Background: an optimization exercise with open tools, aiming at small area and a short achievable clock period. Do not read the settings as production practice. RTL that was checked went through simulation tests only; none was proved equivalent to the original. Some runs may be left out. An edit can pass the tests and still lose a function that they never use. Function not checked in runs 2 to 8: the RTL went through the layout flow alone.

==> run_1/layer_met1.png <==
Cells faint in the background.
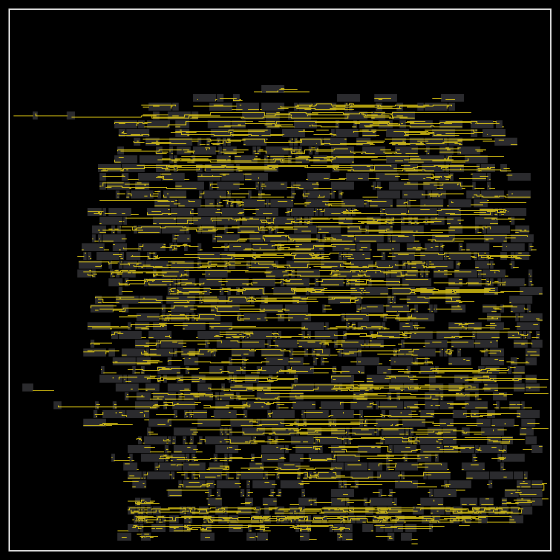
==> run_1/logic_types.png <==
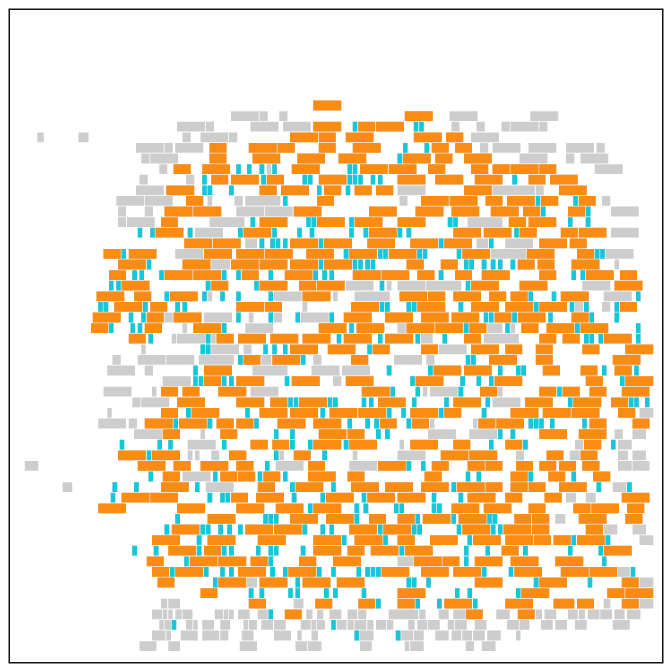
==> run_1/io_fan.png <==
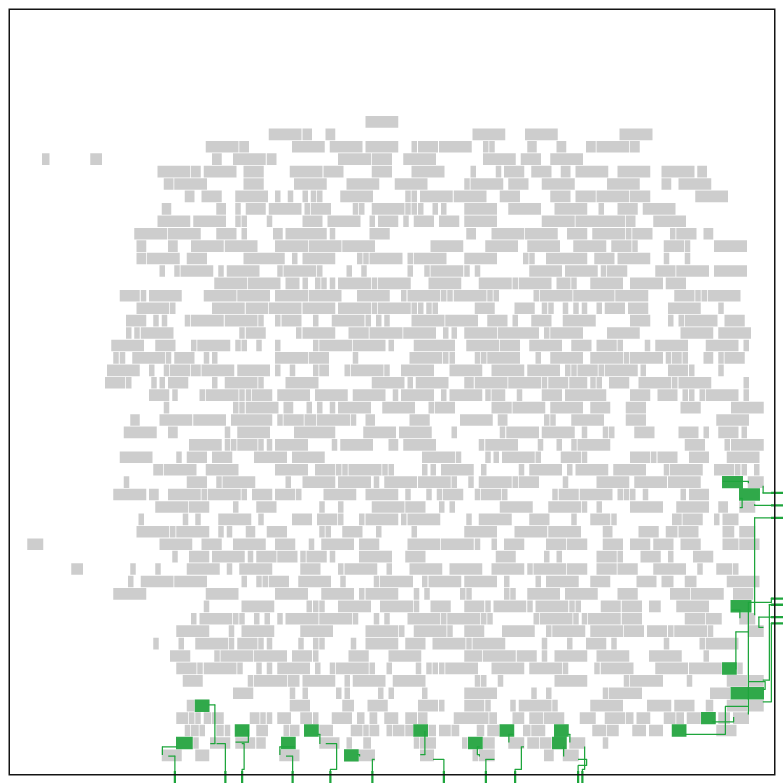
==> design.v <==
module fir_filter (
    data_in, data_out, clk, rst
);
    output[17:0] data_out;
    input[7:0] data_in;
    input clk, rst;
    parameter b0 = 8'b01010101;
    parameter b1 = 8'b01001111;
    parameter b2 = 8'b00000000;
    parameter b3 = 8'b01001111;
    parameter b4 = 8'b11111111;
    parameter b5 = 8'b01001111;
    parameter b6 = 8'b00000000;
    parameter b7 = 8'b01001111;
    parameter b8 = 8'b01010101;
    reg[17:0] ff_data[1:8];
    assign data_out = b0*data_in+b1*ff_data[1]+b2*ff_data[2]+b3*ff_data[3]+b4*ff_data[4]+b5*ff_data[5]+b6*ff_data[6]+b7*ff_data[7]+b8*ff_data[8];
    integer k;
    always @ (posedge clk)
        if (rst==1)
        begin
            for (k=1;k<=8;k=k+1)
            begin
                ff_data[k]<=0;
            end
        end
        else
        begin
          	ff_data[1]<=data_in;
            for (k=2;k<=8;k=k+1)
            begin
                ff_data[k]<=ff_data[k-1];
            end
        end
endmodule
==> run.sh <==
#!/bin/bash
# synth_recipe.tcl (not shown) runs the flow's synth.tcl, then flattens the netlist and writes it again
# the make line also repeats each setting of config.mk as NAME=value (left out here)
make -C /OpenROAD-flow-scripts/flow DESIGN_CONFIG=/design/flow/config.mk WORK_HOME=/design/flow/orfs CLKGATE_MAP_FILE= SYNTH_SCRIPT=/design/flow/synth_recipe.tcl finish
==> config.mk <==
export PLATFORM = sky130hd
export DESIGN_NAME = fir_filter
export DESIGN_NICKNAME = fir_filter
export VERILOG_FILES = /design/flow/design.v
export SDC_FILE = /design/flow/constraint.sdc
export NUM_CORES = 4
export LEC_CHECK = 0
export CAP_MARGIN = 20
export CORE_MARGIN = 2
export CORE_UTILIZATION = 40
export SLEW_MARGIN = 20
==> constraint.sdc <==
create_clock -name core_clock -period 11.0 [get_ports {clk}]
set_input_delay 2.2000 -clock core_clock [delete_from_list [all_inputs] [get_ports {clk}]]
set_output_delay 2.2000 -clock core_clock [all_outputs]
set_load 0.01 [all_outputs]
==> run notes, run 1 <==
GR peak layer met2; Sink Count 64; Area growth syn-to-layout 10.5%; critical path data required time 8.80 ns; Rows 59; final worst slack 0.262 ns; number of synthesized flops with an enable pin 0; Avg Inst Size Synth 10.7 um2; most frequent cell after synthesis inv_1; xor/xnor cell area share of the yosys netlist 0.00985; GPL Wtd Cong 0.816; CP Launch Type input pin; HPWL Detailed 19600 um; largest family of logic cells by synthesized area adder cells; Die Ht 167 um; first-pass GRT wire length 36300 um; Avg Vias per Cell 4.52; DR pass1 iterations 17; area post-placement 11400 um2; Worst setup EP type output pin; # placed instances 1360; CP max-delay cell fa_1; Final Slew Violations 0; post-synthesis cell type count 39; met3 GRT Util 0.0206; FFs w/ async S/R, synth 0; Main synth FF type dfxtp_1; worst-case reg-to-reg path depth 2; period utilization 0.976; RSZ-0062 raised after global routing no; routing usage on met2 0.288; register-to-register setup slack 10.10 ns; multi-input gate area in the final layout 8050 um2; Seq/total area 0.109; CP most frequent cell fa_1; root buf cell clkbuf_16; critical path type in -> out; Hold WC Path Type reg -> reg; Synth Instances 994; FILL cells 2475; Clock buffer cells 10; Placement Setup Slack -0.145 ns; H-tree depth 3; crit path time final 10.74 ns; Horiz. Die Dim 167 um; most frequent cells in the layout inv_1 (359), fa_1 (251), ha_1 (170), dfxtp_1 (64), nor2b_1 (40); Synth top cells by count inv_1 (359), fa_1 (251), ha_1 (171), dfxtp_1 (64), nor2b_1 (40); Yosys reg bits 64; CTS Hold Bufs 0; final setup vio count 0; hold path start ff_data[2][5]; Area-dominant class multi-input combinational cells; worst hold margin 0.435 ns; synthesized area 10700 um2; Tap Cells 335; Non-CTS buffers 39; Core ar. 26100 um2; ANT nets after route 0; outcome complete, no violations
About layer_met1.png:
The longest straight run is 60.7 um. 1402 nets have wire on it. The wires run mostly horizontal. The layer carries 9920 um of wire.
via count: 6230
Post-Route WL: 21800 um
met1 Resource Use GR: 0.241

About logic_types.png:
Orange marks adder and majority cells, cells 422, most used fa_1. Cyan marks inverters, cells 359, most used inv_1.
post-route insts no fill: 1377
fraction of area in multi-input gates: 0.683
most common cell after layout, fill and taps aside: inv_1

About io_fan.png:
Green marks `data_out`, direction output, edge 11 bottom, 7 right, end cells 18, buffers 18, wire 276 um.
number of I/O pins: 28
PortBufs: 27

==> run_1/metal_density.png <==
Bar = 50 um. 33 x 33 tiles, from white (low) to dark blue (high), scaled to the fullest tile. Values are wire area over tile area, all layers added.
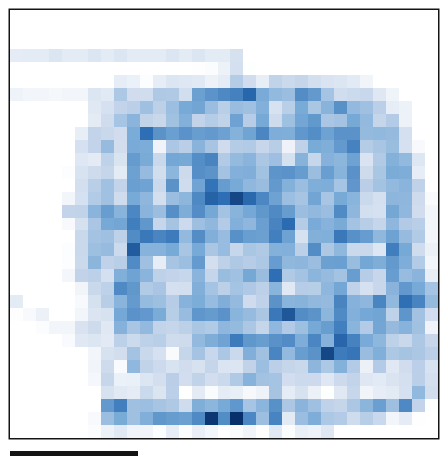

==> run 2: a larger rewrite; changed files in full <==
==> design.v <==
module fir_filter (
    data_in, data_out, clk, rst
);
    output [17:0] data_out;
    input  [7:0]  data_in;
    input         clk, rst;
    reg [7:0]  x1, x2, x3, x4, x5, x6, x7;
    reg [17:0] s;
    wire [17:0] s_next;
    wire [7:0] d = data_in;
    wire p_1, p_2;
    fa u_p_1 (.a(d[0]), .b(x2[0]), .c(x4[0]), .s(p_1), .co(p_2));
    wire p_3, p_4;
    ha u_p_3 (.a(x6[0]), .b(p_1), .s(p_3), .co(p_4));
    wire p_5, p_6;
    fa u_p_5 (.a(d[1]), .b(x2[1]), .c(x4[1]), .s(p_5), .co(p_6));
    wire p_7, p_8;
    fa u_p_7 (.a(x6[1]), .b(p_2), .c(p_5), .s(p_7), .co(p_8));
    wire p_9, p_10;
    ha u_p_9 (.a(p_4), .b(p_7), .s(p_9), .co(p_10));
    wire p_11, p_12;
    fa u_p_11 (.a(d[2]), .b(x2[2]), .c(x4[2]), .s(p_11), .co(p_12));
    wire p_13, p_14;
    fa u_p_13 (.a(x6[2]), .b(p_6), .c(p_11), .s(p_13), .co(p_14));
    wire p_15, p_16;
    fa u_p_15 (.a(p_8), .b(p_13), .c(p_10), .s(p_15), .co(p_16));
    wire p_17, p_18;
    fa u_p_17 (.a(d[3]), .b(x2[3]), .c(x4[3]), .s(p_17), .co(p_18));
    wire p_19, p_20;
    fa u_p_19 (.a(x6[3]), .b(p_12), .c(p_17), .s(p_19), .co(p_20));
    wire p_21, p_22;
    fa u_p_21 (.a(p_14), .b(p_19), .c(p_16), .s(p_21), .co(p_22));
    wire p_23, p_24;
    fa u_p_23 (.a(d[4]), .b(x2[4]), .c(x4[4]), .s(p_23), .co(p_24));
    wire p_25, p_26;
    fa u_p_25 (.a(x6[4]), .b(p_18), .c(p_23), .s(p_25), .co(p_26));
    wire p_27, p_28;
    fa u_p_27 (.a(p_20), .b(p_25), .c(p_22), .s(p_27), .co(p_28));
    wire p_29, p_30;
    fa u_p_29 (.a(d[5]), .b(x2[5]), .c(x4[5]), .s(p_29), .co(p_30));
    wire p_31, p_32;
    fa u_p_31 (.a(x6[5]), .b(p_24), .c(p_29), .s(p_31), .co(p_32));
    wire p_33, p_34;
    fa u_p_33 (.a(p_26), .b(p_31), .c(p_28), .s(p_33), .co(p_34));
    wire p_35, p_36;
    fa u_p_35 (.a(d[6]), .b(x2[6]), .c(x4[6]), .s(p_35), .co(p_36));
    wire p_37, p_38;
    fa u_p_37 (.a(x6[6]), .b(p_30), .c(p_35), .s(p_37), .co(p_38));
    wire p_39, p_40;
    fa u_p_39 (.a(p_32), .b(p_37), .c(p_34), .s(p_39), .co(p_40));
    wire p_41, p_42;
    fa u_p_41 (.a(d[7]), .b(x2[7]), .c(x4[7]), .s(p_41), .co(p_42));
    wire p_43, p_44;
    fa u_p_43 (.a(x6[7]), .b(p_36), .c(p_41), .s(p_43), .co(p_44));
    wire p_45, p_46;
    fa u_p_45 (.a(p_38), .b(p_43), .c(p_40), .s(p_45), .co(p_46));
    wire p_47, p_48;
    fa u_p_47 (.a(p_42), .b(p_44), .c(p_46), .s(p_47), .co(p_48));
    wire [9:0] P = {p_48, p_47, p_45, p_39, p_33, p_27, p_21, p_15, p_9, p_3};
    wire t_1, t_2;
    fa u_t_1 (.a(~P[0]), .b(~x3[0]), .c(x7[0]), .s(t_1), .co(t_2));
    wire t_3, t_4;
    fa u_t_3 (.a(1'b1), .b(~P[1]), .c(~x3[1]), .s(t_3), .co(t_4));
    wire t_5, t_6;
    fa u_t_5 (.a(x7[1]), .b(t_2), .c(t_3), .s(t_5), .co(t_6));
    wire t_7, t_8;
    fa u_t_7 (.a(~P[2]), .b(~x3[2]), .c(x7[2]), .s(t_7), .co(t_8));
    wire t_9, t_10;
    fa u_t_9 (.a(x7[0]), .b(t_4), .c(t_7), .s(t_9), .co(t_10));
    wire t_11, t_12;
    ha u_t_11 (.a(t_6), .b(t_9), .s(t_11), .co(t_12));
    wire t_13, t_14;
    fa u_t_13 (.a(~P[3]), .b(~x3[3]), .c(x7[3]), .s(t_13), .co(t_14));
    wire t_15, t_16;
    fa u_t_15 (.a(x7[1]), .b(t_8), .c(t_13), .s(t_15), .co(t_16));
    wire t_17, t_18;
    fa u_t_17 (.a(t_10), .b(t_15), .c(t_12), .s(t_17), .co(t_18));
    wire t_19, t_20;
    fa u_t_19 (.a(P[0]), .b(~P[4]), .c(~x3[4]), .s(t_19), .co(t_20));
    wire t_21, t_22;
    fa u_t_21 (.a(x7[4]), .b(x7[2]), .c(x7[0]), .s(t_21), .co(t_22));
    wire t_23, t_24;
    fa u_t_23 (.a(t_14), .b(t_19), .c(t_21), .s(t_23), .co(t_24));
    wire t_25, t_26;
    fa u_t_25 (.a(t_16), .b(t_23), .c(t_18), .s(t_25), .co(t_26));
    wire t_27, t_28;
    fa u_t_27 (.a(P[1]), .b(~P[5]), .c(~x3[5]), .s(t_27), .co(t_28));
    wire t_29, t_30;
    fa u_t_29 (.a(x7[5]), .b(x7[3]), .c(x7[1]), .s(t_29), .co(t_30));
    wire t_31, t_32;
    fa u_t_31 (.a(t_20), .b(t_22), .c(t_27), .s(t_31), .co(t_32));
    wire t_33, t_34;
    fa u_t_33 (.a(t_29), .b(t_24), .c(t_31), .s(t_33), .co(t_34));
    wire t_35, t_36;
    ha u_t_35 (.a(t_33), .b(t_26), .s(t_35), .co(t_36));
    wire t_37, t_38;
    fa u_t_37 (.a(P[0]), .b(P[2]), .c(~P[6]), .s(t_37), .co(t_38));
    wire t_39, t_40;
    fa u_t_39 (.a(~x3[6]), .b(x7[6]), .c(x7[4]), .s(t_39), .co(t_40));
    wire t_41, t_42;
    fa u_t_41 (.a(x7[2]), .b(x7[0]), .c(t_28), .s(t_41), .co(t_42));
    wire t_43, t_44;
    fa u_t_43 (.a(t_30), .b(t_37), .c(t_39), .s(t_43), .co(t_44));
    wire t_45, t_46;
    fa u_t_45 (.a(t_32), .b(t_41), .c(t_43), .s(t_45), .co(t_46));
    wire t_47, t_48;
    fa u_t_47 (.a(t_34), .b(t_45), .c(t_36), .s(t_47), .co(t_48));
    wire t_49, t_50;
    fa u_t_49 (.a(P[1]), .b(P[3]), .c(~P[7]), .s(t_49), .co(t_50));
    wire t_51, t_52;
    fa u_t_51 (.a(~x3[7]), .b(x7[7]), .c(x7[5]), .s(t_51), .co(t_52));
    wire t_53, t_54;
    fa u_t_53 (.a(x7[3]), .b(x7[1]), .c(t_38), .s(t_53), .co(t_54));
    wire t_55, t_56;
    fa u_t_55 (.a(t_40), .b(t_49), .c(t_51), .s(t_55), .co(t_56));
    wire t_57, t_58;
    fa u_t_57 (.a(t_42), .b(t_44), .c(t_53), .s(t_57), .co(t_58));
    wire t_59, t_60;
    fa u_t_59 (.a(t_55), .b(t_46), .c(t_57), .s(t_59), .co(t_60));
    wire t_61, t_62;
    ha u_t_61 (.a(t_59), .b(t_48), .s(t_61), .co(t_62));
    wire t_63, t_64;
    fa u_t_63 (.a(1'b1), .b(P[2]), .c(P[4]), .s(t_63), .co(t_64));
    wire t_65, t_66;
    fa u_t_65 (.a(~P[8]), .b(x3[0]), .c(x7[6]), .s(t_65), .co(t_66));
    wire t_67, t_68;
    fa u_t_67 (.a(x7[4]), .b(x7[2]), .c(t_50), .s(t_67), .co(t_68));
    wire t_69, t_70;
    fa u_t_69 (.a(t_52), .b(t_63), .c(t_65), .s(t_69), .co(t_70));
    wire t_71, t_72;
    fa u_t_71 (.a(t_54), .b(t_56), .c(t_67), .s(t_71), .co(t_72));
    wire t_73, t_74;
    fa u_t_73 (.a(t_69), .b(t_58), .c(t_71), .s(t_73), .co(t_74));
    wire t_75, t_76;
    fa u_t_75 (.a(t_60), .b(t_73), .c(t_62), .s(t_75), .co(t_76));
    wire t_77, t_78;
    fa u_t_77 (.a(1'b1), .b(P[3]), .c(P[5]), .s(t_77), .co(t_78));
    wire t_79, t_80;
    fa u_t_79 (.a(~P[9]), .b(x3[1]), .c(x7[7]), .s(t_79), .co(t_80));
    wire t_81, t_82;
    fa u_t_81 (.a(x7[5]), .b(x7[3]), .c(t_64), .s(t_81), .co(t_82));
    wire t_83, t_84;
    fa u_t_83 (.a(t_66), .b(t_77), .c(t_79), .s(t_83), .co(t_84));
    wire t_85, t_86;
    fa u_t_85 (.a(t_68), .b(t_70), .c(t_81), .s(t_85), .co(t_86));
    wire t_87, t_88;
    fa u_t_87 (.a(t_83), .b(t_72), .c(t_85), .s(t_87), .co(t_88));
    wire t_89, t_90;
    fa u_t_89 (.a(t_74), .b(t_87), .c(t_76), .s(t_89), .co(t_90));
    wire t_91, t_92;
    fa u_t_91 (.a(P[4]), .b(P[6]), .c(x3[2]), .s(t_91), .co(t_92));
    wire t_93, t_94;
    fa u_t_93 (.a(x7[6]), .b(x7[4]), .c(t_78), .s(t_93), .co(t_94));
    wire t_95, t_96;
    fa u_t_95 (.a(t_80), .b(t_91), .c(t_82), .s(t_95), .co(t_96));
    wire t_97, t_98;
    fa u_t_97 (.a(t_84), .b(t_93), .c(t_86), .s(t_97), .co(t_98));
    wire t_99, t_100;
    fa u_t_99 (.a(t_95), .b(t_88), .c(t_97), .s(t_99), .co(t_100));
    wire t_101, t_102;
    ha u_t_101 (.a(t_99), .b(t_90), .s(t_101), .co(t_102));
    wire t_103, t_104;
    fa u_t_103 (.a(1'b1), .b(P[5]), .c(P[7]), .s(t_103), .co(t_104));
    wire t_105, t_106;
    fa u_t_105 (.a(x3[3]), .b(x7[7]), .c(x7[5]), .s(t_105), .co(t_106));
    wire t_107, t_108;
    fa u_t_107 (.a(t_92), .b(t_103), .c(t_105), .s(t_107), .co(t_108));
    wire t_109, t_110;
    fa u_t_109 (.a(t_94), .b(t_107), .c(t_96), .s(t_109), .co(t_110));
    wire t_111, t_112;
    fa u_t_111 (.a(t_98), .b(t_109), .c(t_100), .s(t_111), .co(t_112));
    wire t_113, t_114;
    ha u_t_113 (.a(t_111), .b(t_102), .s(t_113), .co(t_114));
    wire t_115, t_116;
    fa u_t_115 (.a(1'b1), .b(P[6]), .c(P[8]), .s(t_115), .co(t_116));
    wire t_117, t_118;
    fa u_t_117 (.a(x3[4]), .b(x7[6]), .c(t_104), .s(t_117), .co(t_118));
    wire t_119, t_120;
    fa u_t_119 (.a(t_106), .b(t_115), .c(t_108), .s(t_119), .co(t_120));
    wire t_121, t_122;
    fa u_t_121 (.a(t_117), .b(t_119), .c(t_110), .s(t_121), .co(t_122));
    wire t_123, t_124;
    fa u_t_123 (.a(t_121), .b(t_112), .c(t_114), .s(t_123), .co(t_124));
    wire t_125, t_126;
    fa u_t_125 (.a(1'b1), .b(P[7]), .c(P[9]), .s(t_125), .co(t_126));
    wire t_127, t_128;
    fa u_t_127 (.a(x3[5]), .b(x7[7]), .c(t_116), .s(t_127), .co(t_128));
    wire t_129, t_130;
    fa u_t_129 (.a(t_125), .b(t_118), .c(t_127), .s(t_129), .co(t_130));
    wire t_131, t_132;
    fa u_t_131 (.a(t_120), .b(t_129), .c(t_122), .s(t_131), .co(t_132));
    wire t_133, t_134;
    ha u_t_133 (.a(t_131), .b(t_124), .s(t_133), .co(t_134));
    wire t_135, t_136;
    fa u_t_135 (.a(1'b1), .b(P[8]), .c(x3[6]), .s(t_135), .co(t_136));
    wire t_137, t_138;
    fa u_t_137 (.a(t_126), .b(t_135), .c(t_128), .s(t_137), .co(t_138));
    wire t_139, t_140;
    fa u_t_139 (.a(t_130), .b(t_137), .c(t_132), .s(t_139), .co(t_140));
    wire t_141, t_142;
    ha u_t_141 (.a(t_139), .b(t_134), .s(t_141), .co(t_142));
    wire t_143, t_144;
    fa u_t_143 (.a(1'b1), .b(P[9]), .c(x3[7]), .s(t_143), .co(t_144));
    wire t_145, t_146;
    fa u_t_145 (.a(t_136), .b(t_143), .c(t_138), .s(t_145), .co(t_146));
    wire t_147, t_148;
    fa u_t_147 (.a(t_145), .b(t_140), .c(t_142), .s(t_147), .co(t_148));
    wire t_149, t_150;
    fa u_t_149 (.a(1'b1), .b(t_144), .c(t_146), .s(t_149), .co(t_150));
    wire t_151, t_152;
    ha u_t_151 (.a(t_149), .b(t_148), .s(t_151), .co(t_152));
    wire t_153, t_154;
    fa u_t_153 (.a(1'b1), .b(t_150), .c(t_152), .s(t_153), .co(t_154));
    assign s_next = {t_153, t_151, t_147, t_141, t_133, t_123, t_113, t_101, t_89, t_75, t_61, t_47, t_35, t_25, t_17, t_11, t_5, t_1};
    wire o_1, o_2;
    fa u_o_1 (.a(s[2]), .b(d[2]), .c(d[0]), .s(o_1), .co(o_2));
    wire o_3, o_4;
    fa u_o_3 (.a(s[3]), .b(d[3]), .c(d[1]), .s(o_3), .co(o_4));
    wire o_5, o_6;
    fa u_o_5 (.a(s[4]), .b(d[4]), .c(d[2]), .s(o_5), .co(o_6));
    wire o_7, o_8;
    fa u_o_7 (.a(d[0]), .b(o_4), .c(o_5), .s(o_7), .co(o_8));
    wire o_9, o_10;
    fa u_o_9 (.a(s[5]), .b(d[5]), .c(d[3]), .s(o_9), .co(o_10));
    wire o_11, o_12;
    fa u_o_11 (.a(d[1]), .b(o_6), .c(o_9), .s(o_11), .co(o_12));
    wire o_13, o_14;
    fa u_o_13 (.a(s[6]), .b(d[6]), .c(d[4]), .s(o_13), .co(o_14));
    wire o_15, o_16;
    fa u_o_15 (.a(d[2]), .b(d[0]), .c(o_10), .s(o_15), .co(o_16));
    wire o_17, o_18;
    fa u_o_17 (.a(o_13), .b(o_12), .c(o_15), .s(o_17), .co(o_18));
    wire o_19, o_20;
    fa u_o_19 (.a(s[7]), .b(d[7]), .c(d[5]), .s(o_19), .co(o_20));
    wire o_21, o_22;
    fa u_o_21 (.a(d[3]), .b(d[1]), .c(o_14), .s(o_21), .co(o_22));
    wire o_23, o_24;
    fa u_o_23 (.a(o_19), .b(o_16), .c(o_21), .s(o_23), .co(o_24));
    wire o_25, o_26;
    fa u_o_25 (.a(s[8]), .b(d[6]), .c(d[4]), .s(o_25), .co(o_26));
    wire o_27, o_28;
    fa u_o_27 (.a(d[2]), .b(o_20), .c(o_25), .s(o_27), .co(o_28));
    wire o_29, o_30;
    fa u_o_29 (.a(o_22), .b(o_27), .c(o_24), .s(o_29), .co(o_30));
    wire o_31, o_32;
    fa u_o_31 (.a(s[9]), .b(d[7]), .c(d[5]), .s(o_31), .co(o_32));
    wire o_33, o_34;
    fa u_o_33 (.a(d[3]), .b(o_26), .c(o_31), .s(o_33), .co(o_34));
    wire o_35, o_36;
    fa u_o_35 (.a(o_28), .b(o_33), .c(o_30), .s(o_35), .co(o_36));
    wire o_37, o_38;
    fa u_o_37 (.a(s[10]), .b(d[6]), .c(d[4]), .s(o_37), .co(o_38));
    wire o_39, o_40;
    fa u_o_39 (.a(o_32), .b(o_37), .c(o_34), .s(o_39), .co(o_40));
    wire o_41, o_42;
    fa u_o_41 (.a(s[11]), .b(d[7]), .c(d[5]), .s(o_41), .co(o_42));
    wire o_43, o_44;
    fa u_o_43 (.a(o_38), .b(o_41), .c(o_40), .s(o_43), .co(o_44));
    wire o_45, o_46;
    fa u_o_45 (.a(s[12]), .b(d[6]), .c(o_42), .s(o_45), .co(o_46));
    wire o_47, o_48;
    fa u_o_47 (.a(s[13]), .b(d[7]), .c(o_46), .s(o_47), .co(o_48));
    assign data_out = {s[17], s[16], s[15], s[14], o_47, o_45, o_43, o_39, o_35, o_29, o_18, o_17, o_8, o_7, o_2, o_1, s[1], s[0]} + {1'b0, 1'b0, 1'b0, o_48, 1'b0, o_44, 1'b0, o_36, 1'b0, 1'b0, o_23, 1'b0, o_11, 1'b0, o_3, 1'b0, d[1], d[0]};
    always @(posedge clk)
        if (rst) begin
            x1 <= 8'd0; x2 <= 8'd0; x3 <= 8'd0; x4 <= 8'd0;
            x5 <= 8'd0; x6 <= 8'd0; x7 <= 8'd0;
            s <= 18'd0;
        end else begin
            x1 <= d; x2 <= x1; x3 <= x2; x4 <= x3;
            x5 <= x4; x6 <= x5; x7 <= x6;
            s <= s_next;
        end
endmodule
module fa (input a, input b, input c, output s, output co);
    assign s = a ^ b ^ c;
    assign co = (a & b) | (a & c) | (b & c);
endmodule
module ha (input a, input b, output s, output co);
    assign s = a ^ b;
    assign co = a & b;
endmodule
==> config.mk <==
export PLATFORM = sky130hd
export DESIGN_NAME = fir_filter
export DESIGN_NICKNAME = fir_filter
export VERILOG_FILES = /design/flow/design.v
export SDC_FILE = /design/flow/constraint.sdc
export NUM_CORES = 4
export LEC_CHECK = 0
export CAP_MARGIN = 20
export CORE_MARGIN = 2
export CORE_UTILIZATION = 40
export SLEW_MARGIN = 20
export SYNTH_HIERARCHICAL = 1
==> run_2/metal_density.png <==
Bar = 20 um. 23 x 23 tiles, from white (low) to dark blue (high), scaled to the fullest tile. Values are wire area over tile area, all layers added.
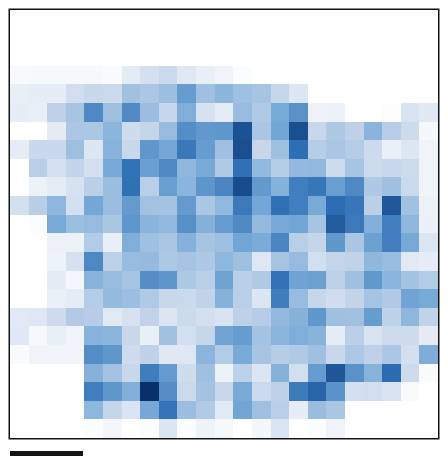
26% of the tiles are nearly empty. 17% of the tiles are over half the peak. The densest ninth of the die: middle.
via count: 2842
total track usage: 0.152
WL/cell: 15.2 um
Post-Route WL: 9320 um

==> run_2/logic_types.png <==
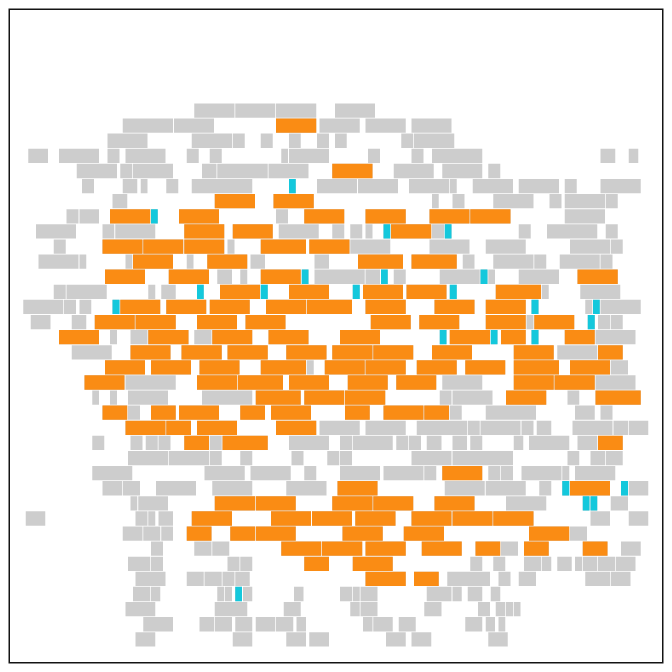
Cyan marks inverters, cells 23, most used inv_1. Orange marks adder and majority cells, cells 134, most used fa_1.
post-route insts no fill: 613
most common cell after layout, fill and taps aside: fa_1
fraction of area in multi-input gates: 0.593

==> run 2 against run 1 <==
Largest cell class unchanged. Fmax barely moved. Highest routed layer unchanged. Hold slack worse by 0.0060 ns. Clock skew about the same. Final area down 49%. Utilization rose by 3.1 points. Critical endpoint is now s[17].
==> run notes, run 2 <==
Die Ht 117 um (-30%); largest net degree at the start of global routing 75; synthesized area 5140 um2 (-52%); H-tree depth 3 (unchanged); xor/xnor cell area share of the yosys netlist 0.0221 (+0.0123); Main synth FF type dfxtp_1; Seq/total area 0.244 (+0.136); Area-dominant class multi-input combinational cells; top post-synthesis cells by area fa_1 (45%), dfxtp_1 (29%), nor2b_1 (7.9%); GPL Wtd Cong 0.855 (+4.8%); Avg Vias per Cell 4.64 (+2.5%); most frequent cells in the layout fa_1 (105), dfxtp_1 (74), nor2b_1 (65), inv_1 (23), clkdlybuf4s50_1 (23); Area growth syn-to-layout 17.9%; Placement Setup Slack -0.752 ns (-0.607 ns); Crit Path Max Fanout 2; met3 GRT Util 0.0447 (+0.0242); FILL cells 1151 (-53%); area post-placement 5720 um2 (-50%); TritonCTS buffer count 9; Hold WC Path Type reg -> reg; Logic inverters 23; ANT nets after route 0 (unchanged); CTS tree yes; routing usage on met2 0.253 (-0.0350); final setup vio count 0 (unchanged); Clock buffer cells 10 (unchanged); worst-case reg-to-reg path depth 25 (+23); CP max-delay cell fa_1; Final Slew Violations 0 (unchanged); crit path time final 10.75 ns (+0.00858 ns); Final Cell Area 6060 um2; FFs w/ async S/R, synth 0 (unchanged); most frequent cell after synthesis fa_1; FF-to-FF End s[17]; CP most frequent cell fa_1; GR peak layer met2; Yosys reg bits 74 (+16%); critical path data required time 11.20 ns (+2.40 ns); CP Launch Point data_in[1]; hold path start x5[5]; DR pass1 iterations 4 (-13); Tap Cells 172 (-49%); Avg Inst Size Synth 13.4 um2 (+24%); PortBufs 27 (unchanged); Core ar. 12600 um2 (-52%); multi-input gate area in the final layout 3590 um2 (-55%); Non-clock buffers, area share 0.0605; period utilization 0.977 (about the same); RSZ-0062 raised after global routing no; met1 Resource Use GR 0.197 (-0.0446); CTS Hold Bufs 0 (unchanged); Synth top cells by count fa_1 (116), dfxtp_1 (74), nor2b_1 (65), inv_1 (23), ha_1 (18); hold depth 1; critical path type in -> reg; Horiz. Die Dim 117 um (-30%); top routing layer used met4; number of synthesized flops with an enable pin 0 (unchanged); outcome complete, no violations; HPWL Detailed 7860 um (-60%); # placed instances 597 (-56%); Hold Vio Cnt, Final 0; final worst slack 0.253 ns (-0.00858 ns); Non-CTS buffers 41 (+5.1%); Sink Count 74 (+16%); Synth Instances 385 (-61%); register-to-register setup slack 2.10 ns (-8.00 ns); root buf cell clkbuf_16; CP Launch Type input pin; first-pass GRT wire length 16000 um (-56%); worst hold margin 0.429 ns (-0.00603 ns); CP Capture Point s[17]; Post-Synth Adder-Cell Area 0.495; largest family of logic cells by synthesized area adder cells; post-synthesis cell type count 44 (+13%); Rows 41 (-31%); number of I/O pins 28 (unchanged)
==> run_2/io_fan.png <==
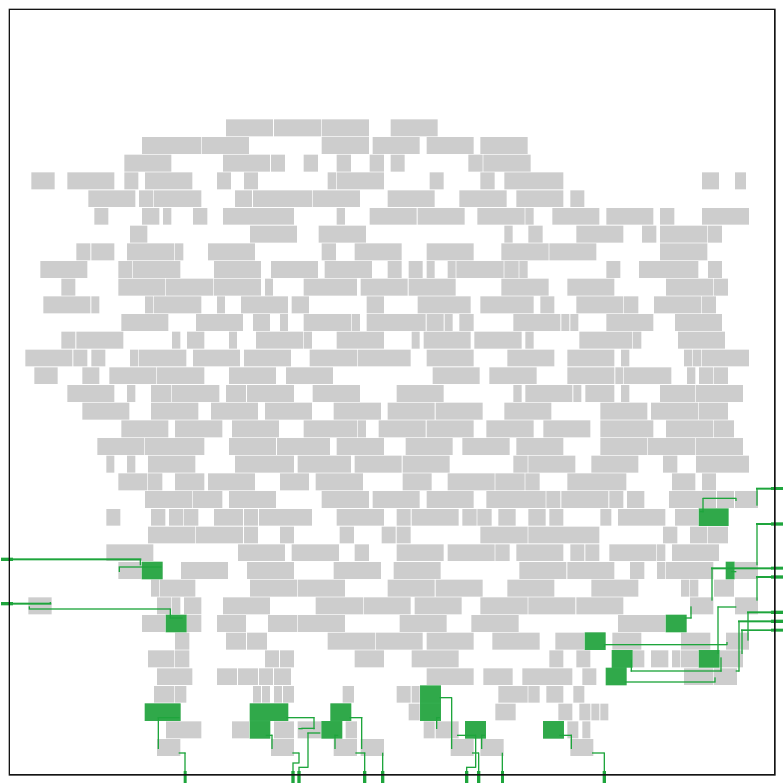
Green marks `data_out`, direction output, edge 9 bottom, 7 right, 2 left, end cells 18, buffers 18, wire 286 um.

==> run_2/clock_tree.png <==
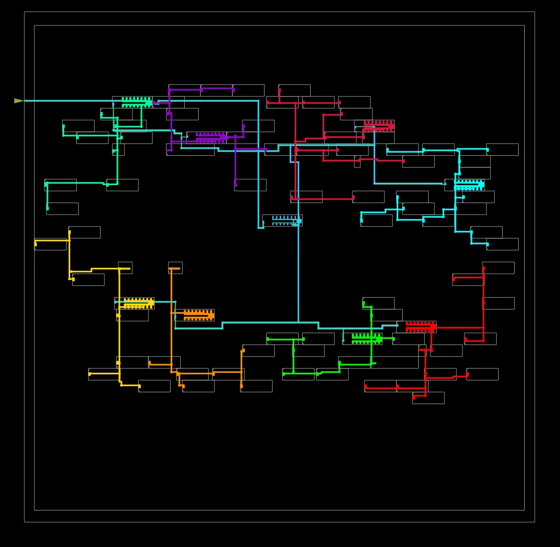

## Run 3: files that changed since run 2, shown whole
==> design.v <==
module fir_filter (
    data_in, data_out, clk, rst
);
    output [17:0] data_out;
    input  [7:0]  data_in;
    input         clk, rst;
    wire [7:0] d = data_in;
    reg  [7:0]  x1, x2, x3, x4, x5, x6, x7;
    reg  [17:0] r;
    wire [17:0] r_next;
    wire p1, p2;
    fa u_p1 (.a(x2[0]), .b(x4[0]), .c(x6[0]), .s(p1), .co(p2));
    wire p3, p4;
    fa u_p3 (.a(x2[1]), .b(x4[1]), .c(x6[1]), .s(p3), .co(p4));
    wire p5, p6;
    fa u_p5 (.a(x2[2]), .b(x4[2]), .c(x6[2]), .s(p5), .co(p6));
    wire p7, p8;
    fa u_p7 (.a(x2[3]), .b(x4[3]), .c(x6[3]), .s(p7), .co(p8));
    wire p9, p10;
    fa u_p9 (.a(x2[4]), .b(x4[4]), .c(x6[4]), .s(p9), .co(p10));
    wire p11, p12;
    fa u_p11 (.a(x2[5]), .b(x4[5]), .c(x6[5]), .s(p11), .co(p12));
    wire p13, p14;
    fa u_p13 (.a(x2[6]), .b(x4[6]), .c(x6[6]), .s(p13), .co(p14));
    wire p15, p16;
    fa u_p15 (.a(x2[7]), .b(x4[7]), .c(x6[7]), .s(p15), .co(p16));
    wire [9:0] P = {1'b0, p16, p14, p12, p10, p8, p6, p4, p2, p1} + {1'b0, 1'b0, p15, p13, p11, p9, p7, p5, p3, 1'b0};
    wire t1 = ~(~P[0] ^ ~x3[0]);
    wire t2 = ~P[0] | ~x3[0];
    wire t3 = ~(~P[1] ^ ~x3[1]);
    wire t4 = ~P[1] | ~x3[1];
    wire t5, t6;
    fa u_t5 (.a(x7[1]), .b(t2), .c(t3), .s(t5), .co(t6));
    wire t7, t8;
    fa u_t7 (.a(~P[2]), .b(~x3[2]), .c(x7[2]), .s(t7), .co(t8));
    wire t9, t10;
    fa u_t9 (.a(x7[0]), .b(t4), .c(t7), .s(t9), .co(t10));
    wire t11, t12;
    fa u_t11 (.a(~P[3]), .b(~x3[3]), .c(x7[3]), .s(t11), .co(t12));
    wire t13, t14;
    fa u_t13 (.a(x7[1]), .b(t8), .c(t11), .s(t13), .co(t14));
    wire t15, t16;
    fa u_t15 (.a(P[0]), .b(~P[4]), .c(~x3[4]), .s(t15), .co(t16));
    wire t17, t18;
    fa u_t17 (.a(x7[4]), .b(x7[2]), .c(x7[0]), .s(t17), .co(t18));
    wire t19, t20;
    fa u_t19 (.a(t12), .b(t15), .c(t17), .s(t19), .co(t20));
    wire t21, t22;
    fa u_t21 (.a(P[1]), .b(~P[5]), .c(~x3[5]), .s(t21), .co(t22));
    wire t23, t24;
    fa u_t23 (.a(x7[5]), .b(x7[3]), .c(x7[1]), .s(t23), .co(t24));
    wire t25, t26;
    fa u_t25 (.a(t16), .b(t18), .c(t21), .s(t25), .co(t26));
    wire t27, t28;
    fa u_t27 (.a(t23), .b(t20), .c(t25), .s(t27), .co(t28));
    wire t29, t30;
    fa u_t29 (.a(P[0]), .b(P[2]), .c(~P[6]), .s(t29), .co(t30));
    wire t31, t32;
    fa u_t31 (.a(~x3[6]), .b(x7[6]), .c(x7[4]), .s(t31), .co(t32));
    wire t33, t34;
    fa u_t33 (.a(x7[2]), .b(x7[0]), .c(t22), .s(t33), .co(t34));
    wire t35, t36;
    fa u_t35 (.a(t24), .b(t29), .c(t31), .s(t35), .co(t36));
    wire t37, t38;
    fa u_t37 (.a(t26), .b(t33), .c(t35), .s(t37), .co(t38));
    wire t39, t40;
    fa u_t39 (.a(P[1]), .b(P[3]), .c(~P[7]), .s(t39), .co(t40));
    wire t41, t42;
    fa u_t41 (.a(~x3[7]), .b(x7[7]), .c(x7[5]), .s(t41), .co(t42));
    wire t43, t44;
    fa u_t43 (.a(x7[3]), .b(x7[1]), .c(t30), .s(t43), .co(t44));
    wire t45, t46;
    fa u_t45 (.a(t32), .b(t39), .c(t41), .s(t45), .co(t46));
    wire t47, t48;
    fa u_t47 (.a(t34), .b(t36), .c(t43), .s(t47), .co(t48));
    wire t49, t50;
    fa u_t49 (.a(t45), .b(t38), .c(t47), .s(t49), .co(t50));
    wire t51, t52;
    fa u_t51 (.a(P[2]), .b(P[4]), .c(~P[8]), .s(t51), .co(t52));
    wire t53, t54;
    fa u_t53 (.a(x3[0]), .b(x7[6]), .c(x7[4]), .s(t53), .co(t54));
    wire t55, t56;
    fa u_t55 (.a(x7[2]), .b(t40), .c(t42), .s(t55), .co(t56));
    wire t57, t58;
    fa u_t57 (.a(t51), .b(t53), .c(t44), .s(t57), .co(t58));
    wire t59, t60;
    fa u_t59 (.a(t46), .b(t55), .c(t48), .s(t59), .co(t60));
    wire t61, t62;
    fa u_t61 (.a(t57), .b(t50), .c(t59), .s(t61), .co(t62));
    wire t63 = ~(P[3] ^ P[5]);
    wire t64 = P[3] | P[5];
    wire t65, t66;
    fa u_t65 (.a(~P[9]), .b(x3[1]), .c(x7[7]), .s(t65), .co(t66));
    wire t67, t68;
    fa u_t67 (.a(x7[5]), .b(x7[3]), .c(t63), .s(t67), .co(t68));
    wire t69, t70;
    fa u_t69 (.a(t52), .b(t54), .c(t65), .s(t69), .co(t70));
    wire t71, t72;
    fa u_t71 (.a(t67), .b(t56), .c(t69), .s(t71), .co(t72));
    wire t73, t74;
    fa u_t73 (.a(t58), .b(t71), .c(t60), .s(t73), .co(t74));
    wire t75, t76;
    fa u_t75 (.a(P[4]), .b(P[6]), .c(x3[2]), .s(t75), .co(t76));
    wire t77, t78;
    fa u_t77 (.a(x7[6]), .b(x7[4]), .c(t64), .s(t77), .co(t78));
    wire t79, t80;
    fa u_t79 (.a(t66), .b(t75), .c(t68), .s(t79), .co(t80));
    wire t81, t82;
    fa u_t81 (.a(t77), .b(t70), .c(t79), .s(t81), .co(t82));
    wire t83, t84;
    fa u_t83 (.a(t72), .b(t81), .c(t74), .s(t83), .co(t84));
    wire t85 = ~(P[5] ^ P[7]);
    wire t86 = P[5] | P[7];
    wire t87, t88;
    fa u_t87 (.a(x3[3]), .b(x7[7]), .c(x7[5]), .s(t87), .co(t88));
    wire t89, t90;
    fa u_t89 (.a(t85), .b(t76), .c(t87), .s(t89), .co(t90));
    wire t91, t92;
    fa u_t91 (.a(t78), .b(t89), .c(t80), .s(t91), .co(t92));
    wire t93, t94;
    fa u_t93 (.a(t82), .b(t91), .c(t84), .s(t93), .co(t94));
    wire t95 = ~(P[6] ^ P[8]);
    wire t96 = P[6] | P[8];
    wire t97, t98;
    fa u_t97 (.a(x3[4]), .b(x7[6]), .c(t86), .s(t97), .co(t98));
    wire t99, t100;
    fa u_t99 (.a(t95), .b(t88), .c(t97), .s(t99), .co(t100));
    wire t101, t102;
    fa u_t101 (.a(t90), .b(t99), .c(t92), .s(t101), .co(t102));
    wire t103 = ~(P[7] ^ P[9]);
    wire t104 = P[7] | P[9];
    wire t105, t106;
    fa u_t105 (.a(x3[5]), .b(x7[7]), .c(t96), .s(t105), .co(t106));
    wire t107, t108;
    fa u_t107 (.a(t103), .b(t98), .c(t105), .s(t107), .co(t108));
    wire t109, t110;
    fa u_t109 (.a(t100), .b(t107), .c(t102), .s(t109), .co(t110));
    wire t111 = ~(P[8] ^ x3[6]);
    wire t112 = P[8] | x3[6];
    wire t113, t114;
    fa u_t113 (.a(t104), .b(t111), .c(t106), .s(t113), .co(t114));
    wire t115, t116;
    fa u_t115 (.a(t108), .b(t113), .c(t110), .s(t115), .co(t116));
    wire t117 = ~(P[9] ^ x3[7]);
    wire t118 = P[9] | x3[7];
    wire t119, t120;
    fa u_t119 (.a(t112), .b(t117), .c(t114), .s(t119), .co(t120));
    wire t121 = ~(t118 ^ t120);
    wire t122 = t118 | t120;
    wire [17:0] r_next_w = {1'b1, t121, t119, t115, t109, t101, t93, t83, t62, t61, t49, t28, t27, t14, t10, t6, t5, x7[0]} + {t122, 1'b0, t116, 1'b0, 1'b0, t94, 1'b0, 1'b0, t73, 1'b0, 1'b0, t37, 1'b0, t19, t13, t9, 1'b0, t1};
    assign r_next = r_next_w;
    wire o1, o2;
    fa u_o1 (.a(r[0]), .b(~x1[0]), .c(d[0]), .s(o1), .co(o2));
    wire o3, o4;
    fa u_o3 (.a(r[1]), .b(~x1[1]), .c(d[1]), .s(o3), .co(o4));
    wire o5, o6;
    fa u_o5 (.a(r[2]), .b(~x1[2]), .c(d[2]), .s(o5), .co(o6));
    wire o7, o8;
    fa u_o7 (.a(d[0]), .b(o4), .c(o5), .s(o7), .co(o8));
    wire o9, o10;
    fa u_o9 (.a(r[3]), .b(~x1[3]), .c(d[3]), .s(o9), .co(o10));
    wire o11, o12;
    fa u_o11 (.a(d[1]), .b(o6), .c(o9), .s(o11), .co(o12));
    wire o13, o14;
    fa u_o13 (.a(r[4]), .b(x1[0]), .c(~x1[4]), .s(o13), .co(o14));
    wire o15, o16;
    fa u_o15 (.a(o13), .b(d[4]), .c(d[2]), .s(o15), .co(o16));
    wire o17, o18;
    fa u_o17 (.a(d[0]), .b(o10), .c(o15), .s(o17), .co(o18));
    wire o19, o20;
    fa u_o19 (.a(r[5]), .b(x1[1]), .c(~x1[5]), .s(o19), .co(o20));
    wire o21, o22;
    fa u_o21 (.a(o14), .b(o19), .c(d[5]), .s(o21), .co(o22));
    wire o23, o24;
    fa u_o23 (.a(d[3]), .b(d[1]), .c(o16), .s(o23), .co(o24));
    wire o25, o26;
    fa u_o25 (.a(o21), .b(o18), .c(o23), .s(o25), .co(o26));
    wire o27, o28;
    fa u_o27 (.a(r[6]), .b(x1[0]), .c(x1[2]), .s(o27), .co(o28));
    wire o29, o30;
    fa u_o29 (.a(~x1[6]), .b(o27), .c(o20), .s(o29), .co(o30));
    wire o31, o32;
    fa u_o31 (.a(o29), .b(d[6]), .c(d[4]), .s(o31), .co(o32));
    wire o33, o34;
    fa u_o33 (.a(d[2]), .b(d[0]), .c(o22), .s(o33), .co(o34));
    wire o35, o36;
    fa u_o35 (.a(o31), .b(o24), .c(o33), .s(o35), .co(o36));
    wire o37, o38;
    fa u_o37 (.a(r[7]), .b(x1[1]), .c(x1[3]), .s(o37), .co(o38));
    wire o39, o40;
    fa u_o39 (.a(~x1[7]), .b(o28), .c(o37), .s(o39), .co(o40));
    wire o41, o42;
    fa u_o41 (.a(o39), .b(o30), .c(d[7]), .s(o41), .co(o42));
    wire o43, o44;
    fa u_o43 (.a(d[5]), .b(d[3]), .c(d[1]), .s(o43), .co(o44));
    wire o45, o46;
    fa u_o45 (.a(o32), .b(o41), .c(o43), .s(o45), .co(o46));
    wire o47, o48;
    fa u_o47 (.a(o34), .b(o45), .c(o36), .s(o47), .co(o48));
    wire o49, o50;
    fa u_o49 (.a(r[8]), .b(x1[2]), .c(x1[4]), .s(o49), .co(o50));
    wire o51, o52;
    fa u_o51 (.a(o38), .b(o49), .c(o40), .s(o51), .co(o52));
    wire o53, o54;
    fa u_o53 (.a(o51), .b(d[6]), .c(d[4]), .s(o53), .co(o54));
    wire o55, o56;
    fa u_o55 (.a(d[2]), .b(o42), .c(o44), .s(o55), .co(o56));
    wire o57, o58;
    fa u_o57 (.a(o53), .b(o46), .c(o55), .s(o57), .co(o58));
    wire o59, o60;
    fa u_o59 (.a(r[9]), .b(x1[3]), .c(x1[5]), .s(o59), .co(o60));
    wire o61, o62;
    fa u_o61 (.a(o50), .b(o59), .c(o52), .s(o61), .co(o62));
    wire o63, o64;
    fa u_o63 (.a(d[7]), .b(d[5]), .c(d[3]), .s(o63), .co(o64));
    wire o65, o66;
    fa u_o65 (.a(o61), .b(o54), .c(o63), .s(o65), .co(o66));
    wire o67, o68;
    fa u_o67 (.a(o56), .b(o65), .c(o58), .s(o67), .co(o68));
    wire o69, o70;
    fa u_o69 (.a(r[10]), .b(x1[4]), .c(x1[6]), .s(o69), .co(o70));
    wire o71, o72;
    fa u_o71 (.a(o60), .b(o69), .c(d[6]), .s(o71), .co(o72));
    wire o73, o74;
    fa u_o73 (.a(d[4]), .b(o62), .c(o64), .s(o73), .co(o74));
    wire o75, o76;
    fa u_o75 (.a(o71), .b(o66), .c(o73), .s(o75), .co(o76));
    wire o77, o78;
    fa u_o77 (.a(r[11]), .b(x1[5]), .c(x1[7]), .s(o77), .co(o78));
    wire o79, o80;
    fa u_o79 (.a(o70), .b(o77), .c(d[7]), .s(o79), .co(o80));
    wire o81, o82;
    fa u_o81 (.a(d[5]), .b(o72), .c(o79), .s(o81), .co(o82));
    wire o83, o84;
    fa u_o83 (.a(o74), .b(o81), .c(o76), .s(o83), .co(o84));
    wire o85, o86;
    fa u_o85 (.a(r[12]), .b(x1[6]), .c(o78), .s(o85), .co(o86));
    wire o87, o88;
    fa u_o87 (.a(o85), .b(d[6]), .c(o80), .s(o87), .co(o88));
    wire o89, o90;
    fa u_o89 (.a(o82), .b(o87), .c(o84), .s(o89), .co(o90));
    wire o91, o92;
    fa u_o91 (.a(r[13]), .b(x1[7]), .c(o86), .s(o91), .co(o92));
    wire o93, o94;
    fa u_o93 (.a(o91), .b(d[7]), .c(o88), .s(o93), .co(o94));
    wire o95, o96;
    fa u_o95 (.a(r[14]), .b(o92), .c(o94), .s(o95), .co(o96));
    assign data_out = {r[17], r[16], r[15], o95, o93, o89, o83, o75, o67, o57, o47, o26, o25, o12, o8, o7, o2, o1} + {1'b0, 1'b0, o96, 1'b0, o90, 1'b0, 1'b0, o68, 1'b0, o48, 1'b0, o35, 1'b0, o17, o11, 1'b0, o3, 1'b0};
    always @(posedge clk)
        if (rst) begin
            x1 <= 8'd0; x2 <= 8'd0; x3 <= 8'd0; x4 <= 8'd0;
            x5 <= 8'd0; x6 <= 8'd0; x7 <= 8'd0;
            r <= 18'd261889;
        end else begin
            x1 <= d; x2 <= x1; x3 <= x2; x4 <= x3;
            x5 <= x4; x6 <= x5; x7 <= x6;
            r <= r_next;
        end
endmodule
module fa (input a, input b, input c, output s, output co);
    assign s = a ^ b ^ c;
    assign co = (a & b) | (a & c) | (b & c);
endmodule
module ha (input a, input b, output s, output co);
    assign s = a ^ b;
    assign co = a & b;
endmodule
==> run_3/clock_tree.png <==
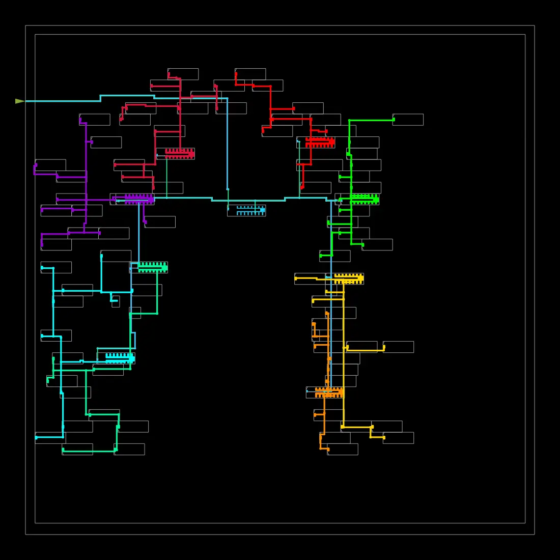
root buf cell: clkbuf_16
H-tree depth: 3
TritonCTS buffer count: 9
Seq Cell Count: 74
Sink Count: 74

==> run_3/logic_types.png <==
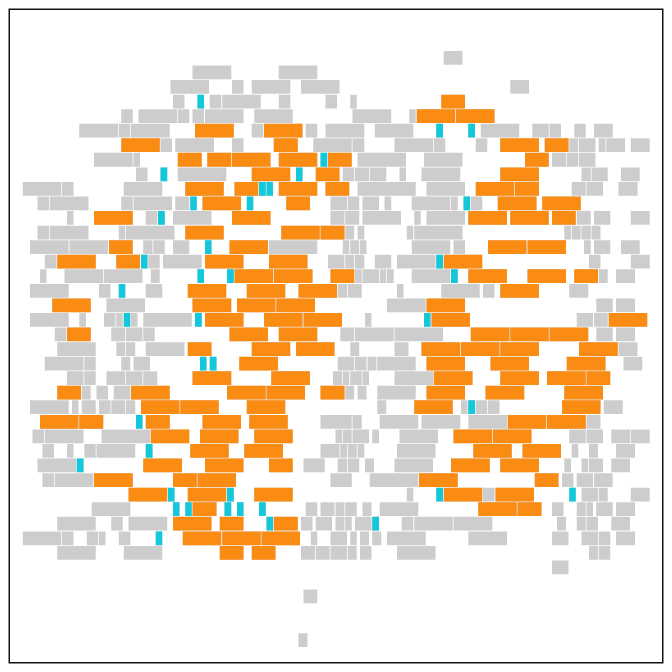
Orange marks adder and majority cells, cells 143, most used fa_1. Cyan marks inverters, cells 40, most used inv_1.
post-route insts no fill: 687
fraction of area in multi-input gates: 0.617

==> run_3/layer_met1.png <==
Cells faint in the background.
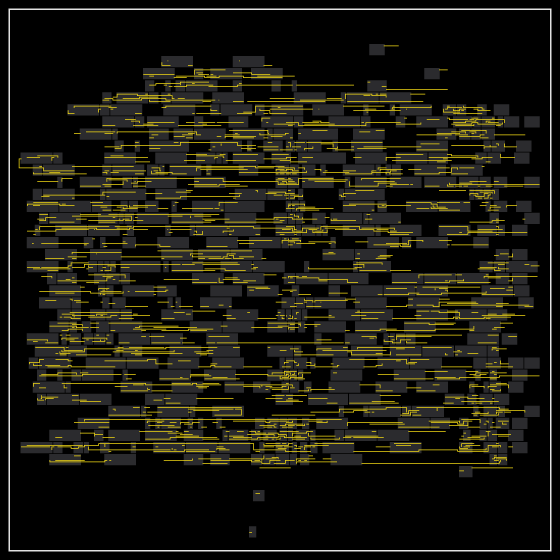
The wires run mostly horizontal. The layer carries 4830 um of wire. The longest straight run is 58.0 um. The layer holds 46% of the routed length.
via count: 3293
met1 Resource Use GR: 0.208
Post-Route WL: 10400 um

==> run 3 against run 2 <==
Register-to-register slack improved by 2.1 ns. Critical path depth decreased by 14. Still clean on timing, DRC and antenna. Non-clock buffer count down 13.
==> run notes, run 3 <==
number of synthesized flops with an enable pin 0 (unchanged); hold path start x5[2]; crit path time final 8.71 ns (-2.03 ns); Post-Synth Adder-Cell Area 0.470 (-0.0258); xor/xnor cell area share of the yosys netlist 0.0442 (+0.0220); Horiz. Die Dim 122 um (+3.8%); most frequent cells in the layout fa_1 (109), dfxtp_1 (74), nor2b_1 (46), inv_1 (39), ha_1 (34); Crit Path Max Fanout 5 (+3); Core ar. 13700 um2 (+9.2%); critical path type in -> out; Hold Vio Cnt, Final 0 (unchanged); PortBufs 27 (unchanged); GR peak layer met2; area post-placement 6020 um2 (+5.3%); total track usage 0.158 (+0.00622); Non-clock buffers, area share 0.0433 (-0.0172); first-pass GRT wire length 17900 um (+12%); CTS Hold Bufs 0 (unchanged); largest family of logic cells by synthesized area adder cells; CP Launch Point data_in[5]; multi-input gate area in the final layout 3890 um2 (+8.2%); final setup vio count 0 (unchanged); period utilization 0.792 (-0.185); Hold WC Path Type reg -> reg; CTS tree yes; FFs w/ async S/R, synth 0 (unchanged); outcome complete, no violations; Rows 43 (+4.9%); met3 GRT Util 0.0276 (-0.0171); FF-to-FF End r[17]; CP most frequent cell fa_1; Non-CTS buffers 28 (-32%); GPL Wtd Cong 0.844 (-1.3%); DR pass1 iterations 4 (unchanged); Area growth syn-to-layout 13.5%; worst-case reg-to-reg path depth 20 (-20%); top routing layer used met4; Final Slew Violations 0 (unchanged); number of I/O pins 28 (unchanged); WL/cell 15.1 um (-0.51%); Area-dominant class multi-input combinational cells; Synth Instances 471 (+22%); Avg Inst Size Synth 11.8 um2 (-12%); FILL cells 1251 (+8.7%); Yosys reg bits 74 (unchanged); final worst slack 2.29 ns (+2.03 ns); routing usage on met2 0.266 (+0.0135); worst hold margin 0.432 ns (+0.00326 ns); top post-synthesis cells by area fa_1 (39%), dfxtp_1 (27%), ha_1 (7.7%); Seq/total area 0.235 (-0.00946); ANT nets after route 0 (unchanged); RSZ-0062 raised after global routing no; critical path data required time 8.80 ns (-2.40 ns); register-to-register setup slack 4.17 ns (+2.07 ns); Clock buffer cells 11 (+1); HPWL Detailed 8620 um (+9.7%); # placed instances 671 (+12%); Synth top cells by count fa_1 (109), dfxtp_1 (74), nor2b_1 (46), inv_1 (39), ha_1 (34); Logic inverters 40 (+74%)
==> run_3/io_fan.png <==
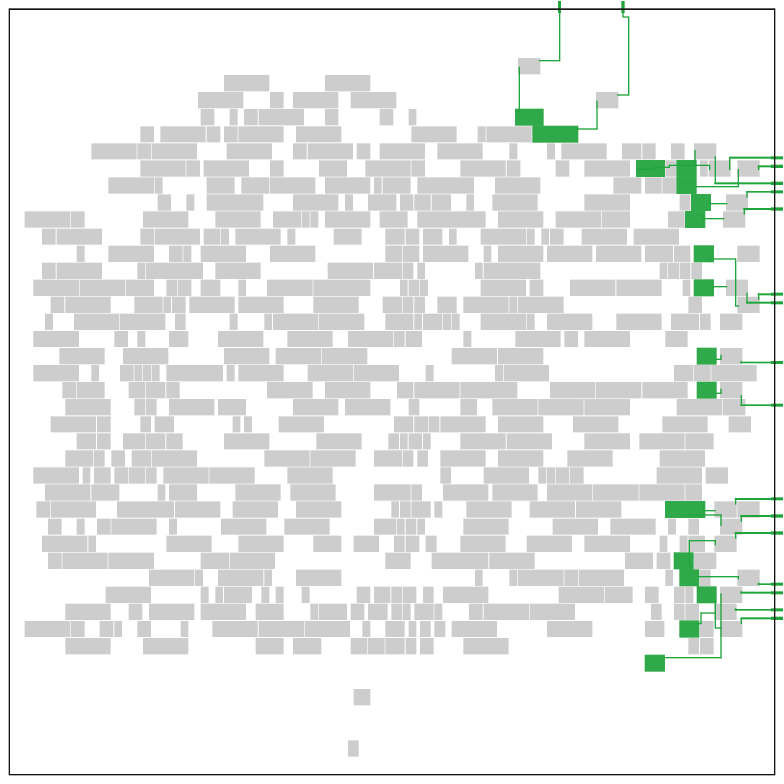

==> run 4: changes to the inputs <==
--- a/config.mk
+++ b/config.mk
@@ -9,3 +9,4 @@
 export CORE_MARGIN = 2
-export CORE_UTILIZATION = 40
+export CORE_UTILIZATION = 65
+export CTS_BUF_LIST = sky130_fd_sc_hd__clkbuf_4 sky130_fd_sc_hd__clkbuf_8
 export SLEW_MARGIN = 20
==> run_4/io_fan.png <==
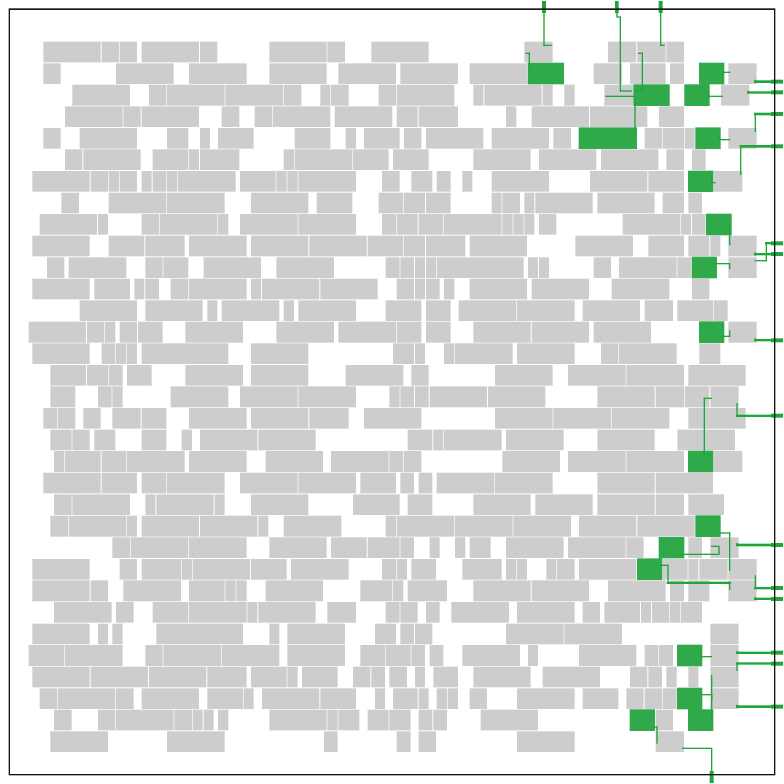
Green marks `data_out`, direction output, edge 14 right, 3 top, 1 bottom, end cells 18, buffers 18, wire 161 um.

==> run_4/layer_met1.png <==
Cells faint in the background.
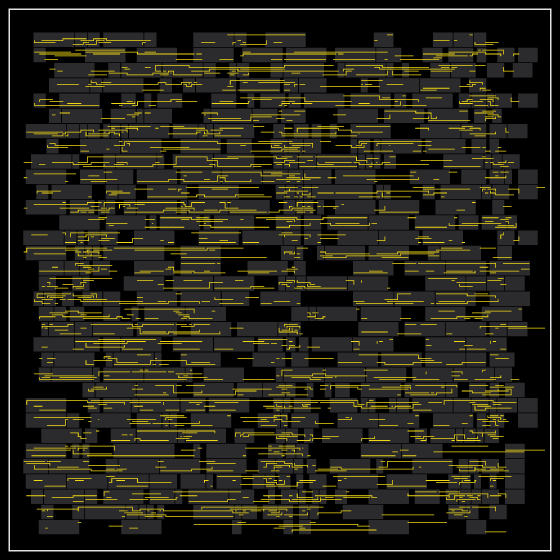
The layer carries 4290 um of wire. The wires run mostly horizontal. The layer holds 43% of the routed length.
met1 Resource Use GR: 0.302
Post-Route WL: 9900 um

==> run 4 against run 3 <==
Still clean. Wire length decreased by 4.8%. Utilization increased by 29 points. First-iteration DRC count grew 13%. Clock skew grew 0.0036 ns. Non-clock buffer count is the same. Setup slack improved by 0.0059 ns. Sequential share of layout area is 0.51 points higher. Fmax about the same. Count of clock-buffer cells in the layout decreased by 1.
==> run notes, run 4 <==
FFs w/ async S/R, synth 0 (unchanged); Non-clock buffers, area share 0.0442 (+0.000948); GPL Wtd Cong 0.878 (+4.0%); outcome complete, no violations; CTS tree yes; Area growth syn-to-layout 11.1%; # placed instances 596 (-11%); top post-synthesis cells by area fa_1 (39%), dfxtp_1 (27%), ha_1 (7.7%); FILL cells 576 (-54%); Seq Cell Count 74 (unchanged); Logic inverters 40 (unchanged); CTS Hold Bufs 0 (unchanged); Post-Synth Adder-Cell Area 0.470 (unchanged); Clock buffer cells 10 (-1); Final Slew Violations 0 (unchanged); most frequent cells in the layout fa_1 (109), dfxtp_1 (74), nor2b_1 (46), inv_1 (39), ha_1 (34); Sink Count 74 (unchanged); period utilization 0.792 (about the same); via count 3352 (+1.8%); DR pass1 iterations 4 (unchanged); routing usage on met2 0.429 (+0.162); final worst slack 2.29 ns (+0.00594 ns); Synth Instances 471 (unchanged); Non-CTS buffers 28 (unchanged); PortBufs 27 (unchanged); GR peak layer met2; number of synthesized flops with an enable pin 0 (unchanged); Yosys reg bits 74 (unchanged); number of I/O pins 28 (unchanged); WL/cell 16.2 um (+6.9%); TritonCTS buffer count 9 (unchanged); FF-to-FF End r[17]; HPWL Detailed 8100 um (-6.1%); CP most frequent cell fa_1; root buf cell clkbuf_8; xor/xnor cell area share of the yosys netlist 0.0442 (unchanged); RSZ-0062 raised after global routing no; Core ar. 8260 um2 (-40%); H-tree depth 3 (unchanged); final setup vio count 0 (unchanged); Seq/total area 0.240 (+0.00515); Area-dominant class multi-input combinational cells; met3 GRT Util 0.0497 (+0.0220); worst-case reg-to-reg path depth 20 (unchanged); area post-placement 5920 um2 (-1.6%); register-to-register setup slack 4.18 ns (about the same); ANT nets after route 0 (unchanged); worst hold margin 0.445 ns (+0.0131 ns)
==> run_4/logic_types.png <==
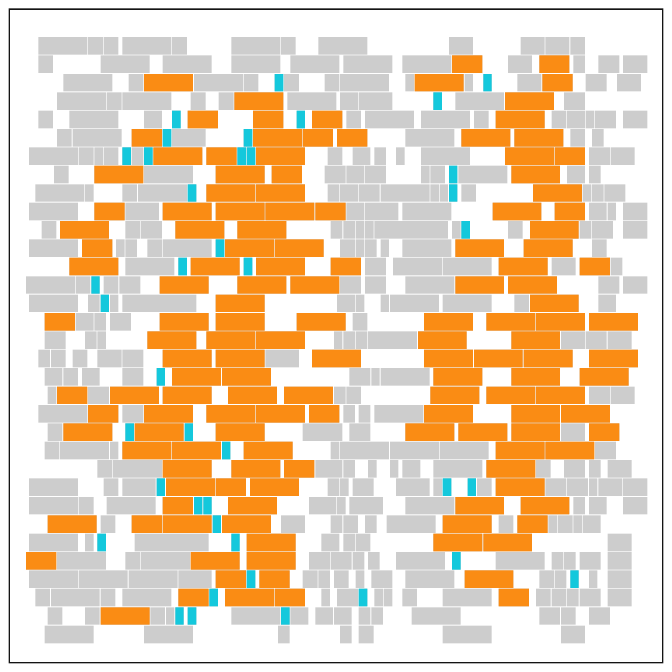
Cyan marks inverters, cells 40, most used inv_1. Orange marks adder and majority cells, cells 143, most used fa_1.
fraction of area in multi-input gates: 0.630
post-route insts no fill: 612

==> run_4/clock_tree.png <==
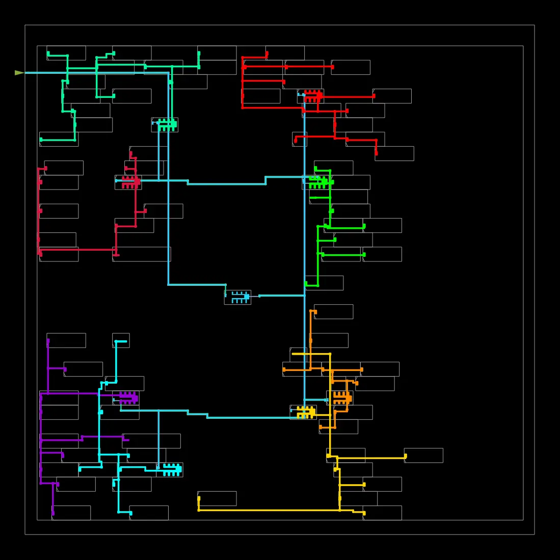

==> run 5: changes to the inputs <==
--- a/config.mk
+++ b/config.mk
@@ -11,2 +11,3 @@
 export CTS_BUF_LIST = sky130_fd_sc_hd__clkbuf_4 sky130_fd_sc_hd__clkbuf_8
+export SETUP_SLACK_MARGIN = 3.5
 export SLEW_MARGIN = 20
==> run_5/clock_tree.png <==
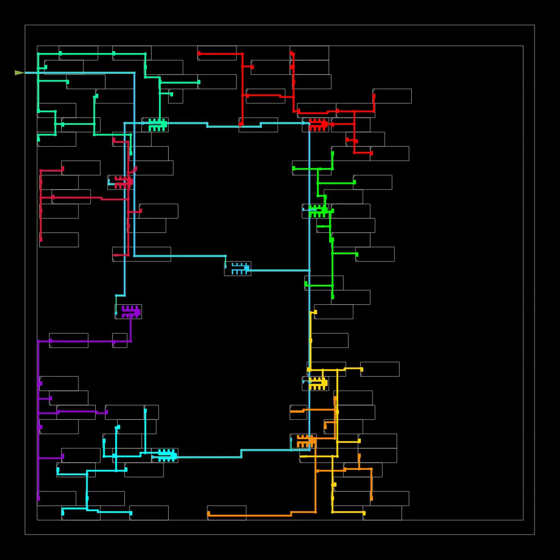
root buf cell: clkbuf_8

==> run_5/layer_met1.png <==
Cells faint in the background.
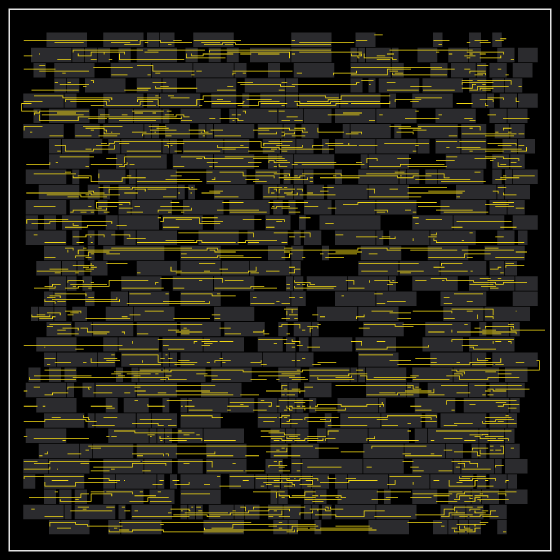
608 nets have wire on it. The layer holds 42% of the routed length. The longest straight run is 40.0 um. The wires run mostly horizontal.
via count: 3357
Post-Route WL: 10400 um
met1 Resource Use GR: 0.309

==> run 5 against run 4 <==
Final area rose by 1.6%. Die area unchanged. Sequential share of layout area fell by 0.38 points. Synthesized area unchanged. Cell count grew 0.65%. Still clean. Critical endpoint unchanged.
==> run notes, run 5 <==
YS warnings 7; Yosys reg bits 74 (unchanged); worst hold margin 0.448 ns (+0.00241 ns); Non-clock buffers, area share 0.0435 (-0.000706); total global routing overflow 0; DR pass1 iterations 4 (unchanged); # placed instances 596 (unchanged); Area growth syn-to-layout 12.9%; CTS Hold Bufs 0 (unchanged); met3 GRT Util 0.0372 (-0.0124); Seq Cell Count 74 (unchanged); PortBufs 27 (unchanged); H-tree depth 3 (unchanged); xor/xnor cell area share of the yosys netlist 0.0442 (unchanged); Final Slew Violations 0 (unchanged); register-to-register setup slack 4.12 ns (-0.06 ns); outcome complete, no violations; Critical Path AT 5.31 ns; HPWL Detailed 8400 um (+3.7%); fraction of area in multi-input gates 0.636 (+0.00611); routing usage on met2 0.455 (+0.0266); Seq/total area 0.236 (-0.00383); area post-placement 5920 um2 (unchanged); FFs w/ async S/R, synth 0 (unchanged); Synth Instances 471 (unchanged); FILL cells 564 (-2.1%); Skew-Pair Late Insertion Delay 0.36 ns; ANT nets after route 0 (unchanged); Logic inverters 40 (unchanged); Post-Synth Adder-Cell Area 0.470 (unchanged); Clock buffer cells 10 (unchanged); crit-path leading delay family adder cells; worst-case reg-to-reg path depth 20 (unchanged); Non-CTS buffers 32 (+14%); TritonCTS buffer count 9 (unchanged); GR peak layer met2; RSZ-0062 raised after global routing yes; FF-to-FF End r[17]; CTS tree yes; post-route insts no fill 616 (+0.65%); GPL Wtd Cong 0.901 (+2.6%); final worst slack 3.49 ns (+1.19 ns); number of I/O pins 28 (unchanged); Sink Count 74 (unchanged); number of synthesized flops with an enable pin 0 (unchanged); hold depth 1; period utilization 0.683 (-0.108); most frequent cells in the layout fa_1 (96), dfxtp_1 (74), nor2b_1 (46), inv_1 (39), nor2_1 (33); Area-dominant class multi-input combinational cells; WL/cell 17.0 um (+4.9%); CP most frequent cell fa_1; Hold EP x6[2]
==> run_5/io_fan.png <==
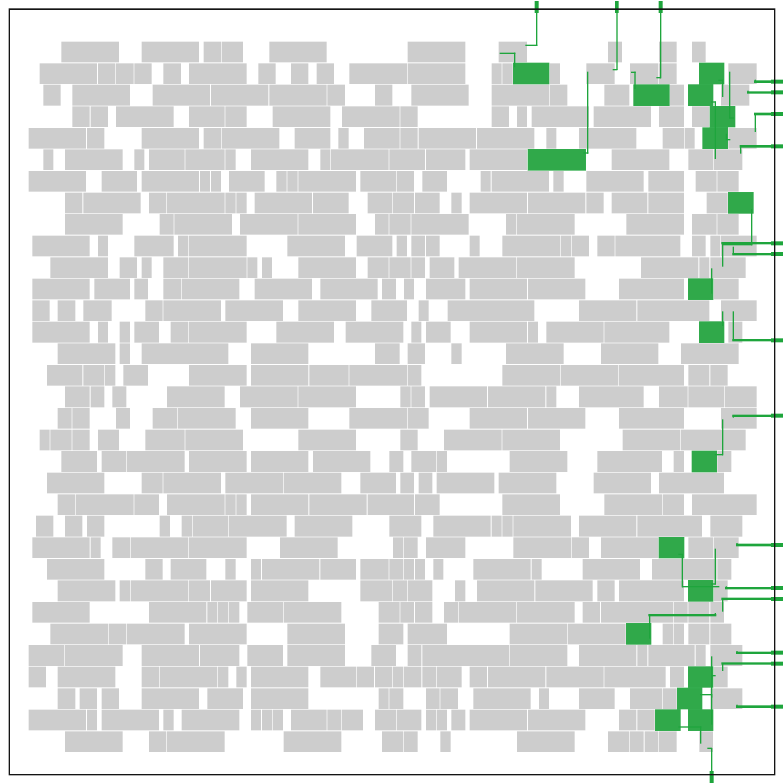
Green marks `data_out`, direction output, edge 14 right, 3 top, 1 bottom, end cells 18, buffers 18, wire 196 um.

==> run_5/metal_density.png <==
Bar = 20 um. 19 x 19 tiles, from white (low) to dark blue (high), scaled to the fullest tile. Values are wire area over tile area, all layers added.
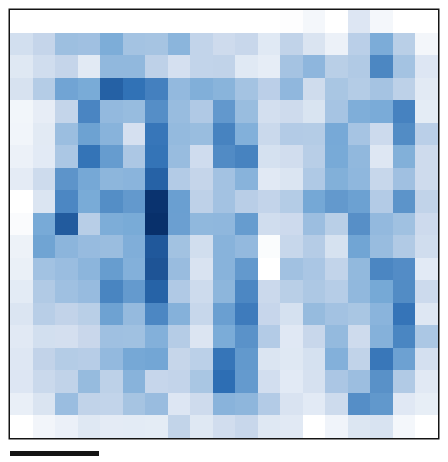

--- run 6 (changed files replaced; the others as in run 5) ---
==> design.v <==
module fir_filter (
    data_in, data_out, clk, rst
);
    output [17:0] data_out;
    input  [7:0]  data_in;
    input         clk, rst;
    wire [7:0] d = data_in;
    reg  [7:0]  x1, x2, x3, x4, x5, x6, x7;
    reg  [17:0] s;
    wire p1, p2;
    fa u_p1 (.a(x2[0]), .b(x4[0]), .c(x6[0]), .s(p1), .co(p2));
    wire p3, p4;
    fa u_p3 (.a(x2[1]), .b(x4[1]), .c(x6[1]), .s(p3), .co(p4));
    wire p5, p6;
    fa u_p5 (.a(x2[2]), .b(x4[2]), .c(x6[2]), .s(p5), .co(p6));
    wire p7, p8;
    fa u_p7 (.a(x2[3]), .b(x4[3]), .c(x6[3]), .s(p7), .co(p8));
    wire p9, p10;
    fa u_p9 (.a(x2[4]), .b(x4[4]), .c(x6[4]), .s(p9), .co(p10));
    wire p11, p12;
    fa u_p11 (.a(x2[5]), .b(x4[5]), .c(x6[5]), .s(p11), .co(p12));
    wire p13, p14;
    fa u_p13 (.a(x2[6]), .b(x4[6]), .c(x6[6]), .s(p13), .co(p14));
    wire p15, p16;
    fa u_p15 (.a(x2[7]), .b(x4[7]), .c(x6[7]), .s(p15), .co(p16));
    wire [9:0] P = {1'b0, p16, p14, p12, p10, p8, p6, p4, p2, p1} + {1'b0, 1'b0, p15, p13, p11, p9, p7, p5, p3, 1'b0};
    wire t1 = ~(x7[0] ^ ~x3[0]);
    wire t2 = x7[0] | ~x3[0];
    wire t3, t4;
    fa u_t3 (.a(t1), .b(~P[0]), .c(~d[0]), .s(t3), .co(t4));
    wire t5 = ~(x7[1] ^ ~x3[1]);
    wire t6 = x7[1] | ~x3[1];
    wire t7, t8;
    fa u_t7 (.a(t2), .b(t5), .c(~P[1]), .s(t7), .co(t8));
    wire t9, t10;
    fa u_t9 (.a(~d[1]), .b(t7), .c(t4), .s(t9), .co(t10));
    wire t11, t12;
    fa u_t11 (.a(x7[2]), .b(x7[0]), .c(~x3[2]), .s(t11), .co(t12));
    wire t13, t14;
    fa u_t13 (.a(t6), .b(t11), .c(~P[2]), .s(t13), .co(t14));
    wire t15, t16;
    fa u_t15 (.a(~d[2]), .b(t8), .c(t13), .s(t15), .co(t16));
    wire t17, t18;
    fa u_t17 (.a(x7[3]), .b(x7[1]), .c(~x3[3]), .s(t17), .co(t18));
    wire t19, t20;
    fa u_t19 (.a(t12), .b(t17), .c(~P[3]), .s(t19), .co(t20));
    wire t21, t22;
    fa u_t21 (.a(~d[3]), .b(t14), .c(t19), .s(t21), .co(t22));
    wire t23, t24;
    fa u_t23 (.a(x7[4]), .b(x7[2]), .c(x7[0]), .s(t23), .co(t24));
    wire t25, t26;
    fa u_t25 (.a(~x3[4]), .b(t23), .c(t18), .s(t25), .co(t26));
    wire t27, t28;
    fa u_t27 (.a(P[0]), .b(~P[4]), .c(t25), .s(t27), .co(t28));
    wire t29, t30;
    fa u_t29 (.a(d[0]), .b(~d[4]), .c(t20), .s(t29), .co(t30));
    wire t31, t32;
    fa u_t31 (.a(t27), .b(t22), .c(t29), .s(t31), .co(t32));
    wire t33, t34;
    fa u_t33 (.a(x7[5]), .b(x7[3]), .c(x7[1]), .s(t33), .co(t34));
    wire t35, t36;
    fa u_t35 (.a(~x3[5]), .b(t24), .c(t33), .s(t35), .co(t36));
    wire t37, t38;
    fa u_t37 (.a(P[1]), .b(t35), .c(~P[5]), .s(t37), .co(t38));
    wire t39, t40;
    fa u_t39 (.a(t26), .b(d[1]), .c(~d[5]), .s(t39), .co(t40));
    wire t41, t42;
    fa u_t41 (.a(t28), .b(t37), .c(t30), .s(t41), .co(t42));
    wire t43, t44;
    fa u_t43 (.a(t39), .b(t32), .c(t41), .s(t43), .co(t44));
    wire t45, t46;
    fa u_t45 (.a(x7[6]), .b(x7[4]), .c(x7[2]), .s(t45), .co(t46));
    wire t47, t48;
    fa u_t47 (.a(x7[0]), .b(~x3[6]), .c(t34), .s(t47), .co(t48));
    wire t49, t50;
    fa u_t49 (.a(t45), .b(P[0]), .c(P[2]), .s(t49), .co(t50));
    wire t51, t52;
    fa u_t51 (.a(t36), .b(t47), .c(~P[6]), .s(t51), .co(t52));
    wire t53, t54;
    fa u_t53 (.a(d[0]), .b(d[2]), .c(t49), .s(t53), .co(t54));
    wire t55, t56;
    fa u_t55 (.a(~d[6]), .b(t38), .c(t51), .s(t55), .co(t56));
    wire t57, t58;
    fa u_t57 (.a(t53), .b(t40), .c(t55), .s(t57), .co(t58));
    wire t59, t60;
    fa u_t59 (.a(t42), .b(t57), .c(t44), .s(t59), .co(t60));
    wire t61, t62;
    fa u_t61 (.a(x7[7]), .b(x7[5]), .c(x7[3]), .s(t61), .co(t62));
    wire t63, t64;
    fa u_t63 (.a(x7[1]), .b(~x3[7]), .c(t46), .s(t63), .co(t64));
    wire t65, t66;
    fa u_t65 (.a(t61), .b(P[1]), .c(P[3]), .s(t65), .co(t66));
    wire t67, t68;
    fa u_t67 (.a(t48), .b(t63), .c(~P[7]), .s(t67), .co(t68));
    wire t69, t70;
    fa u_t69 (.a(d[1]), .b(d[3]), .c(t50), .s(t69), .co(t70));
    wire t71, t72;
    fa u_t71 (.a(t65), .b(~d[7]), .c(t52), .s(t71), .co(t72));
    wire t73, t74;
    fa u_t73 (.a(t67), .b(t54), .c(t69), .s(t73), .co(t74));
    wire t75, t76;
    fa u_t75 (.a(t56), .b(t71), .c(t73), .s(t75), .co(t76));
    wire t77, t78;
    fa u_t77 (.a(t58), .b(t75), .c(t60), .s(t77), .co(t78));
    wire t79, t80;
    fa u_t79 (.a(x3[0]), .b(x7[6]), .c(x7[4]), .s(t79), .co(t80));
    wire t81, t82;
    fa u_t81 (.a(x7[2]), .b(t62), .c(t79), .s(t81), .co(t82));
    wire t83, t84;
    fa u_t83 (.a(P[2]), .b(P[4]), .c(t64), .s(t83), .co(t84));
    wire t85, t86;
    fa u_t85 (.a(t81), .b(~P[8]), .c(d[2]), .s(t85), .co(t86));
    wire t87, t88;
    fa u_t87 (.a(d[4]), .b(t66), .c(t83), .s(t87), .co(t88));
    wire t89, t90;
    fa u_t89 (.a(t68), .b(t70), .c(t85), .s(t89), .co(t90));
    wire t91, t92;
    fa u_t91 (.a(t87), .b(t72), .c(t74), .s(t91), .co(t92));
    wire t93, t94;
    fa u_t93 (.a(t89), .b(t76), .c(t91), .s(t93), .co(t94));
    wire t95 = ~(x3[1] ^ x7[7]);
    wire t96 = x3[1] | x7[7];
    wire t97, t98;
    fa u_t97 (.a(x7[5]), .b(x7[3]), .c(t95), .s(t97), .co(t98));
    wire t99, t100;
    fa u_t99 (.a(t80), .b(t97), .c(P[3]), .s(t99), .co(t100));
    wire t101, t102;
    fa u_t101 (.a(P[5]), .b(t82), .c(~P[9]), .s(t101), .co(t102));
    wire t103, t104;
    fa u_t103 (.a(d[3]), .b(d[5]), .c(t84), .s(t103), .co(t104));
    wire t105, t106;
    fa u_t105 (.a(t99), .b(t101), .c(t86), .s(t105), .co(t106));
    wire t107, t108;
    fa u_t107 (.a(t88), .b(t103), .c(t90), .s(t107), .co(t108));
    wire t109, t110;
    fa u_t109 (.a(t105), .b(t92), .c(t107), .s(t109), .co(t110));
    wire t111, t112;
    fa u_t111 (.a(x3[2]), .b(x7[6]), .c(x7[4]), .s(t111), .co(t112));
    wire t113, t114;
    fa u_t113 (.a(t96), .b(t111), .c(t98), .s(t113), .co(t114));
    wire t115, t116;
    fa u_t115 (.a(P[4]), .b(P[6]), .c(t113), .s(t115), .co(t116));
    wire t117, t118;
    fa u_t117 (.a(d[4]), .b(d[6]), .c(t100), .s(t117), .co(t118));
    wire t119, t120;
    fa u_t119 (.a(t102), .b(t115), .c(t104), .s(t119), .co(t120));
    wire t121, t122;
    fa u_t121 (.a(t117), .b(t106), .c(t119), .s(t121), .co(t122));
    wire t123, t124;
    fa u_t123 (.a(t108), .b(t121), .c(t110), .s(t123), .co(t124));
    wire t125 = ~(x3[3] ^ x7[7]);
    wire t126 = x3[3] | x7[7];
    wire t127, t128;
    fa u_t127 (.a(x7[5]), .b(t125), .c(t112), .s(t127), .co(t128));
    wire t129, t130;
    fa u_t129 (.a(P[5]), .b(P[7]), .c(t127), .s(t129), .co(t130));
    wire t131, t132;
    fa u_t131 (.a(t114), .b(d[5]), .c(d[7]), .s(t131), .co(t132));
    wire t133, t134;
    fa u_t133 (.a(t129), .b(t116), .c(t118), .s(t133), .co(t134));
    wire t135, t136;
    fa u_t135 (.a(t131), .b(t120), .c(t133), .s(t135), .co(t136));
    wire t137, t138;
    fa u_t137 (.a(t122), .b(t135), .c(t124), .s(t137), .co(t138));
    wire t139 = ~(x3[4] ^ x7[6]);
    wire t140 = x3[4] | x7[6];
    wire t141, t142;
    fa u_t141 (.a(t126), .b(t139), .c(P[6]), .s(t141), .co(t142));
    wire t143, t144;
    fa u_t143 (.a(P[8]), .b(t128), .c(d[6]), .s(t143), .co(t144));
    wire t145, t146;
    fa u_t145 (.a(t130), .b(t141), .c(t132), .s(t145), .co(t146));
    wire t147, t148;
    fa u_t147 (.a(t143), .b(t134), .c(t145), .s(t147), .co(t148));
    wire t149, t150;
    fa u_t149 (.a(t136), .b(t147), .c(t138), .s(t149), .co(t150));
    wire t151 = ~(x3[5] ^ x7[7]);
    wire t152 = x3[5] | x7[7];
    wire t153, t154;
    fa u_t153 (.a(t140), .b(t151), .c(P[7]), .s(t153), .co(t154));
    wire t155, t156;
    fa u_t155 (.a(P[9]), .b(d[7]), .c(t142), .s(t155), .co(t156));
    wire t157, t158;
    fa u_t157 (.a(t153), .b(t144), .c(t155), .s(t157), .co(t158));
    wire t159, t160;
    fa u_t159 (.a(t146), .b(t157), .c(t148), .s(t159), .co(t160));
    wire t161 = ~(x3[6] ^ t152);
    wire t162 = x3[6] | t152;
    wire t163, t164;
    fa u_t163 (.a(t161), .b(P[8]), .c(t154), .s(t163), .co(t164));
    wire t165, t166;
    fa u_t165 (.a(t156), .b(t163), .c(t158), .s(t165), .co(t166));
    wire t167 = ~(x3[7] ^ t162);
    wire t168 = x3[7] | t162;
    wire t169, t170;
    fa u_t169 (.a(P[9]), .b(t167), .c(t164), .s(t169), .co(t170));
    wire t171 = ~(t168 ^ t170);
    wire t172 = t168 | t170;
    wire [17:0] s_next = {1'b1, t171, t169, t165, t159, t149, t137, t123, t94, t93, t77, t59, t43, t31, t16, t15, t9, t3} + {t172, 1'b0, t166, t160, t150, 1'b0, 1'b0, 1'b0, t109, t78, 1'b0, 1'b0, 1'b0, 1'b0, t21, t10, 1'b0, 1'b0};
    wire o1, o2;
    fa u_o1 (.a(s[2]), .b(d[2]), .c(d[0]), .s(o1), .co(o2));
    wire o3, o4;
    fa u_o3 (.a(s[3]), .b(d[3]), .c(d[1]), .s(o3), .co(o4));
    wire o5, o6;
    fa u_o5 (.a(s[4]), .b(d[4]), .c(d[2]), .s(o5), .co(o6));
    wire o7, o8;
    fa u_o7 (.a(d[0]), .b(o4), .c(o5), .s(o7), .co(o8));
    wire o9, o10;
    fa u_o9 (.a(s[5]), .b(d[5]), .c(d[3]), .s(o9), .co(o10));
    wire o11, o12;
    fa u_o11 (.a(d[1]), .b(o6), .c(o9), .s(o11), .co(o12));
    wire o13, o14;
    fa u_o13 (.a(s[6]), .b(d[6]), .c(d[4]), .s(o13), .co(o14));
    wire o15, o16;
    fa u_o15 (.a(d[2]), .b(d[0]), .c(o10), .s(o15), .co(o16));
    wire o17, o18;
    fa u_o17 (.a(o13), .b(o12), .c(o15), .s(o17), .co(o18));
    wire o19, o20;
    fa u_o19 (.a(s[7]), .b(d[7]), .c(d[5]), .s(o19), .co(o20));
    wire o21, o22;
    fa u_o21 (.a(d[3]), .b(d[1]), .c(o14), .s(o21), .co(o22));
    wire o23, o24;
    fa u_o23 (.a(o19), .b(o16), .c(o21), .s(o23), .co(o24));
    wire o25, o26;
    fa u_o25 (.a(s[8]), .b(d[6]), .c(d[4]), .s(o25), .co(o26));
    wire o27, o28;
    fa u_o27 (.a(d[2]), .b(o20), .c(o25), .s(o27), .co(o28));
    wire o29, o30;
    fa u_o29 (.a(o22), .b(o27), .c(o24), .s(o29), .co(o30));
    wire o31, o32;
    fa u_o31 (.a(s[9]), .b(d[7]), .c(d[5]), .s(o31), .co(o32));
    wire o33, o34;
    fa u_o33 (.a(d[3]), .b(o26), .c(o31), .s(o33), .co(o34));
    wire o35, o36;
    fa u_o35 (.a(o28), .b(o33), .c(o30), .s(o35), .co(o36));
    wire o37, o38;
    fa u_o37 (.a(s[10]), .b(d[6]), .c(d[4]), .s(o37), .co(o38));
    wire o39, o40;
    fa u_o39 (.a(o32), .b(o37), .c(o34), .s(o39), .co(o40));
    wire o41, o42;
    fa u_o41 (.a(s[11]), .b(d[7]), .c(d[5]), .s(o41), .co(o42));
    wire o43, o44;
    fa u_o43 (.a(o38), .b(o41), .c(o40), .s(o43), .co(o44));
    wire o45, o46;
    fa u_o45 (.a(s[12]), .b(d[6]), .c(o42), .s(o45), .co(o46));
    wire o47, o48;
    fa u_o47 (.a(s[13]), .b(d[7]), .c(o46), .s(o47), .co(o48));
    assign data_out = {s[17], s[16], s[15], s[14], o47, o45, o43, o39, o35, o29, o18, o17, o8, o7, o2, o1, s[1], s[0]} + {1'b0, 1'b0, 1'b0, o48, 1'b0, o44, 1'b0, o36, 1'b0, 1'b0, o23, 1'b0, o11, 1'b0, o3, 1'b0, d[1], d[0]};
    always @(posedge clk)
        if (rst) begin
            x1 <= 8'd0; x2 <= 8'd0; x3 <= 8'd0; x4 <= 8'd0;
            x5 <= 8'd0; x6 <= 8'd0; x7 <= 8'd0;
            s <= 18'd0;
        end else begin
            x1 <= d; x2 <= x1; x3 <= x2; x4 <= x3;
            x5 <= x4; x6 <= x5; x7 <= x6;
            s <= s_next;
        end
endmodule
module fa (input a, input b, input c, output s, output co);
    assign s = a ^ b ^ c;
    assign co = (a & b) | (a & c) | (b & c);
endmodule
module ha (input a, input b, output s, output co);
    assign s = a ^ b;
    assign co = a & b;
endmodule
==> config.mk <==
export PLATFORM = sky130hd
export DESIGN_NAME = fir_filter
export DESIGN_NICKNAME = fir_filter
export VERILOG_FILES = /design/flow/design.v
export SDC_FILE = /design/flow/constraint.sdc
export NUM_CORES = 4
export LEC_CHECK = 0
export CAP_MARGIN = 20
export CORE_MARGIN = 2
export CORE_UTILIZATION = 65
export CTS_BUF_LIST = sky130_fd_sc_hd__clkbuf_4 sky130_fd_sc_hd__clkbuf_8
export SETUP_SLACK_MARGIN = 4.0
export SLEW_MARGIN = 20
export SYNTH_HIERARCHICAL = 1
==> run_6/metal_density.png <==
Bar = 20 um. 20 x 20 tiles, from white (low) to dark blue (high), scaled to the fullest tile. Values are wire area over tile area, all layers added.
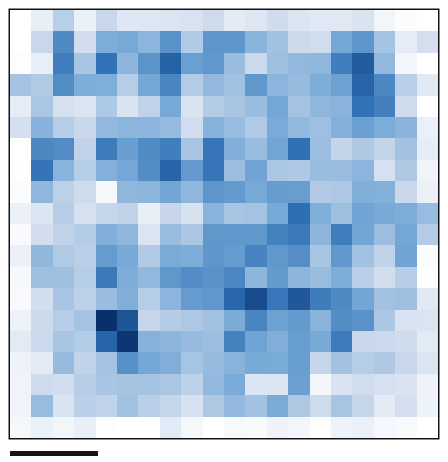
The densest ninth of the die: middle. 25% of the tiles are over half the peak. The mean over all tiles is 0.18. 4.3% of the tiles are nearly empty. The fullest tile reaches 0.50.
WL/cell: 17.3 um
Post-Route WL: 11200 um
via count: 3706
total track usage: 0.268

==> run_6/layer_met1.png <==
Cells faint in the background.
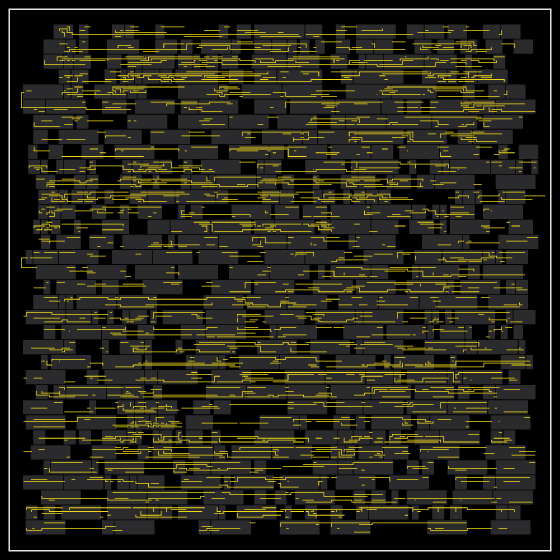
636 nets have wire on it. The layer carries 4970 um of wire.
met1 Resource Use GR: 0.381

==> run_6/clock_tree.png <==
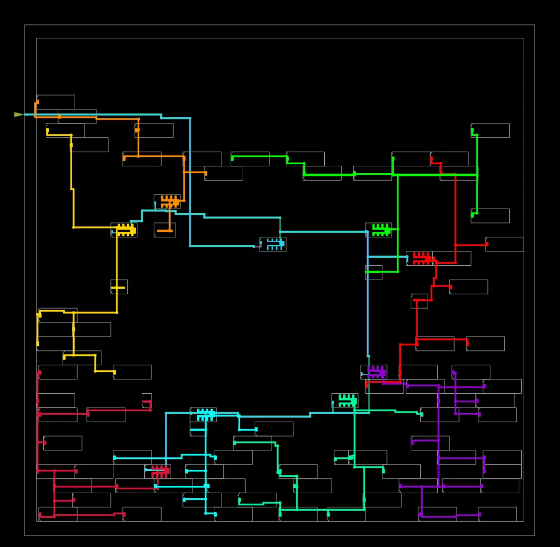

==> run 6 against run 5 <==
Die area increased by 2.8%. Cell count is 5.2% higher. Setup slack better by 0.022 ns. Sequential share of layout area down 1.0 points. Clock skew decreased by 0.0024 ns. Non-clock buffer count rose by 6. First-iteration DRC count rose by 16%. Global-route usage is 1.6 points higher. Fmax grew 0.29%. Critical endpoint is now data_out[15]. Highest routed layer unchanged.
==> run notes, run 6 <==
DR pass1 iterations 5 (+1); area post-placement 6170 um2 (+4.1%); most frequent cell after synthesis fa_1; Horiz. Die Dim 97.8 um; Synth Instances 494 (+4.9%); Hold EP x2[5]; FFs w/ async S/R, synth 0 (unchanged); worst hold margin 0.441 ns (-0.00650 ns); simple-gate share of the synthesized area 0.124; largest net degree at the start of global routing 81; period utilization 0.681 (-0.00197); CTS tree yes; GPL Wtd Cong 0.829 (-7.9%); root buf cell clkbuf_8; CTS Hold Bufs 0 (unchanged); Seq/total area 0.226 (-0.0102); routed wl met3 433 um; hold depth 1 (unchanged); Final Slew Violations 0 (unchanged); clk_skew 0.00772 ns; drt drc 0; routing usage on met2 0.441 (-0.0141); Logic inverters 52 (+30%); Critical Path AT 5.29 ns (-0.02 ns); RSZ-0062 raised after global routing yes; Non-clock buffers, area share 0.0500 (+0.00651); post-route insts no fill 648 (+5.2%); fraction of area in multi-input gates 0.646 (+0.00946); met3 GRT Util 0.0494 (+0.0122); Clock buffer cells 9 (-1); Area growth syn-to-layout 14.7%; Avg Vias per Cell 5.72; Yosys reg bits 74 (unchanged); H-tree depth 3 (unchanged); Skew-Pair Late Insertion Delay 0.35 ns (about the same); CP Launch Type input pin; top post-synthesis cells by area fa_1 (39%), dfxtp_1 (26%), ha_1 (6.8%); multi-input gate area in the final layout 4230 um2; number of synthesized flops with an enable pin 0 (unchanged); Slew headroom 0.500; post-synthesis sequential area ratio 0.259; most frequent cells in the layout fa_1 (104), dfxtp_1 (74), inv_1 (52), nor2b_1 (48), nor2_1 (30); register-to-register setup slack 4.30 ns (+0.18 ns); outcome complete, no violations; GR peak layer met2; final worst slack 3.51 ns (+0.0217 ns); crit-path leading delay family adder cells; Seq Cell Count 74 (unchanged); synthesized area 5710 um2; clk tree area frac 0.0279; initial antenna violation count 0; die area 9560 um2; total global routing overflow 0 (unchanged); CP max-delay cell fa_1; cell depth of the worst setup path 12; worst-case reg-to-reg path depth 19 (-5.0%); PortBufs 27 (unchanged); Max Root-Sink Buffers 2; Post-Synth Adder-Cell Area 0.460 (-0.00922); ANT nets after route 0 (unchanged); CP most frequent cell fa_2; TritonCTS buffer count 9 (unchanged); Non-CTS buffers 38 (+19%); top routing layer used met4; FILL cells 608 (+7.8%); Area-dominant class multi-input combinational cells; number of I/O pins 28 (unchanged); nets 688; HPWL Detailed 8670 um (+3.2%); # placed instances 622 (+4.4%); Sequential Area 1480 um2; FF-to-FF End s[16]; Multi-Input Combinational 360; share of cells above drive strength 1 0.157; Largest stage delay, worst path 0.46 ns; Max Cap Viol 0; post-layout util 0.759; YS warnings 7 (unchanged); Placement Setup Slack 2.26 ns; xor/xnor cell area share of the yosys netlist 0.0399 (-0.00430); Sink Count 74 (unchanged)
==> run_6/io_fan.png <==
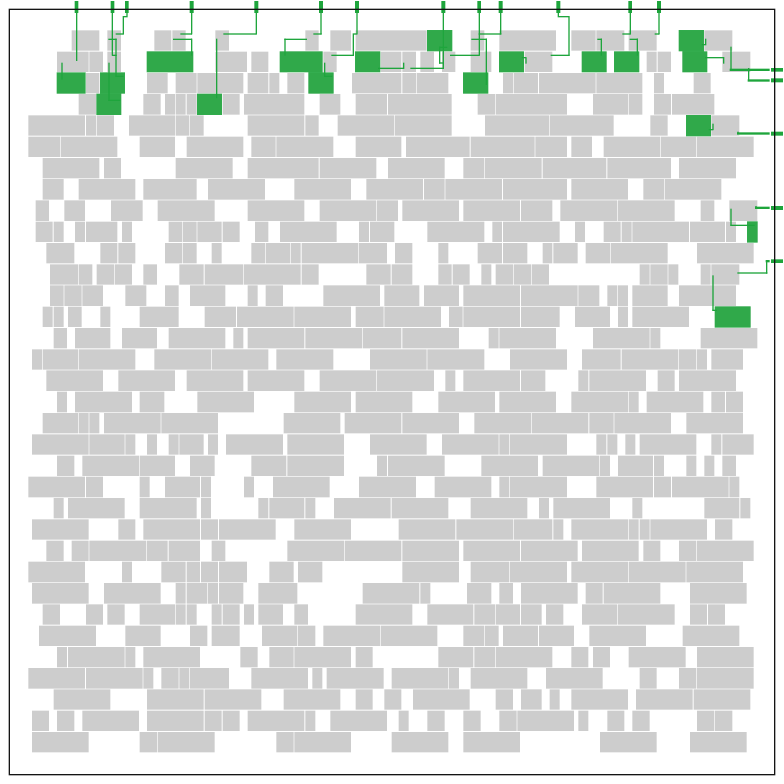

--- run 7 (changed files replaced; the others as in run 6) ---
==> design.v <==
module fir_filter (
    data_in, data_out, clk, rst
);
    output [17:0] data_out;
    input  [7:0]  data_in;
    input         clk, rst;
    wire [7:0] d = data_in;
    reg  [7:0]  x1, x2, x3, x4, x5, x6, x7;
    reg  [17:0] s;
    wire p1, p2;
    fa u_p1 (.a(x2[0]), .b(x4[0]), .c(x6[0]), .s(p1), .co(p2));
    wire p3, p4;
    fa u_p3 (.a(x2[1]), .b(x4[1]), .c(x6[1]), .s(p3), .co(p4));
    wire p5, p6;
    fa u_p5 (.a(x7[1]), .b(p2), .c(p3), .s(p5), .co(p6));
    wire p7, p8;
    fa u_p7 (.a(x2[2]), .b(x4[2]), .c(x6[2]), .s(p7), .co(p8));
    wire p9, p10;
    fa u_p9 (.a(x7[2]), .b(p4), .c(p7), .s(p9), .co(p10));
    wire p11, p12;
    fa u_p11 (.a(x2[3]), .b(x4[3]), .c(x6[3]), .s(p11), .co(p12));
    wire p13, p14;
    fa u_p13 (.a(x7[3]), .b(p8), .c(p11), .s(p13), .co(p14));
    wire p15, p16;
    fa u_p15 (.a(x2[4]), .b(x4[4]), .c(x6[4]), .s(p15), .co(p16));
    wire p17, p18;
    fa u_p17 (.a(x7[4]), .b(p12), .c(p15), .s(p17), .co(p18));
    wire p19, p20;
    fa u_p19 (.a(x2[5]), .b(x4[5]), .c(x6[5]), .s(p19), .co(p20));
    wire p21, p22;
    fa u_p21 (.a(x7[5]), .b(p16), .c(p19), .s(p21), .co(p22));
    wire p23, p24;
    fa u_p23 (.a(x2[6]), .b(x4[6]), .c(x6[6]), .s(p23), .co(p24));
    wire p25, p26;
    fa u_p25 (.a(x7[6]), .b(p20), .c(p23), .s(p25), .co(p26));
    wire p27, p28;
    fa u_p27 (.a(x2[7]), .b(x4[7]), .c(x6[7]), .s(p27), .co(p28));
    wire p29, p30;
    fa u_p29 (.a(x7[7]), .b(p24), .c(p27), .s(p29), .co(p30));
    wire [10:0] P = {1'b0, 1'b0, p28, p26, p22, p18, p14, p10, p6, p5, x7[0]} + {1'b0, 1'b0, p30, p29, p25, p21, p17, p13, p9, 1'b0, p1};
    wire t1 = ~(~x3[0] ^ ~P[0]);
    wire t2 = ~x3[0] | ~P[0];
    wire t3 = ~(x7[0] ^ ~x3[1]);
    wire t4 = x7[0] | ~x3[1];
    wire t5, t6;
    fa u_t5 (.a(t3), .b(~P[1]), .c(t2), .s(t5), .co(t6));
    wire t7, t8;
    fa u_t7 (.a(x7[1]), .b(x7[0]), .c(~x3[2]), .s(t7), .co(t8));
    wire t9, t10;
    fa u_t9 (.a(t4), .b(t7), .c(~P[2]), .s(t9), .co(t10));
    wire t11, t12;
    fa u_t11 (.a(~d[2]), .b(t9), .c(t6), .s(t11), .co(t12));
    wire t13, t14;
    fa u_t13 (.a(x7[2]), .b(x7[1]), .c(~x3[3]), .s(t13), .co(t14));
    wire t15, t16;
    fa u_t15 (.a(t8), .b(t13), .c(~P[3]), .s(t15), .co(t16));
    wire t17, t18;
    fa u_t17 (.a(~d[3]), .b(t10), .c(t15), .s(t17), .co(t18));
    wire t19, t20;
    fa u_t19 (.a(x7[3]), .b(x7[2]), .c(~x3[4]), .s(t19), .co(t20));
    wire t21, t22;
    fa u_t21 (.a(t14), .b(t19), .c(P[0]), .s(t21), .co(t22));
    wire t23, t24;
    fa u_t23 (.a(~P[4]), .b(d[0]), .c(t21), .s(t23), .co(t24));
    wire t25, t26;
    fa u_t25 (.a(~d[4]), .b(t16), .c(t23), .s(t25), .co(t26));
    wire t27, t28;
    fa u_t27 (.a(x7[4]), .b(x7[3]), .c(~x3[5]), .s(t27), .co(t28));
    wire t29, t30;
    fa u_t29 (.a(t20), .b(t27), .c(P[1]), .s(t29), .co(t30));
    wire t31, t32;
    fa u_t31 (.a(~P[5]), .b(d[1]), .c(t22), .s(t31), .co(t32));
    wire t33, t34;
    fa u_t33 (.a(t29), .b(~d[5]), .c(t24), .s(t33), .co(t34));
    wire t35, t36;
    fa u_t35 (.a(t31), .b(t26), .c(t33), .s(t35), .co(t36));
    wire t37, t38;
    fa u_t37 (.a(x7[5]), .b(x7[4]), .c(~x3[6]), .s(t37), .co(t38));
    wire t39, t40;
    fa u_t39 (.a(t28), .b(t37), .c(P[0]), .s(t39), .co(t40));
    wire t41, t42;
    fa u_t41 (.a(P[2]), .b(~P[6]), .c(d[0]), .s(t41), .co(t42));
    wire t43, t44;
    fa u_t43 (.a(d[2]), .b(t30), .c(t39), .s(t43), .co(t44));
    wire t45, t46;
    fa u_t45 (.a(~d[6]), .b(t32), .c(t41), .s(t45), .co(t46));
    wire t47, t48;
    fa u_t47 (.a(t43), .b(t34), .c(t45), .s(t47), .co(t48));
    wire t49, t50;
    fa u_t49 (.a(x7[6]), .b(x7[5]), .c(~x3[7]), .s(t49), .co(t50));
    wire t51, t52;
    fa u_t51 (.a(t38), .b(t49), .c(P[1]), .s(t51), .co(t52));
    wire t53, t54;
    fa u_t53 (.a(P[3]), .b(~P[7]), .c(d[1]), .s(t53), .co(t54));
    wire t55, t56;
    fa u_t55 (.a(d[3]), .b(t40), .c(t51), .s(t55), .co(t56));
    wire t57, t58;
    fa u_t57 (.a(~d[7]), .b(t42), .c(t44), .s(t57), .co(t58));
    wire t59, t60;
    fa u_t59 (.a(t53), .b(t55), .c(t46), .s(t59), .co(t60));
    wire t61, t62;
    fa u_t61 (.a(t57), .b(t48), .c(t59), .s(t61), .co(t62));
    wire t63, t64;
    fa u_t63 (.a(x3[0]), .b(x7[7]), .c(x7[6]), .s(t63), .co(t64));
    wire t65, t66;
    fa u_t65 (.a(t63), .b(t50), .c(P[2]), .s(t65), .co(t66));
    wire t67, t68;
    fa u_t67 (.a(P[4]), .b(~P[8]), .c(d[2]), .s(t67), .co(t68));
    wire t69, t70;
    fa u_t69 (.a(d[4]), .b(t52), .c(t65), .s(t69), .co(t70));
    wire t71, t72;
    fa u_t71 (.a(t54), .b(t56), .c(t67), .s(t71), .co(t72));
    wire t73, t74;
    fa u_t73 (.a(t69), .b(t58), .c(t71), .s(t73), .co(t74));
    wire t75, t76;
    fa u_t75 (.a(t60), .b(t73), .c(t62), .s(t75), .co(t76));
    wire t77 = ~(x3[1] ^ x7[7]);
    wire t78 = x3[1] | x7[7];
    wire t79, t80;
    fa u_t79 (.a(t77), .b(t64), .c(P[3]), .s(t79), .co(t80));
    wire t81, t82;
    fa u_t81 (.a(P[5]), .b(~P[9]), .c(d[3]), .s(t81), .co(t82));
    wire t83, t84;
    fa u_t83 (.a(d[5]), .b(t66), .c(t79), .s(t83), .co(t84));
    wire t85, t86;
    fa u_t85 (.a(t68), .b(t70), .c(t81), .s(t85), .co(t86));
    wire t87, t88;
    fa u_t87 (.a(t83), .b(t72), .c(t85), .s(t87), .co(t88));
    wire t89, t90;
    fa u_t89 (.a(t74), .b(t87), .c(t76), .s(t89), .co(t90));
    wire t91 = ~(x3[2] ^ t78);
    wire t92 = x3[2] | t78;
    wire t93, t94;
    fa u_t93 (.a(t91), .b(P[4]), .c(P[6]), .s(t93), .co(t94));
    wire t95, t96;
    fa u_t95 (.a(~P[10]), .b(d[4]), .c(d[6]), .s(t95), .co(t96));
    wire t97, t98;
    fa u_t97 (.a(t80), .b(t93), .c(t82), .s(t97), .co(t98));
    wire t99, t100;
    fa u_t99 (.a(t84), .b(t95), .c(t86), .s(t99), .co(t100));
    wire t101, t102;
    fa u_t101 (.a(t97), .b(t88), .c(t99), .s(t101), .co(t102));
    wire t103, t104;
    fa u_t103 (.a(x3[3]), .b(t92), .c(P[5]), .s(t103), .co(t104));
    wire t105, t106;
    fa u_t105 (.a(P[7]), .b(d[5]), .c(d[7]), .s(t105), .co(t106));
    wire t107, t108;
    fa u_t107 (.a(t94), .b(t103), .c(t96), .s(t107), .co(t108));
    wire t109, t110;
    fa u_t109 (.a(t105), .b(t98), .c(t107), .s(t109), .co(t110));
    wire t111, t112;
    fa u_t111 (.a(t100), .b(t109), .c(t102), .s(t111), .co(t112));
    wire t113 = ~(x3[4] ^ P[6]);
    wire t114 = x3[4] | P[6];
    wire t115, t116;
    fa u_t115 (.a(P[8]), .b(t113), .c(d[6]), .s(t115), .co(t116));
    wire t117, t118;
    fa u_t117 (.a(t104), .b(t106), .c(t115), .s(t117), .co(t118));
    wire t119, t120;
    fa u_t119 (.a(t108), .b(t117), .c(t110), .s(t119), .co(t120));
    wire t121 = ~(x3[5] ^ P[7]);
    wire t122 = x3[5] | P[7];
    wire t123, t124;
    fa u_t123 (.a(P[9]), .b(t114), .c(t121), .s(t123), .co(t124));
    wire t125, t126;
    fa u_t125 (.a(d[7]), .b(t123), .c(t116), .s(t125), .co(t126));
    wire t127, t128;
    fa u_t127 (.a(t118), .b(t125), .c(t120), .s(t127), .co(t128));
    wire t129 = ~(x3[6] ^ P[8]);
    wire t130 = x3[6] | P[8];
    wire t131, t132;
    fa u_t131 (.a(P[10]), .b(t122), .c(t129), .s(t131), .co(t132));
    wire t133, t134;
    fa u_t133 (.a(t124), .b(t131), .c(t126), .s(t133), .co(t134));
    wire t135 = ~(x3[7] ^ P[9]);
    wire t136 = x3[7] | P[9];
    wire t137, t138;
    fa u_t137 (.a(t130), .b(t135), .c(t132), .s(t137), .co(t138));
    wire t139 = ~(P[10] ^ t136);
    wire t140 = P[10] | t136;
    wire [17:0] s_next = {1'b1, t139, t137, t133, t127, t119, t111, t101, t89, t75, t61, t36, t35, t18, t17, t11, ~d[1], t1} + {t140, t138, t134, t128, 1'b0, t112, 1'b0, t90, 1'b0, 1'b0, 1'b0, t47, 1'b0, t25, t12, 1'b0, t5, ~d[0]};
    wire o1, o2;
    fa u_o1 (.a(s[2]), .b(d[2]), .c(d[0]), .s(o1), .co(o2));
    wire o3, o4;
    fa u_o3 (.a(s[3]), .b(d[3]), .c(d[1]), .s(o3), .co(o4));
    wire o5, o6;
    fa u_o5 (.a(s[4]), .b(d[4]), .c(d[2]), .s(o5), .co(o6));
    wire o7, o8;
    fa u_o7 (.a(d[0]), .b(o4), .c(o5), .s(o7), .co(o8));
    wire o9, o10;
    fa u_o9 (.a(s[5]), .b(d[5]), .c(d[3]), .s(o9), .co(o10));
    wire o11, o12;
    fa u_o11 (.a(d[1]), .b(o6), .c(o9), .s(o11), .co(o12));
    wire o13, o14;
    fa u_o13 (.a(s[6]), .b(d[6]), .c(d[4]), .s(o13), .co(o14));
    wire o15, o16;
    fa u_o15 (.a(d[2]), .b(d[0]), .c(o10), .s(o15), .co(o16));
    wire o17, o18;
    fa u_o17 (.a(o13), .b(o12), .c(o15), .s(o17), .co(o18));
    wire o19, o20;
    fa u_o19 (.a(s[7]), .b(d[7]), .c(d[5]), .s(o19), .co(o20));
    wire o21, o22;
    fa u_o21 (.a(d[3]), .b(d[1]), .c(o14), .s(o21), .co(o22));
    wire o23, o24;
    fa u_o23 (.a(o19), .b(o16), .c(o21), .s(o23), .co(o24));
    wire o25, o26;
    fa u_o25 (.a(s[8]), .b(d[6]), .c(d[4]), .s(o25), .co(o26));
    wire o27, o28;
    fa u_o27 (.a(d[2]), .b(o20), .c(o25), .s(o27), .co(o28));
    wire o29, o30;
    fa u_o29 (.a(o22), .b(o27), .c(o24), .s(o29), .co(o30));
    wire o31, o32;
    fa u_o31 (.a(s[9]), .b(d[7]), .c(d[5]), .s(o31), .co(o32));
    wire o33, o34;
    fa u_o33 (.a(d[3]), .b(o26), .c(o31), .s(o33), .co(o34));
    wire o35, o36;
    fa u_o35 (.a(o28), .b(o33), .c(o30), .s(o35), .co(o36));
    wire o37, o38;
    fa u_o37 (.a(s[10]), .b(d[6]), .c(d[4]), .s(o37), .co(o38));
    wire o39, o40;
    fa u_o39 (.a(o32), .b(o37), .c(o34), .s(o39), .co(o40));
    wire o41, o42;
    fa u_o41 (.a(s[11]), .b(d[7]), .c(d[5]), .s(o41), .co(o42));
    wire o43, o44;
    fa u_o43 (.a(o38), .b(o41), .c(o40), .s(o43), .co(o44));
    wire o45, o46;
    fa u_o45 (.a(s[12]), .b(d[6]), .c(o42), .s(o45), .co(o46));
    wire o47, o48;
    fa u_o47 (.a(s[13]), .b(d[7]), .c(o46), .s(o47), .co(o48));
    assign data_out = {s[17], s[16], s[15], s[14], o47, o45, o43, o39, o35, o29, o18, o17, o8, o7, o2, o1, s[1], s[0]} + {1'b0, 1'b0, 1'b0, o48, 1'b0, o44, 1'b0, o36, 1'b0, 1'b0, o23, 1'b0, o11, 1'b0, o3, 1'b0, d[1], d[0]};
    always @(posedge clk)
        if (rst) begin
            x1 <= 8'd0; x2 <= 8'd0; x3 <= 8'd0; x4 <= 8'd0;
            x5 <= 8'd0; x6 <= 8'd0; x7 <= 8'd0;
            s <= 18'd0;
        end else begin
            x1 <= d; x2 <= x1; x3 <= x2; x4 <= x3;
            x5 <= x4; x6 <= x5; x7 <= x6;
            s <= s_next;
        end
endmodule
module fa (input a, input b, input c, output s, output co);
    assign s = a ^ b ^ c;
    assign co = (a & b) | (a & c) | (b & c);
endmodule
module ha (input a, input b, output s, output co);
    assign s = a ^ b;
    assign co = a & b;
endmodule
==> run_7/io_fan.png <==
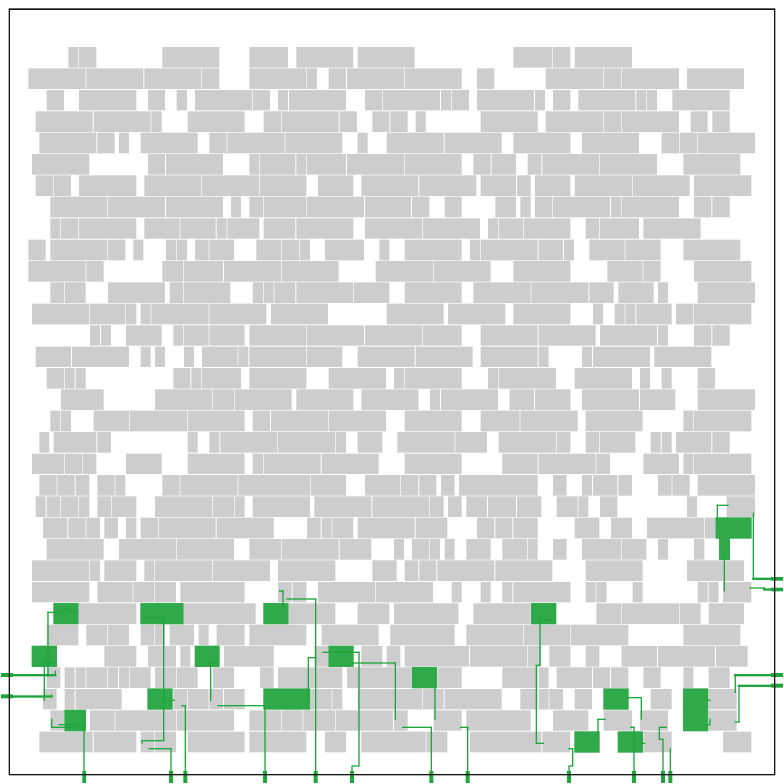
Green marks `data_out`, direction output, edge 12 bottom, 4 right, 2 left, end cells 18, buffers 18, wire 274 um.

==> run_7/clock_tree.png <==
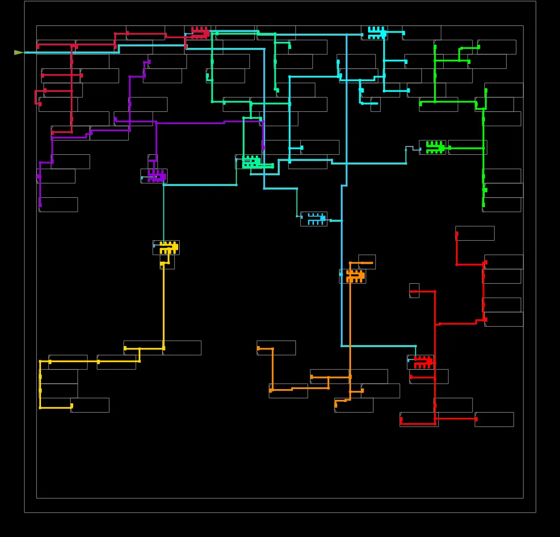

==> run 7 against run 6 <==
Final area up 0.17%. First-iteration DRC count down 22%. Highest routed layer unchanged. Synthesized area down 1.3%. Hold slack worse by 0.0077 ns. Synthesized cell count up 0.40%. Setup slack worse by 0.092 ns. Utilization up 3.2 points. Sequential share of layout area about the same.
==> run notes, run 7 <==
largest net degree at the start of global routing 79 (-2.5%); worst-case reg-to-reg path depth 20 (+1); met3 GRT Util 0.0482 (-0.00119); root buf cell clkbuf_8; Largest stage delay, worst path 0.46 ns (about the same); drt drc 0 (unchanged); Skew-Pair Late Insertion Delay 0.35 ns (about the same); period utilization 0.690 (+0.00837); clk_skew 0.00795 ns (+0.000226 ns); WL/cell 17.1 um (-1.4%); GR peak layer met2; Sequential Area 1480 um2 (unchanged); total track usage 0.253 (-0.0152); number of synthesized flops with an enable pin 0 (unchanged); Horiz. Die Dim 97.1 um (-0.62%); FF-to-FF End s[16]; Multi-Input Combinational 365 (+1.4%); synthesized area 5640 um2 (-1.3%); via count 3691 (-0.40%); CP most frequent cell fa_2; Placement Setup Slack 2.19 ns (-0.0701 ns); GPL Wtd Cong 0.812 (-2.0%); CP Launch Type input pin; initial antenna violation count 0 (unchanged); die area 9440 um2 (-1.2%); worst hold margin 0.433 ns (-0.00771 ns); routing usage on met2 0.421 (-0.0204); CTS tree yes; clk tree area frac 0.0257 (-0.00214); Critical Path AT 5.39 ns (+0.10 ns); Area-dominant class multi-input combinational cells; H-tree depth 3 (unchanged); xor/xnor cell area share of the yosys netlist 0.0513 (+0.0114); Hold EP x6[5]; Final Slew Violations 0 (unchanged); Post-Synth Adder-Cell Area 0.440 (-0.0206); hold depth 1 (unchanged); Max Cap Viol 0 (unchanged); CTS Hold Bufs 0 (unchanged); routed wl met3 342 um (-21%); ANT nets after route 0 (unchanged); # placed instances 620 (-0.32%); WL met2 5760 um; diode count 0; Synth Instances 496 (+0.40%); final worst slack 3.41 ns (-0.0921 ns); met1 WL 5010 um; CP max-delay cell fa_1; Non-clock buffers, area share 0.0686 (+0.0186); area fraction in compound gates after synthesis 0.0737; top post-synthesis cells by area fa_1 (36%), dfxtp_1 (26%), ha_1 (7.8%); Max Root-Sink Buffers 2 (unchanged); YS warnings 7 (unchanged); Hold WC Path Type reg -> reg; crit-path leading delay family adder cells; Yosys reg bits 74 (unchanged); Logic inverters 48 (-7.7%); simple-gate share of the synthesized area 0.127 (+0.00317); Avg Vias per Cell 5.61 (-1.9%); nets 696 (+1.2%); Sink Count 74 (unchanged); register-to-register setup slack 4.27 ns (-0.03 ns); most frequent cells in the layout fa_1 (93), dfxtp_1 (74), inv_1 (48), nor2b_1 (45), nor2_1 (37); DR pass1 iterations 4 (-1); PortBufs 27 (unchanged); TritonCTS buffer count 9 (unchanged); Seq Cell Count 74 (unchanged); outcome complete, no violations; FFs w/ async S/R, synth 0 (unchanged); Seq/total area 0.226 (-0.000388); HPWL Detailed 8450 um (-2.5%); RSZ-0062 raised after global routing yes; number of I/O pins 28 (unchanged); FILL cells 531 (-13%); Area growth syn-to-layout 16.4%; Post-Route WL 11200 um (about the same); area post-placement 6060 um2 (-1.7%); Clock buffer cells 10 (+1); total global routing overflow 0 (unchanged); share of cells above drive strength 1 0.177 (+0.0198); most frequent cell after synthesis fa_1; post-CTS sizing 107; multi-input gate area in the final layout 4150 um2 (-1.9%); met1 Resource Use GR 0.345 (-0.0362); post-layout util 0.791 (+0.0321); post-synthesis sequential area ratio 0.263 (+0.00339); Slew headroom 0.518 (+0.0185); first-pass GRT wire length 18700 um
==> run_7/logic_types.png <==
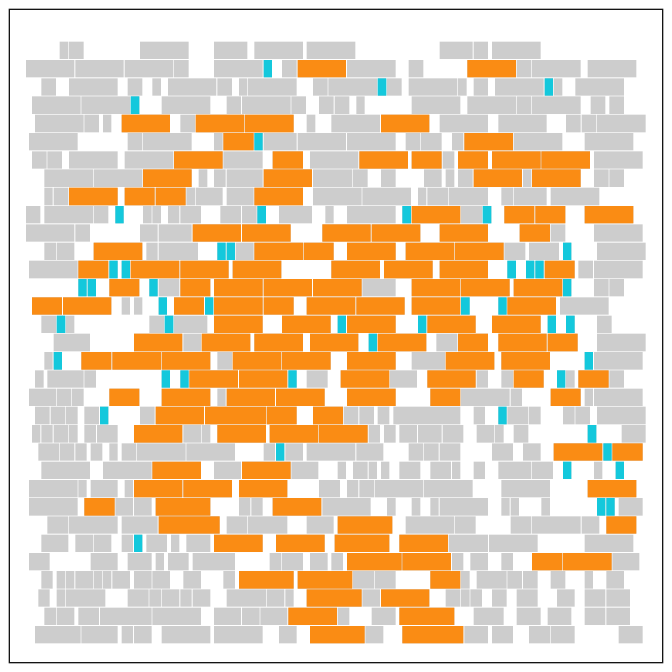
Orange marks adder and majority cells, cells 137, most used fa_1. Cyan marks inverters, cells 48, most used inv_1.
fraction of area in multi-input gates: 0.633
post-route insts no fill: 658

==> run_7/metal_density.png <==
Bar = 20 um. 19 x 19 tiles, from white (low) to dark blue (high), scaled to the fullest tile. Values are wire area over tile area, all layers added.
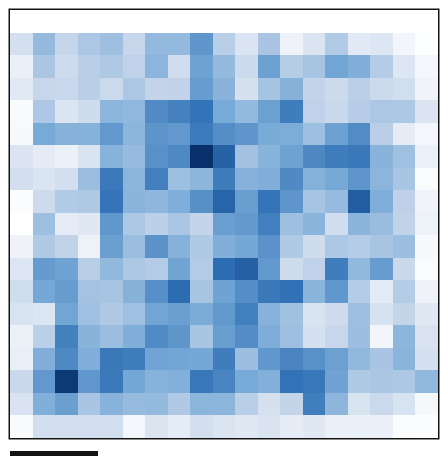

--- run 8: outline of the changes from run 7 ---
design.v: 249 -> 499 lines; modules unchanged: 2
  fir_filter: edited, 241 -> 485 lines
  nand2v: new, 3 lines
  nor2v: new, 3 lines
==> module nor2v as of run 8 <==
module nor2v (input [7:0] a, input [7:0] b, output [7:0] y);
    assign y = ~(a | b);
endmodule
==> module nand2v as of run 8 <==
module nand2v (input [7:0] a, input [7:0] b, output [7:0] y);
    assign y = ~(a & b);
endmodule
==> run_8/metal_density.png <==
Bar = 20 um. 19 x 19 tiles, from white (low) to dark blue (high), scaled to the fullest tile. Values are wire area over tile area, all layers added.
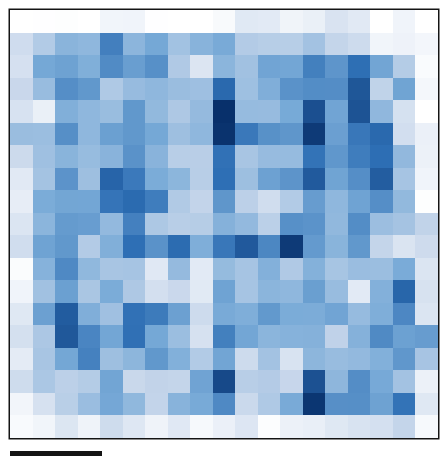
3.3% of the tiles are nearly empty. 34% of the tiles are over half the peak. The mean over all tiles is 0.17.
Post-Route WL: 9730 um
total track usage: 0.249

==> run_8/layer_met1.png <==
Cells faint in the background.
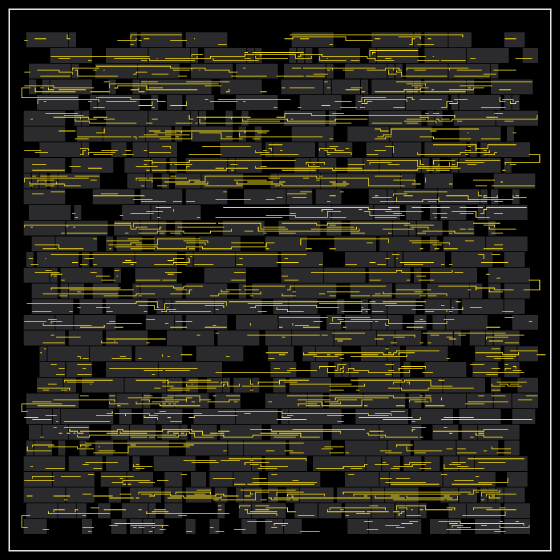
The layer holds 44% of the routed length. The longest straight run is 44.2 um. 598 nets have wire on it. The layer carries 4290 um of wire. The wires run mostly horizontal.
met1 Resource Use GR: 0.334
via count: 3141

==> run_8/logic_types.png <==
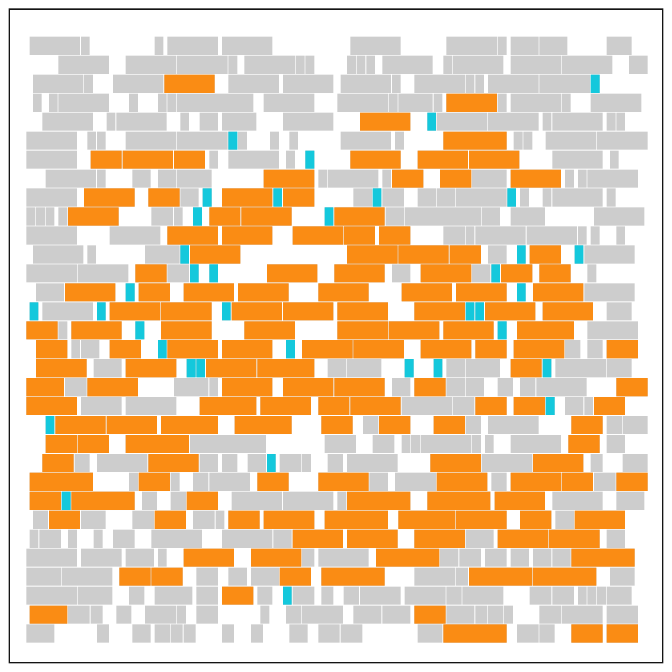
Cyan marks inverters, cells 37, most used inv_1. Orange marks adder and majority cells, cells 152, most used fa_1.
post-route insts no fill: 594
fraction of area in multi-input gates: 0.611

==> run 8 against run 7 <==
Sequential share of layout area up 1.2 points. Synthesized area down 7.6%. Cell count down 9.7%. Setup slack better by 0.29 ns. Fmax up 3.9%. Register-to-register slack better by 0.69 ns. Non-clock buffer count down 5. Clock skew down 0.0020 ns. Critical path depth up 1. Critical endpoint unchanged.
==> run notes, run 8 <==
outcome complete, no violations; PortBufs 27 (unchanged); clk_skew 0.00597 ns (-0.00198 ns); GPL Wtd Cong 0.881 (+8.4%); largest net degree at the start of global routing 44 (-44%); worst hold margin 0.377 ns (-0.0561 ns); initial antenna violation count 0 (unchanged); Hold EP x2[4]; die area 8750 um2 (-7.3%); post-CTS sizing 98 (-8.4%); Max Root-Sink Buffers 2 (unchanged); xor/xnor cell area share of the yosys netlist 0.0336 (-0.0176); Yosys reg bits 74 (unchanged); Largest stage delay, worst path 0.60 ns (+0.14 ns); HPWL Detailed 7250 um (-14%); CTS Hold Bufs 0 (unchanged); Critical Path AT 5.10 ns (-0.29 ns); FILL cells 479 (-9.8%); Slew headroom 0.373 (-0.145); nets 649 (-6.8%); most frequent cell after synthesis fa_1; routing usage on met2 0.421 (+0.000523); Area-dominant class multi-input combinational cells; post-layout util 0.801 (+0.0103); # placed instances 560 (-9.7%); FFs w/ async S/R, synth 0 (unchanged); first-pass GRT wire length 16300 um (-13%); multi-input gate area in the final layout 3810 um2 (-8.3%); YS warnings 7 (unchanged); Clock buffer cells 10 (unchanged); Synth Instances 449 (-9.5%); simple-gate share of the synthesized area 0.0955 (-0.0312); Area growth syn-to-layout 19.4%; FF-to-FF End s[17]; TritonCTS buffer count 9 (unchanged); Multi-Input Combinational 319 (-13%); root buf cell clkbuf_8; GR peak layer met2; CP most frequent cell fa_1; worst-case reg-to-reg path depth 24 (+20%); share of cells above drive strength 1 0.215 (+0.0382); crit-path leading delay family adder cells; final worst slack 3.70 ns (+0.286 ns); met1 WL 4290 um (-14%); Post-Synth Adder-Cell Area 0.487 (+0.0475); WL met2 5060 um (-12%); WL/cell 16.4 um (-4.2%); drt drc 0 (unchanged); Horiz. Die Dim 93.6 um (-3.7%); Sequential Area 1480 um2 (unchanged); post-synthesis sequential area ratio 0.284 (+0.0215); Final Slew Violations 0 (unchanged); routed wl met3 246 um (-28%); Placement Setup Slack 2.46 ns (+0.265 ns); register-to-register setup slack 4.96 ns (+0.69 ns); Skew-Pair Late Insertion Delay 0.35 ns (about the same); H-tree depth 3 (unchanged); Hold WC Path Type reg -> reg; Max Cap Viol 0 (unchanged); Seq/total area 0.238 (+0.0123); CTS tree yes; ANT nets after route 0 (unchanged); Sink Count 74 (unchanged); Non-clock buffers, area share 0.0683 (-0.000269); most frequent cells in the layout fa_1 (79), dfxtp_1 (74), ha_1 (52), nor2_1 (44), inv_1 (36); Avg Vias per Cell 5.29 (-5.7%); diode count 0 (unchanged); number of synthesized flops with an enable pin 0 (unchanged); period utilization 0.664 (-0.0260)

[static timing again, ports no longer ideal]
No port has a modelled driver above. Below, the same layouts with a new extraction and two added sets of constraints. Step 1 assumes that a clkbuf_16 drives the clock port and a buf_2 every other input. Step 2 adds t to the input delays and takes it off the output delays; t is the mean of the earliest and latest rising clock arrival at the registers after step 1. Input paths then give back, and output paths get back, about the clock's delay inside the block. Three values: ideal, step 1, step 2; two values: the first two.
run	shift t [ns]	setup WS [ns]	clock arrival spread, ns	worst register clock-pin slew, ns	worst data-port slew with drivers (ns)
run 1	0.379	0.262 / 0.224 / 0.224	0.009 / 0.009	0.06 / 0.06	0.04
run 2	0.370	0.253 / 0.266 / -0.104	0.008 / 0.009	0.06 / 0.06	0.04
run 3	0.359	2.287 / 2.260 / 2.260	0.008 / 0.008	0.06 / 0.06	0.03
run 4	0.382	2.293 / 2.261 / 2.261	0.011 / 0.011	0.08 / 0.08	0.04
run 5	0.382	3.485 / 3.462 / 3.462	0.010 / 0.010	0.08 / 0.08	0.04
run 6	0.377	3.507 / 3.457 / 3.457	0.007 / 0.008	0.09 / 0.09	0.06
run 7	0.382	3.415 / 3.368 / 3.368	0.009 / 0.010	0.08 / 0.08	0.06
run 8	0.378	3.701 / 3.652 / 3.495	0.006 / 0.006	0.08 / 0.08	0.07
Met with ideal ports but missed after step 2: setup timing in run 2. For run 2, which loses most, drivers alone change the setup slack by +0.013 ns; drivers and shift together by -0.357 ns.
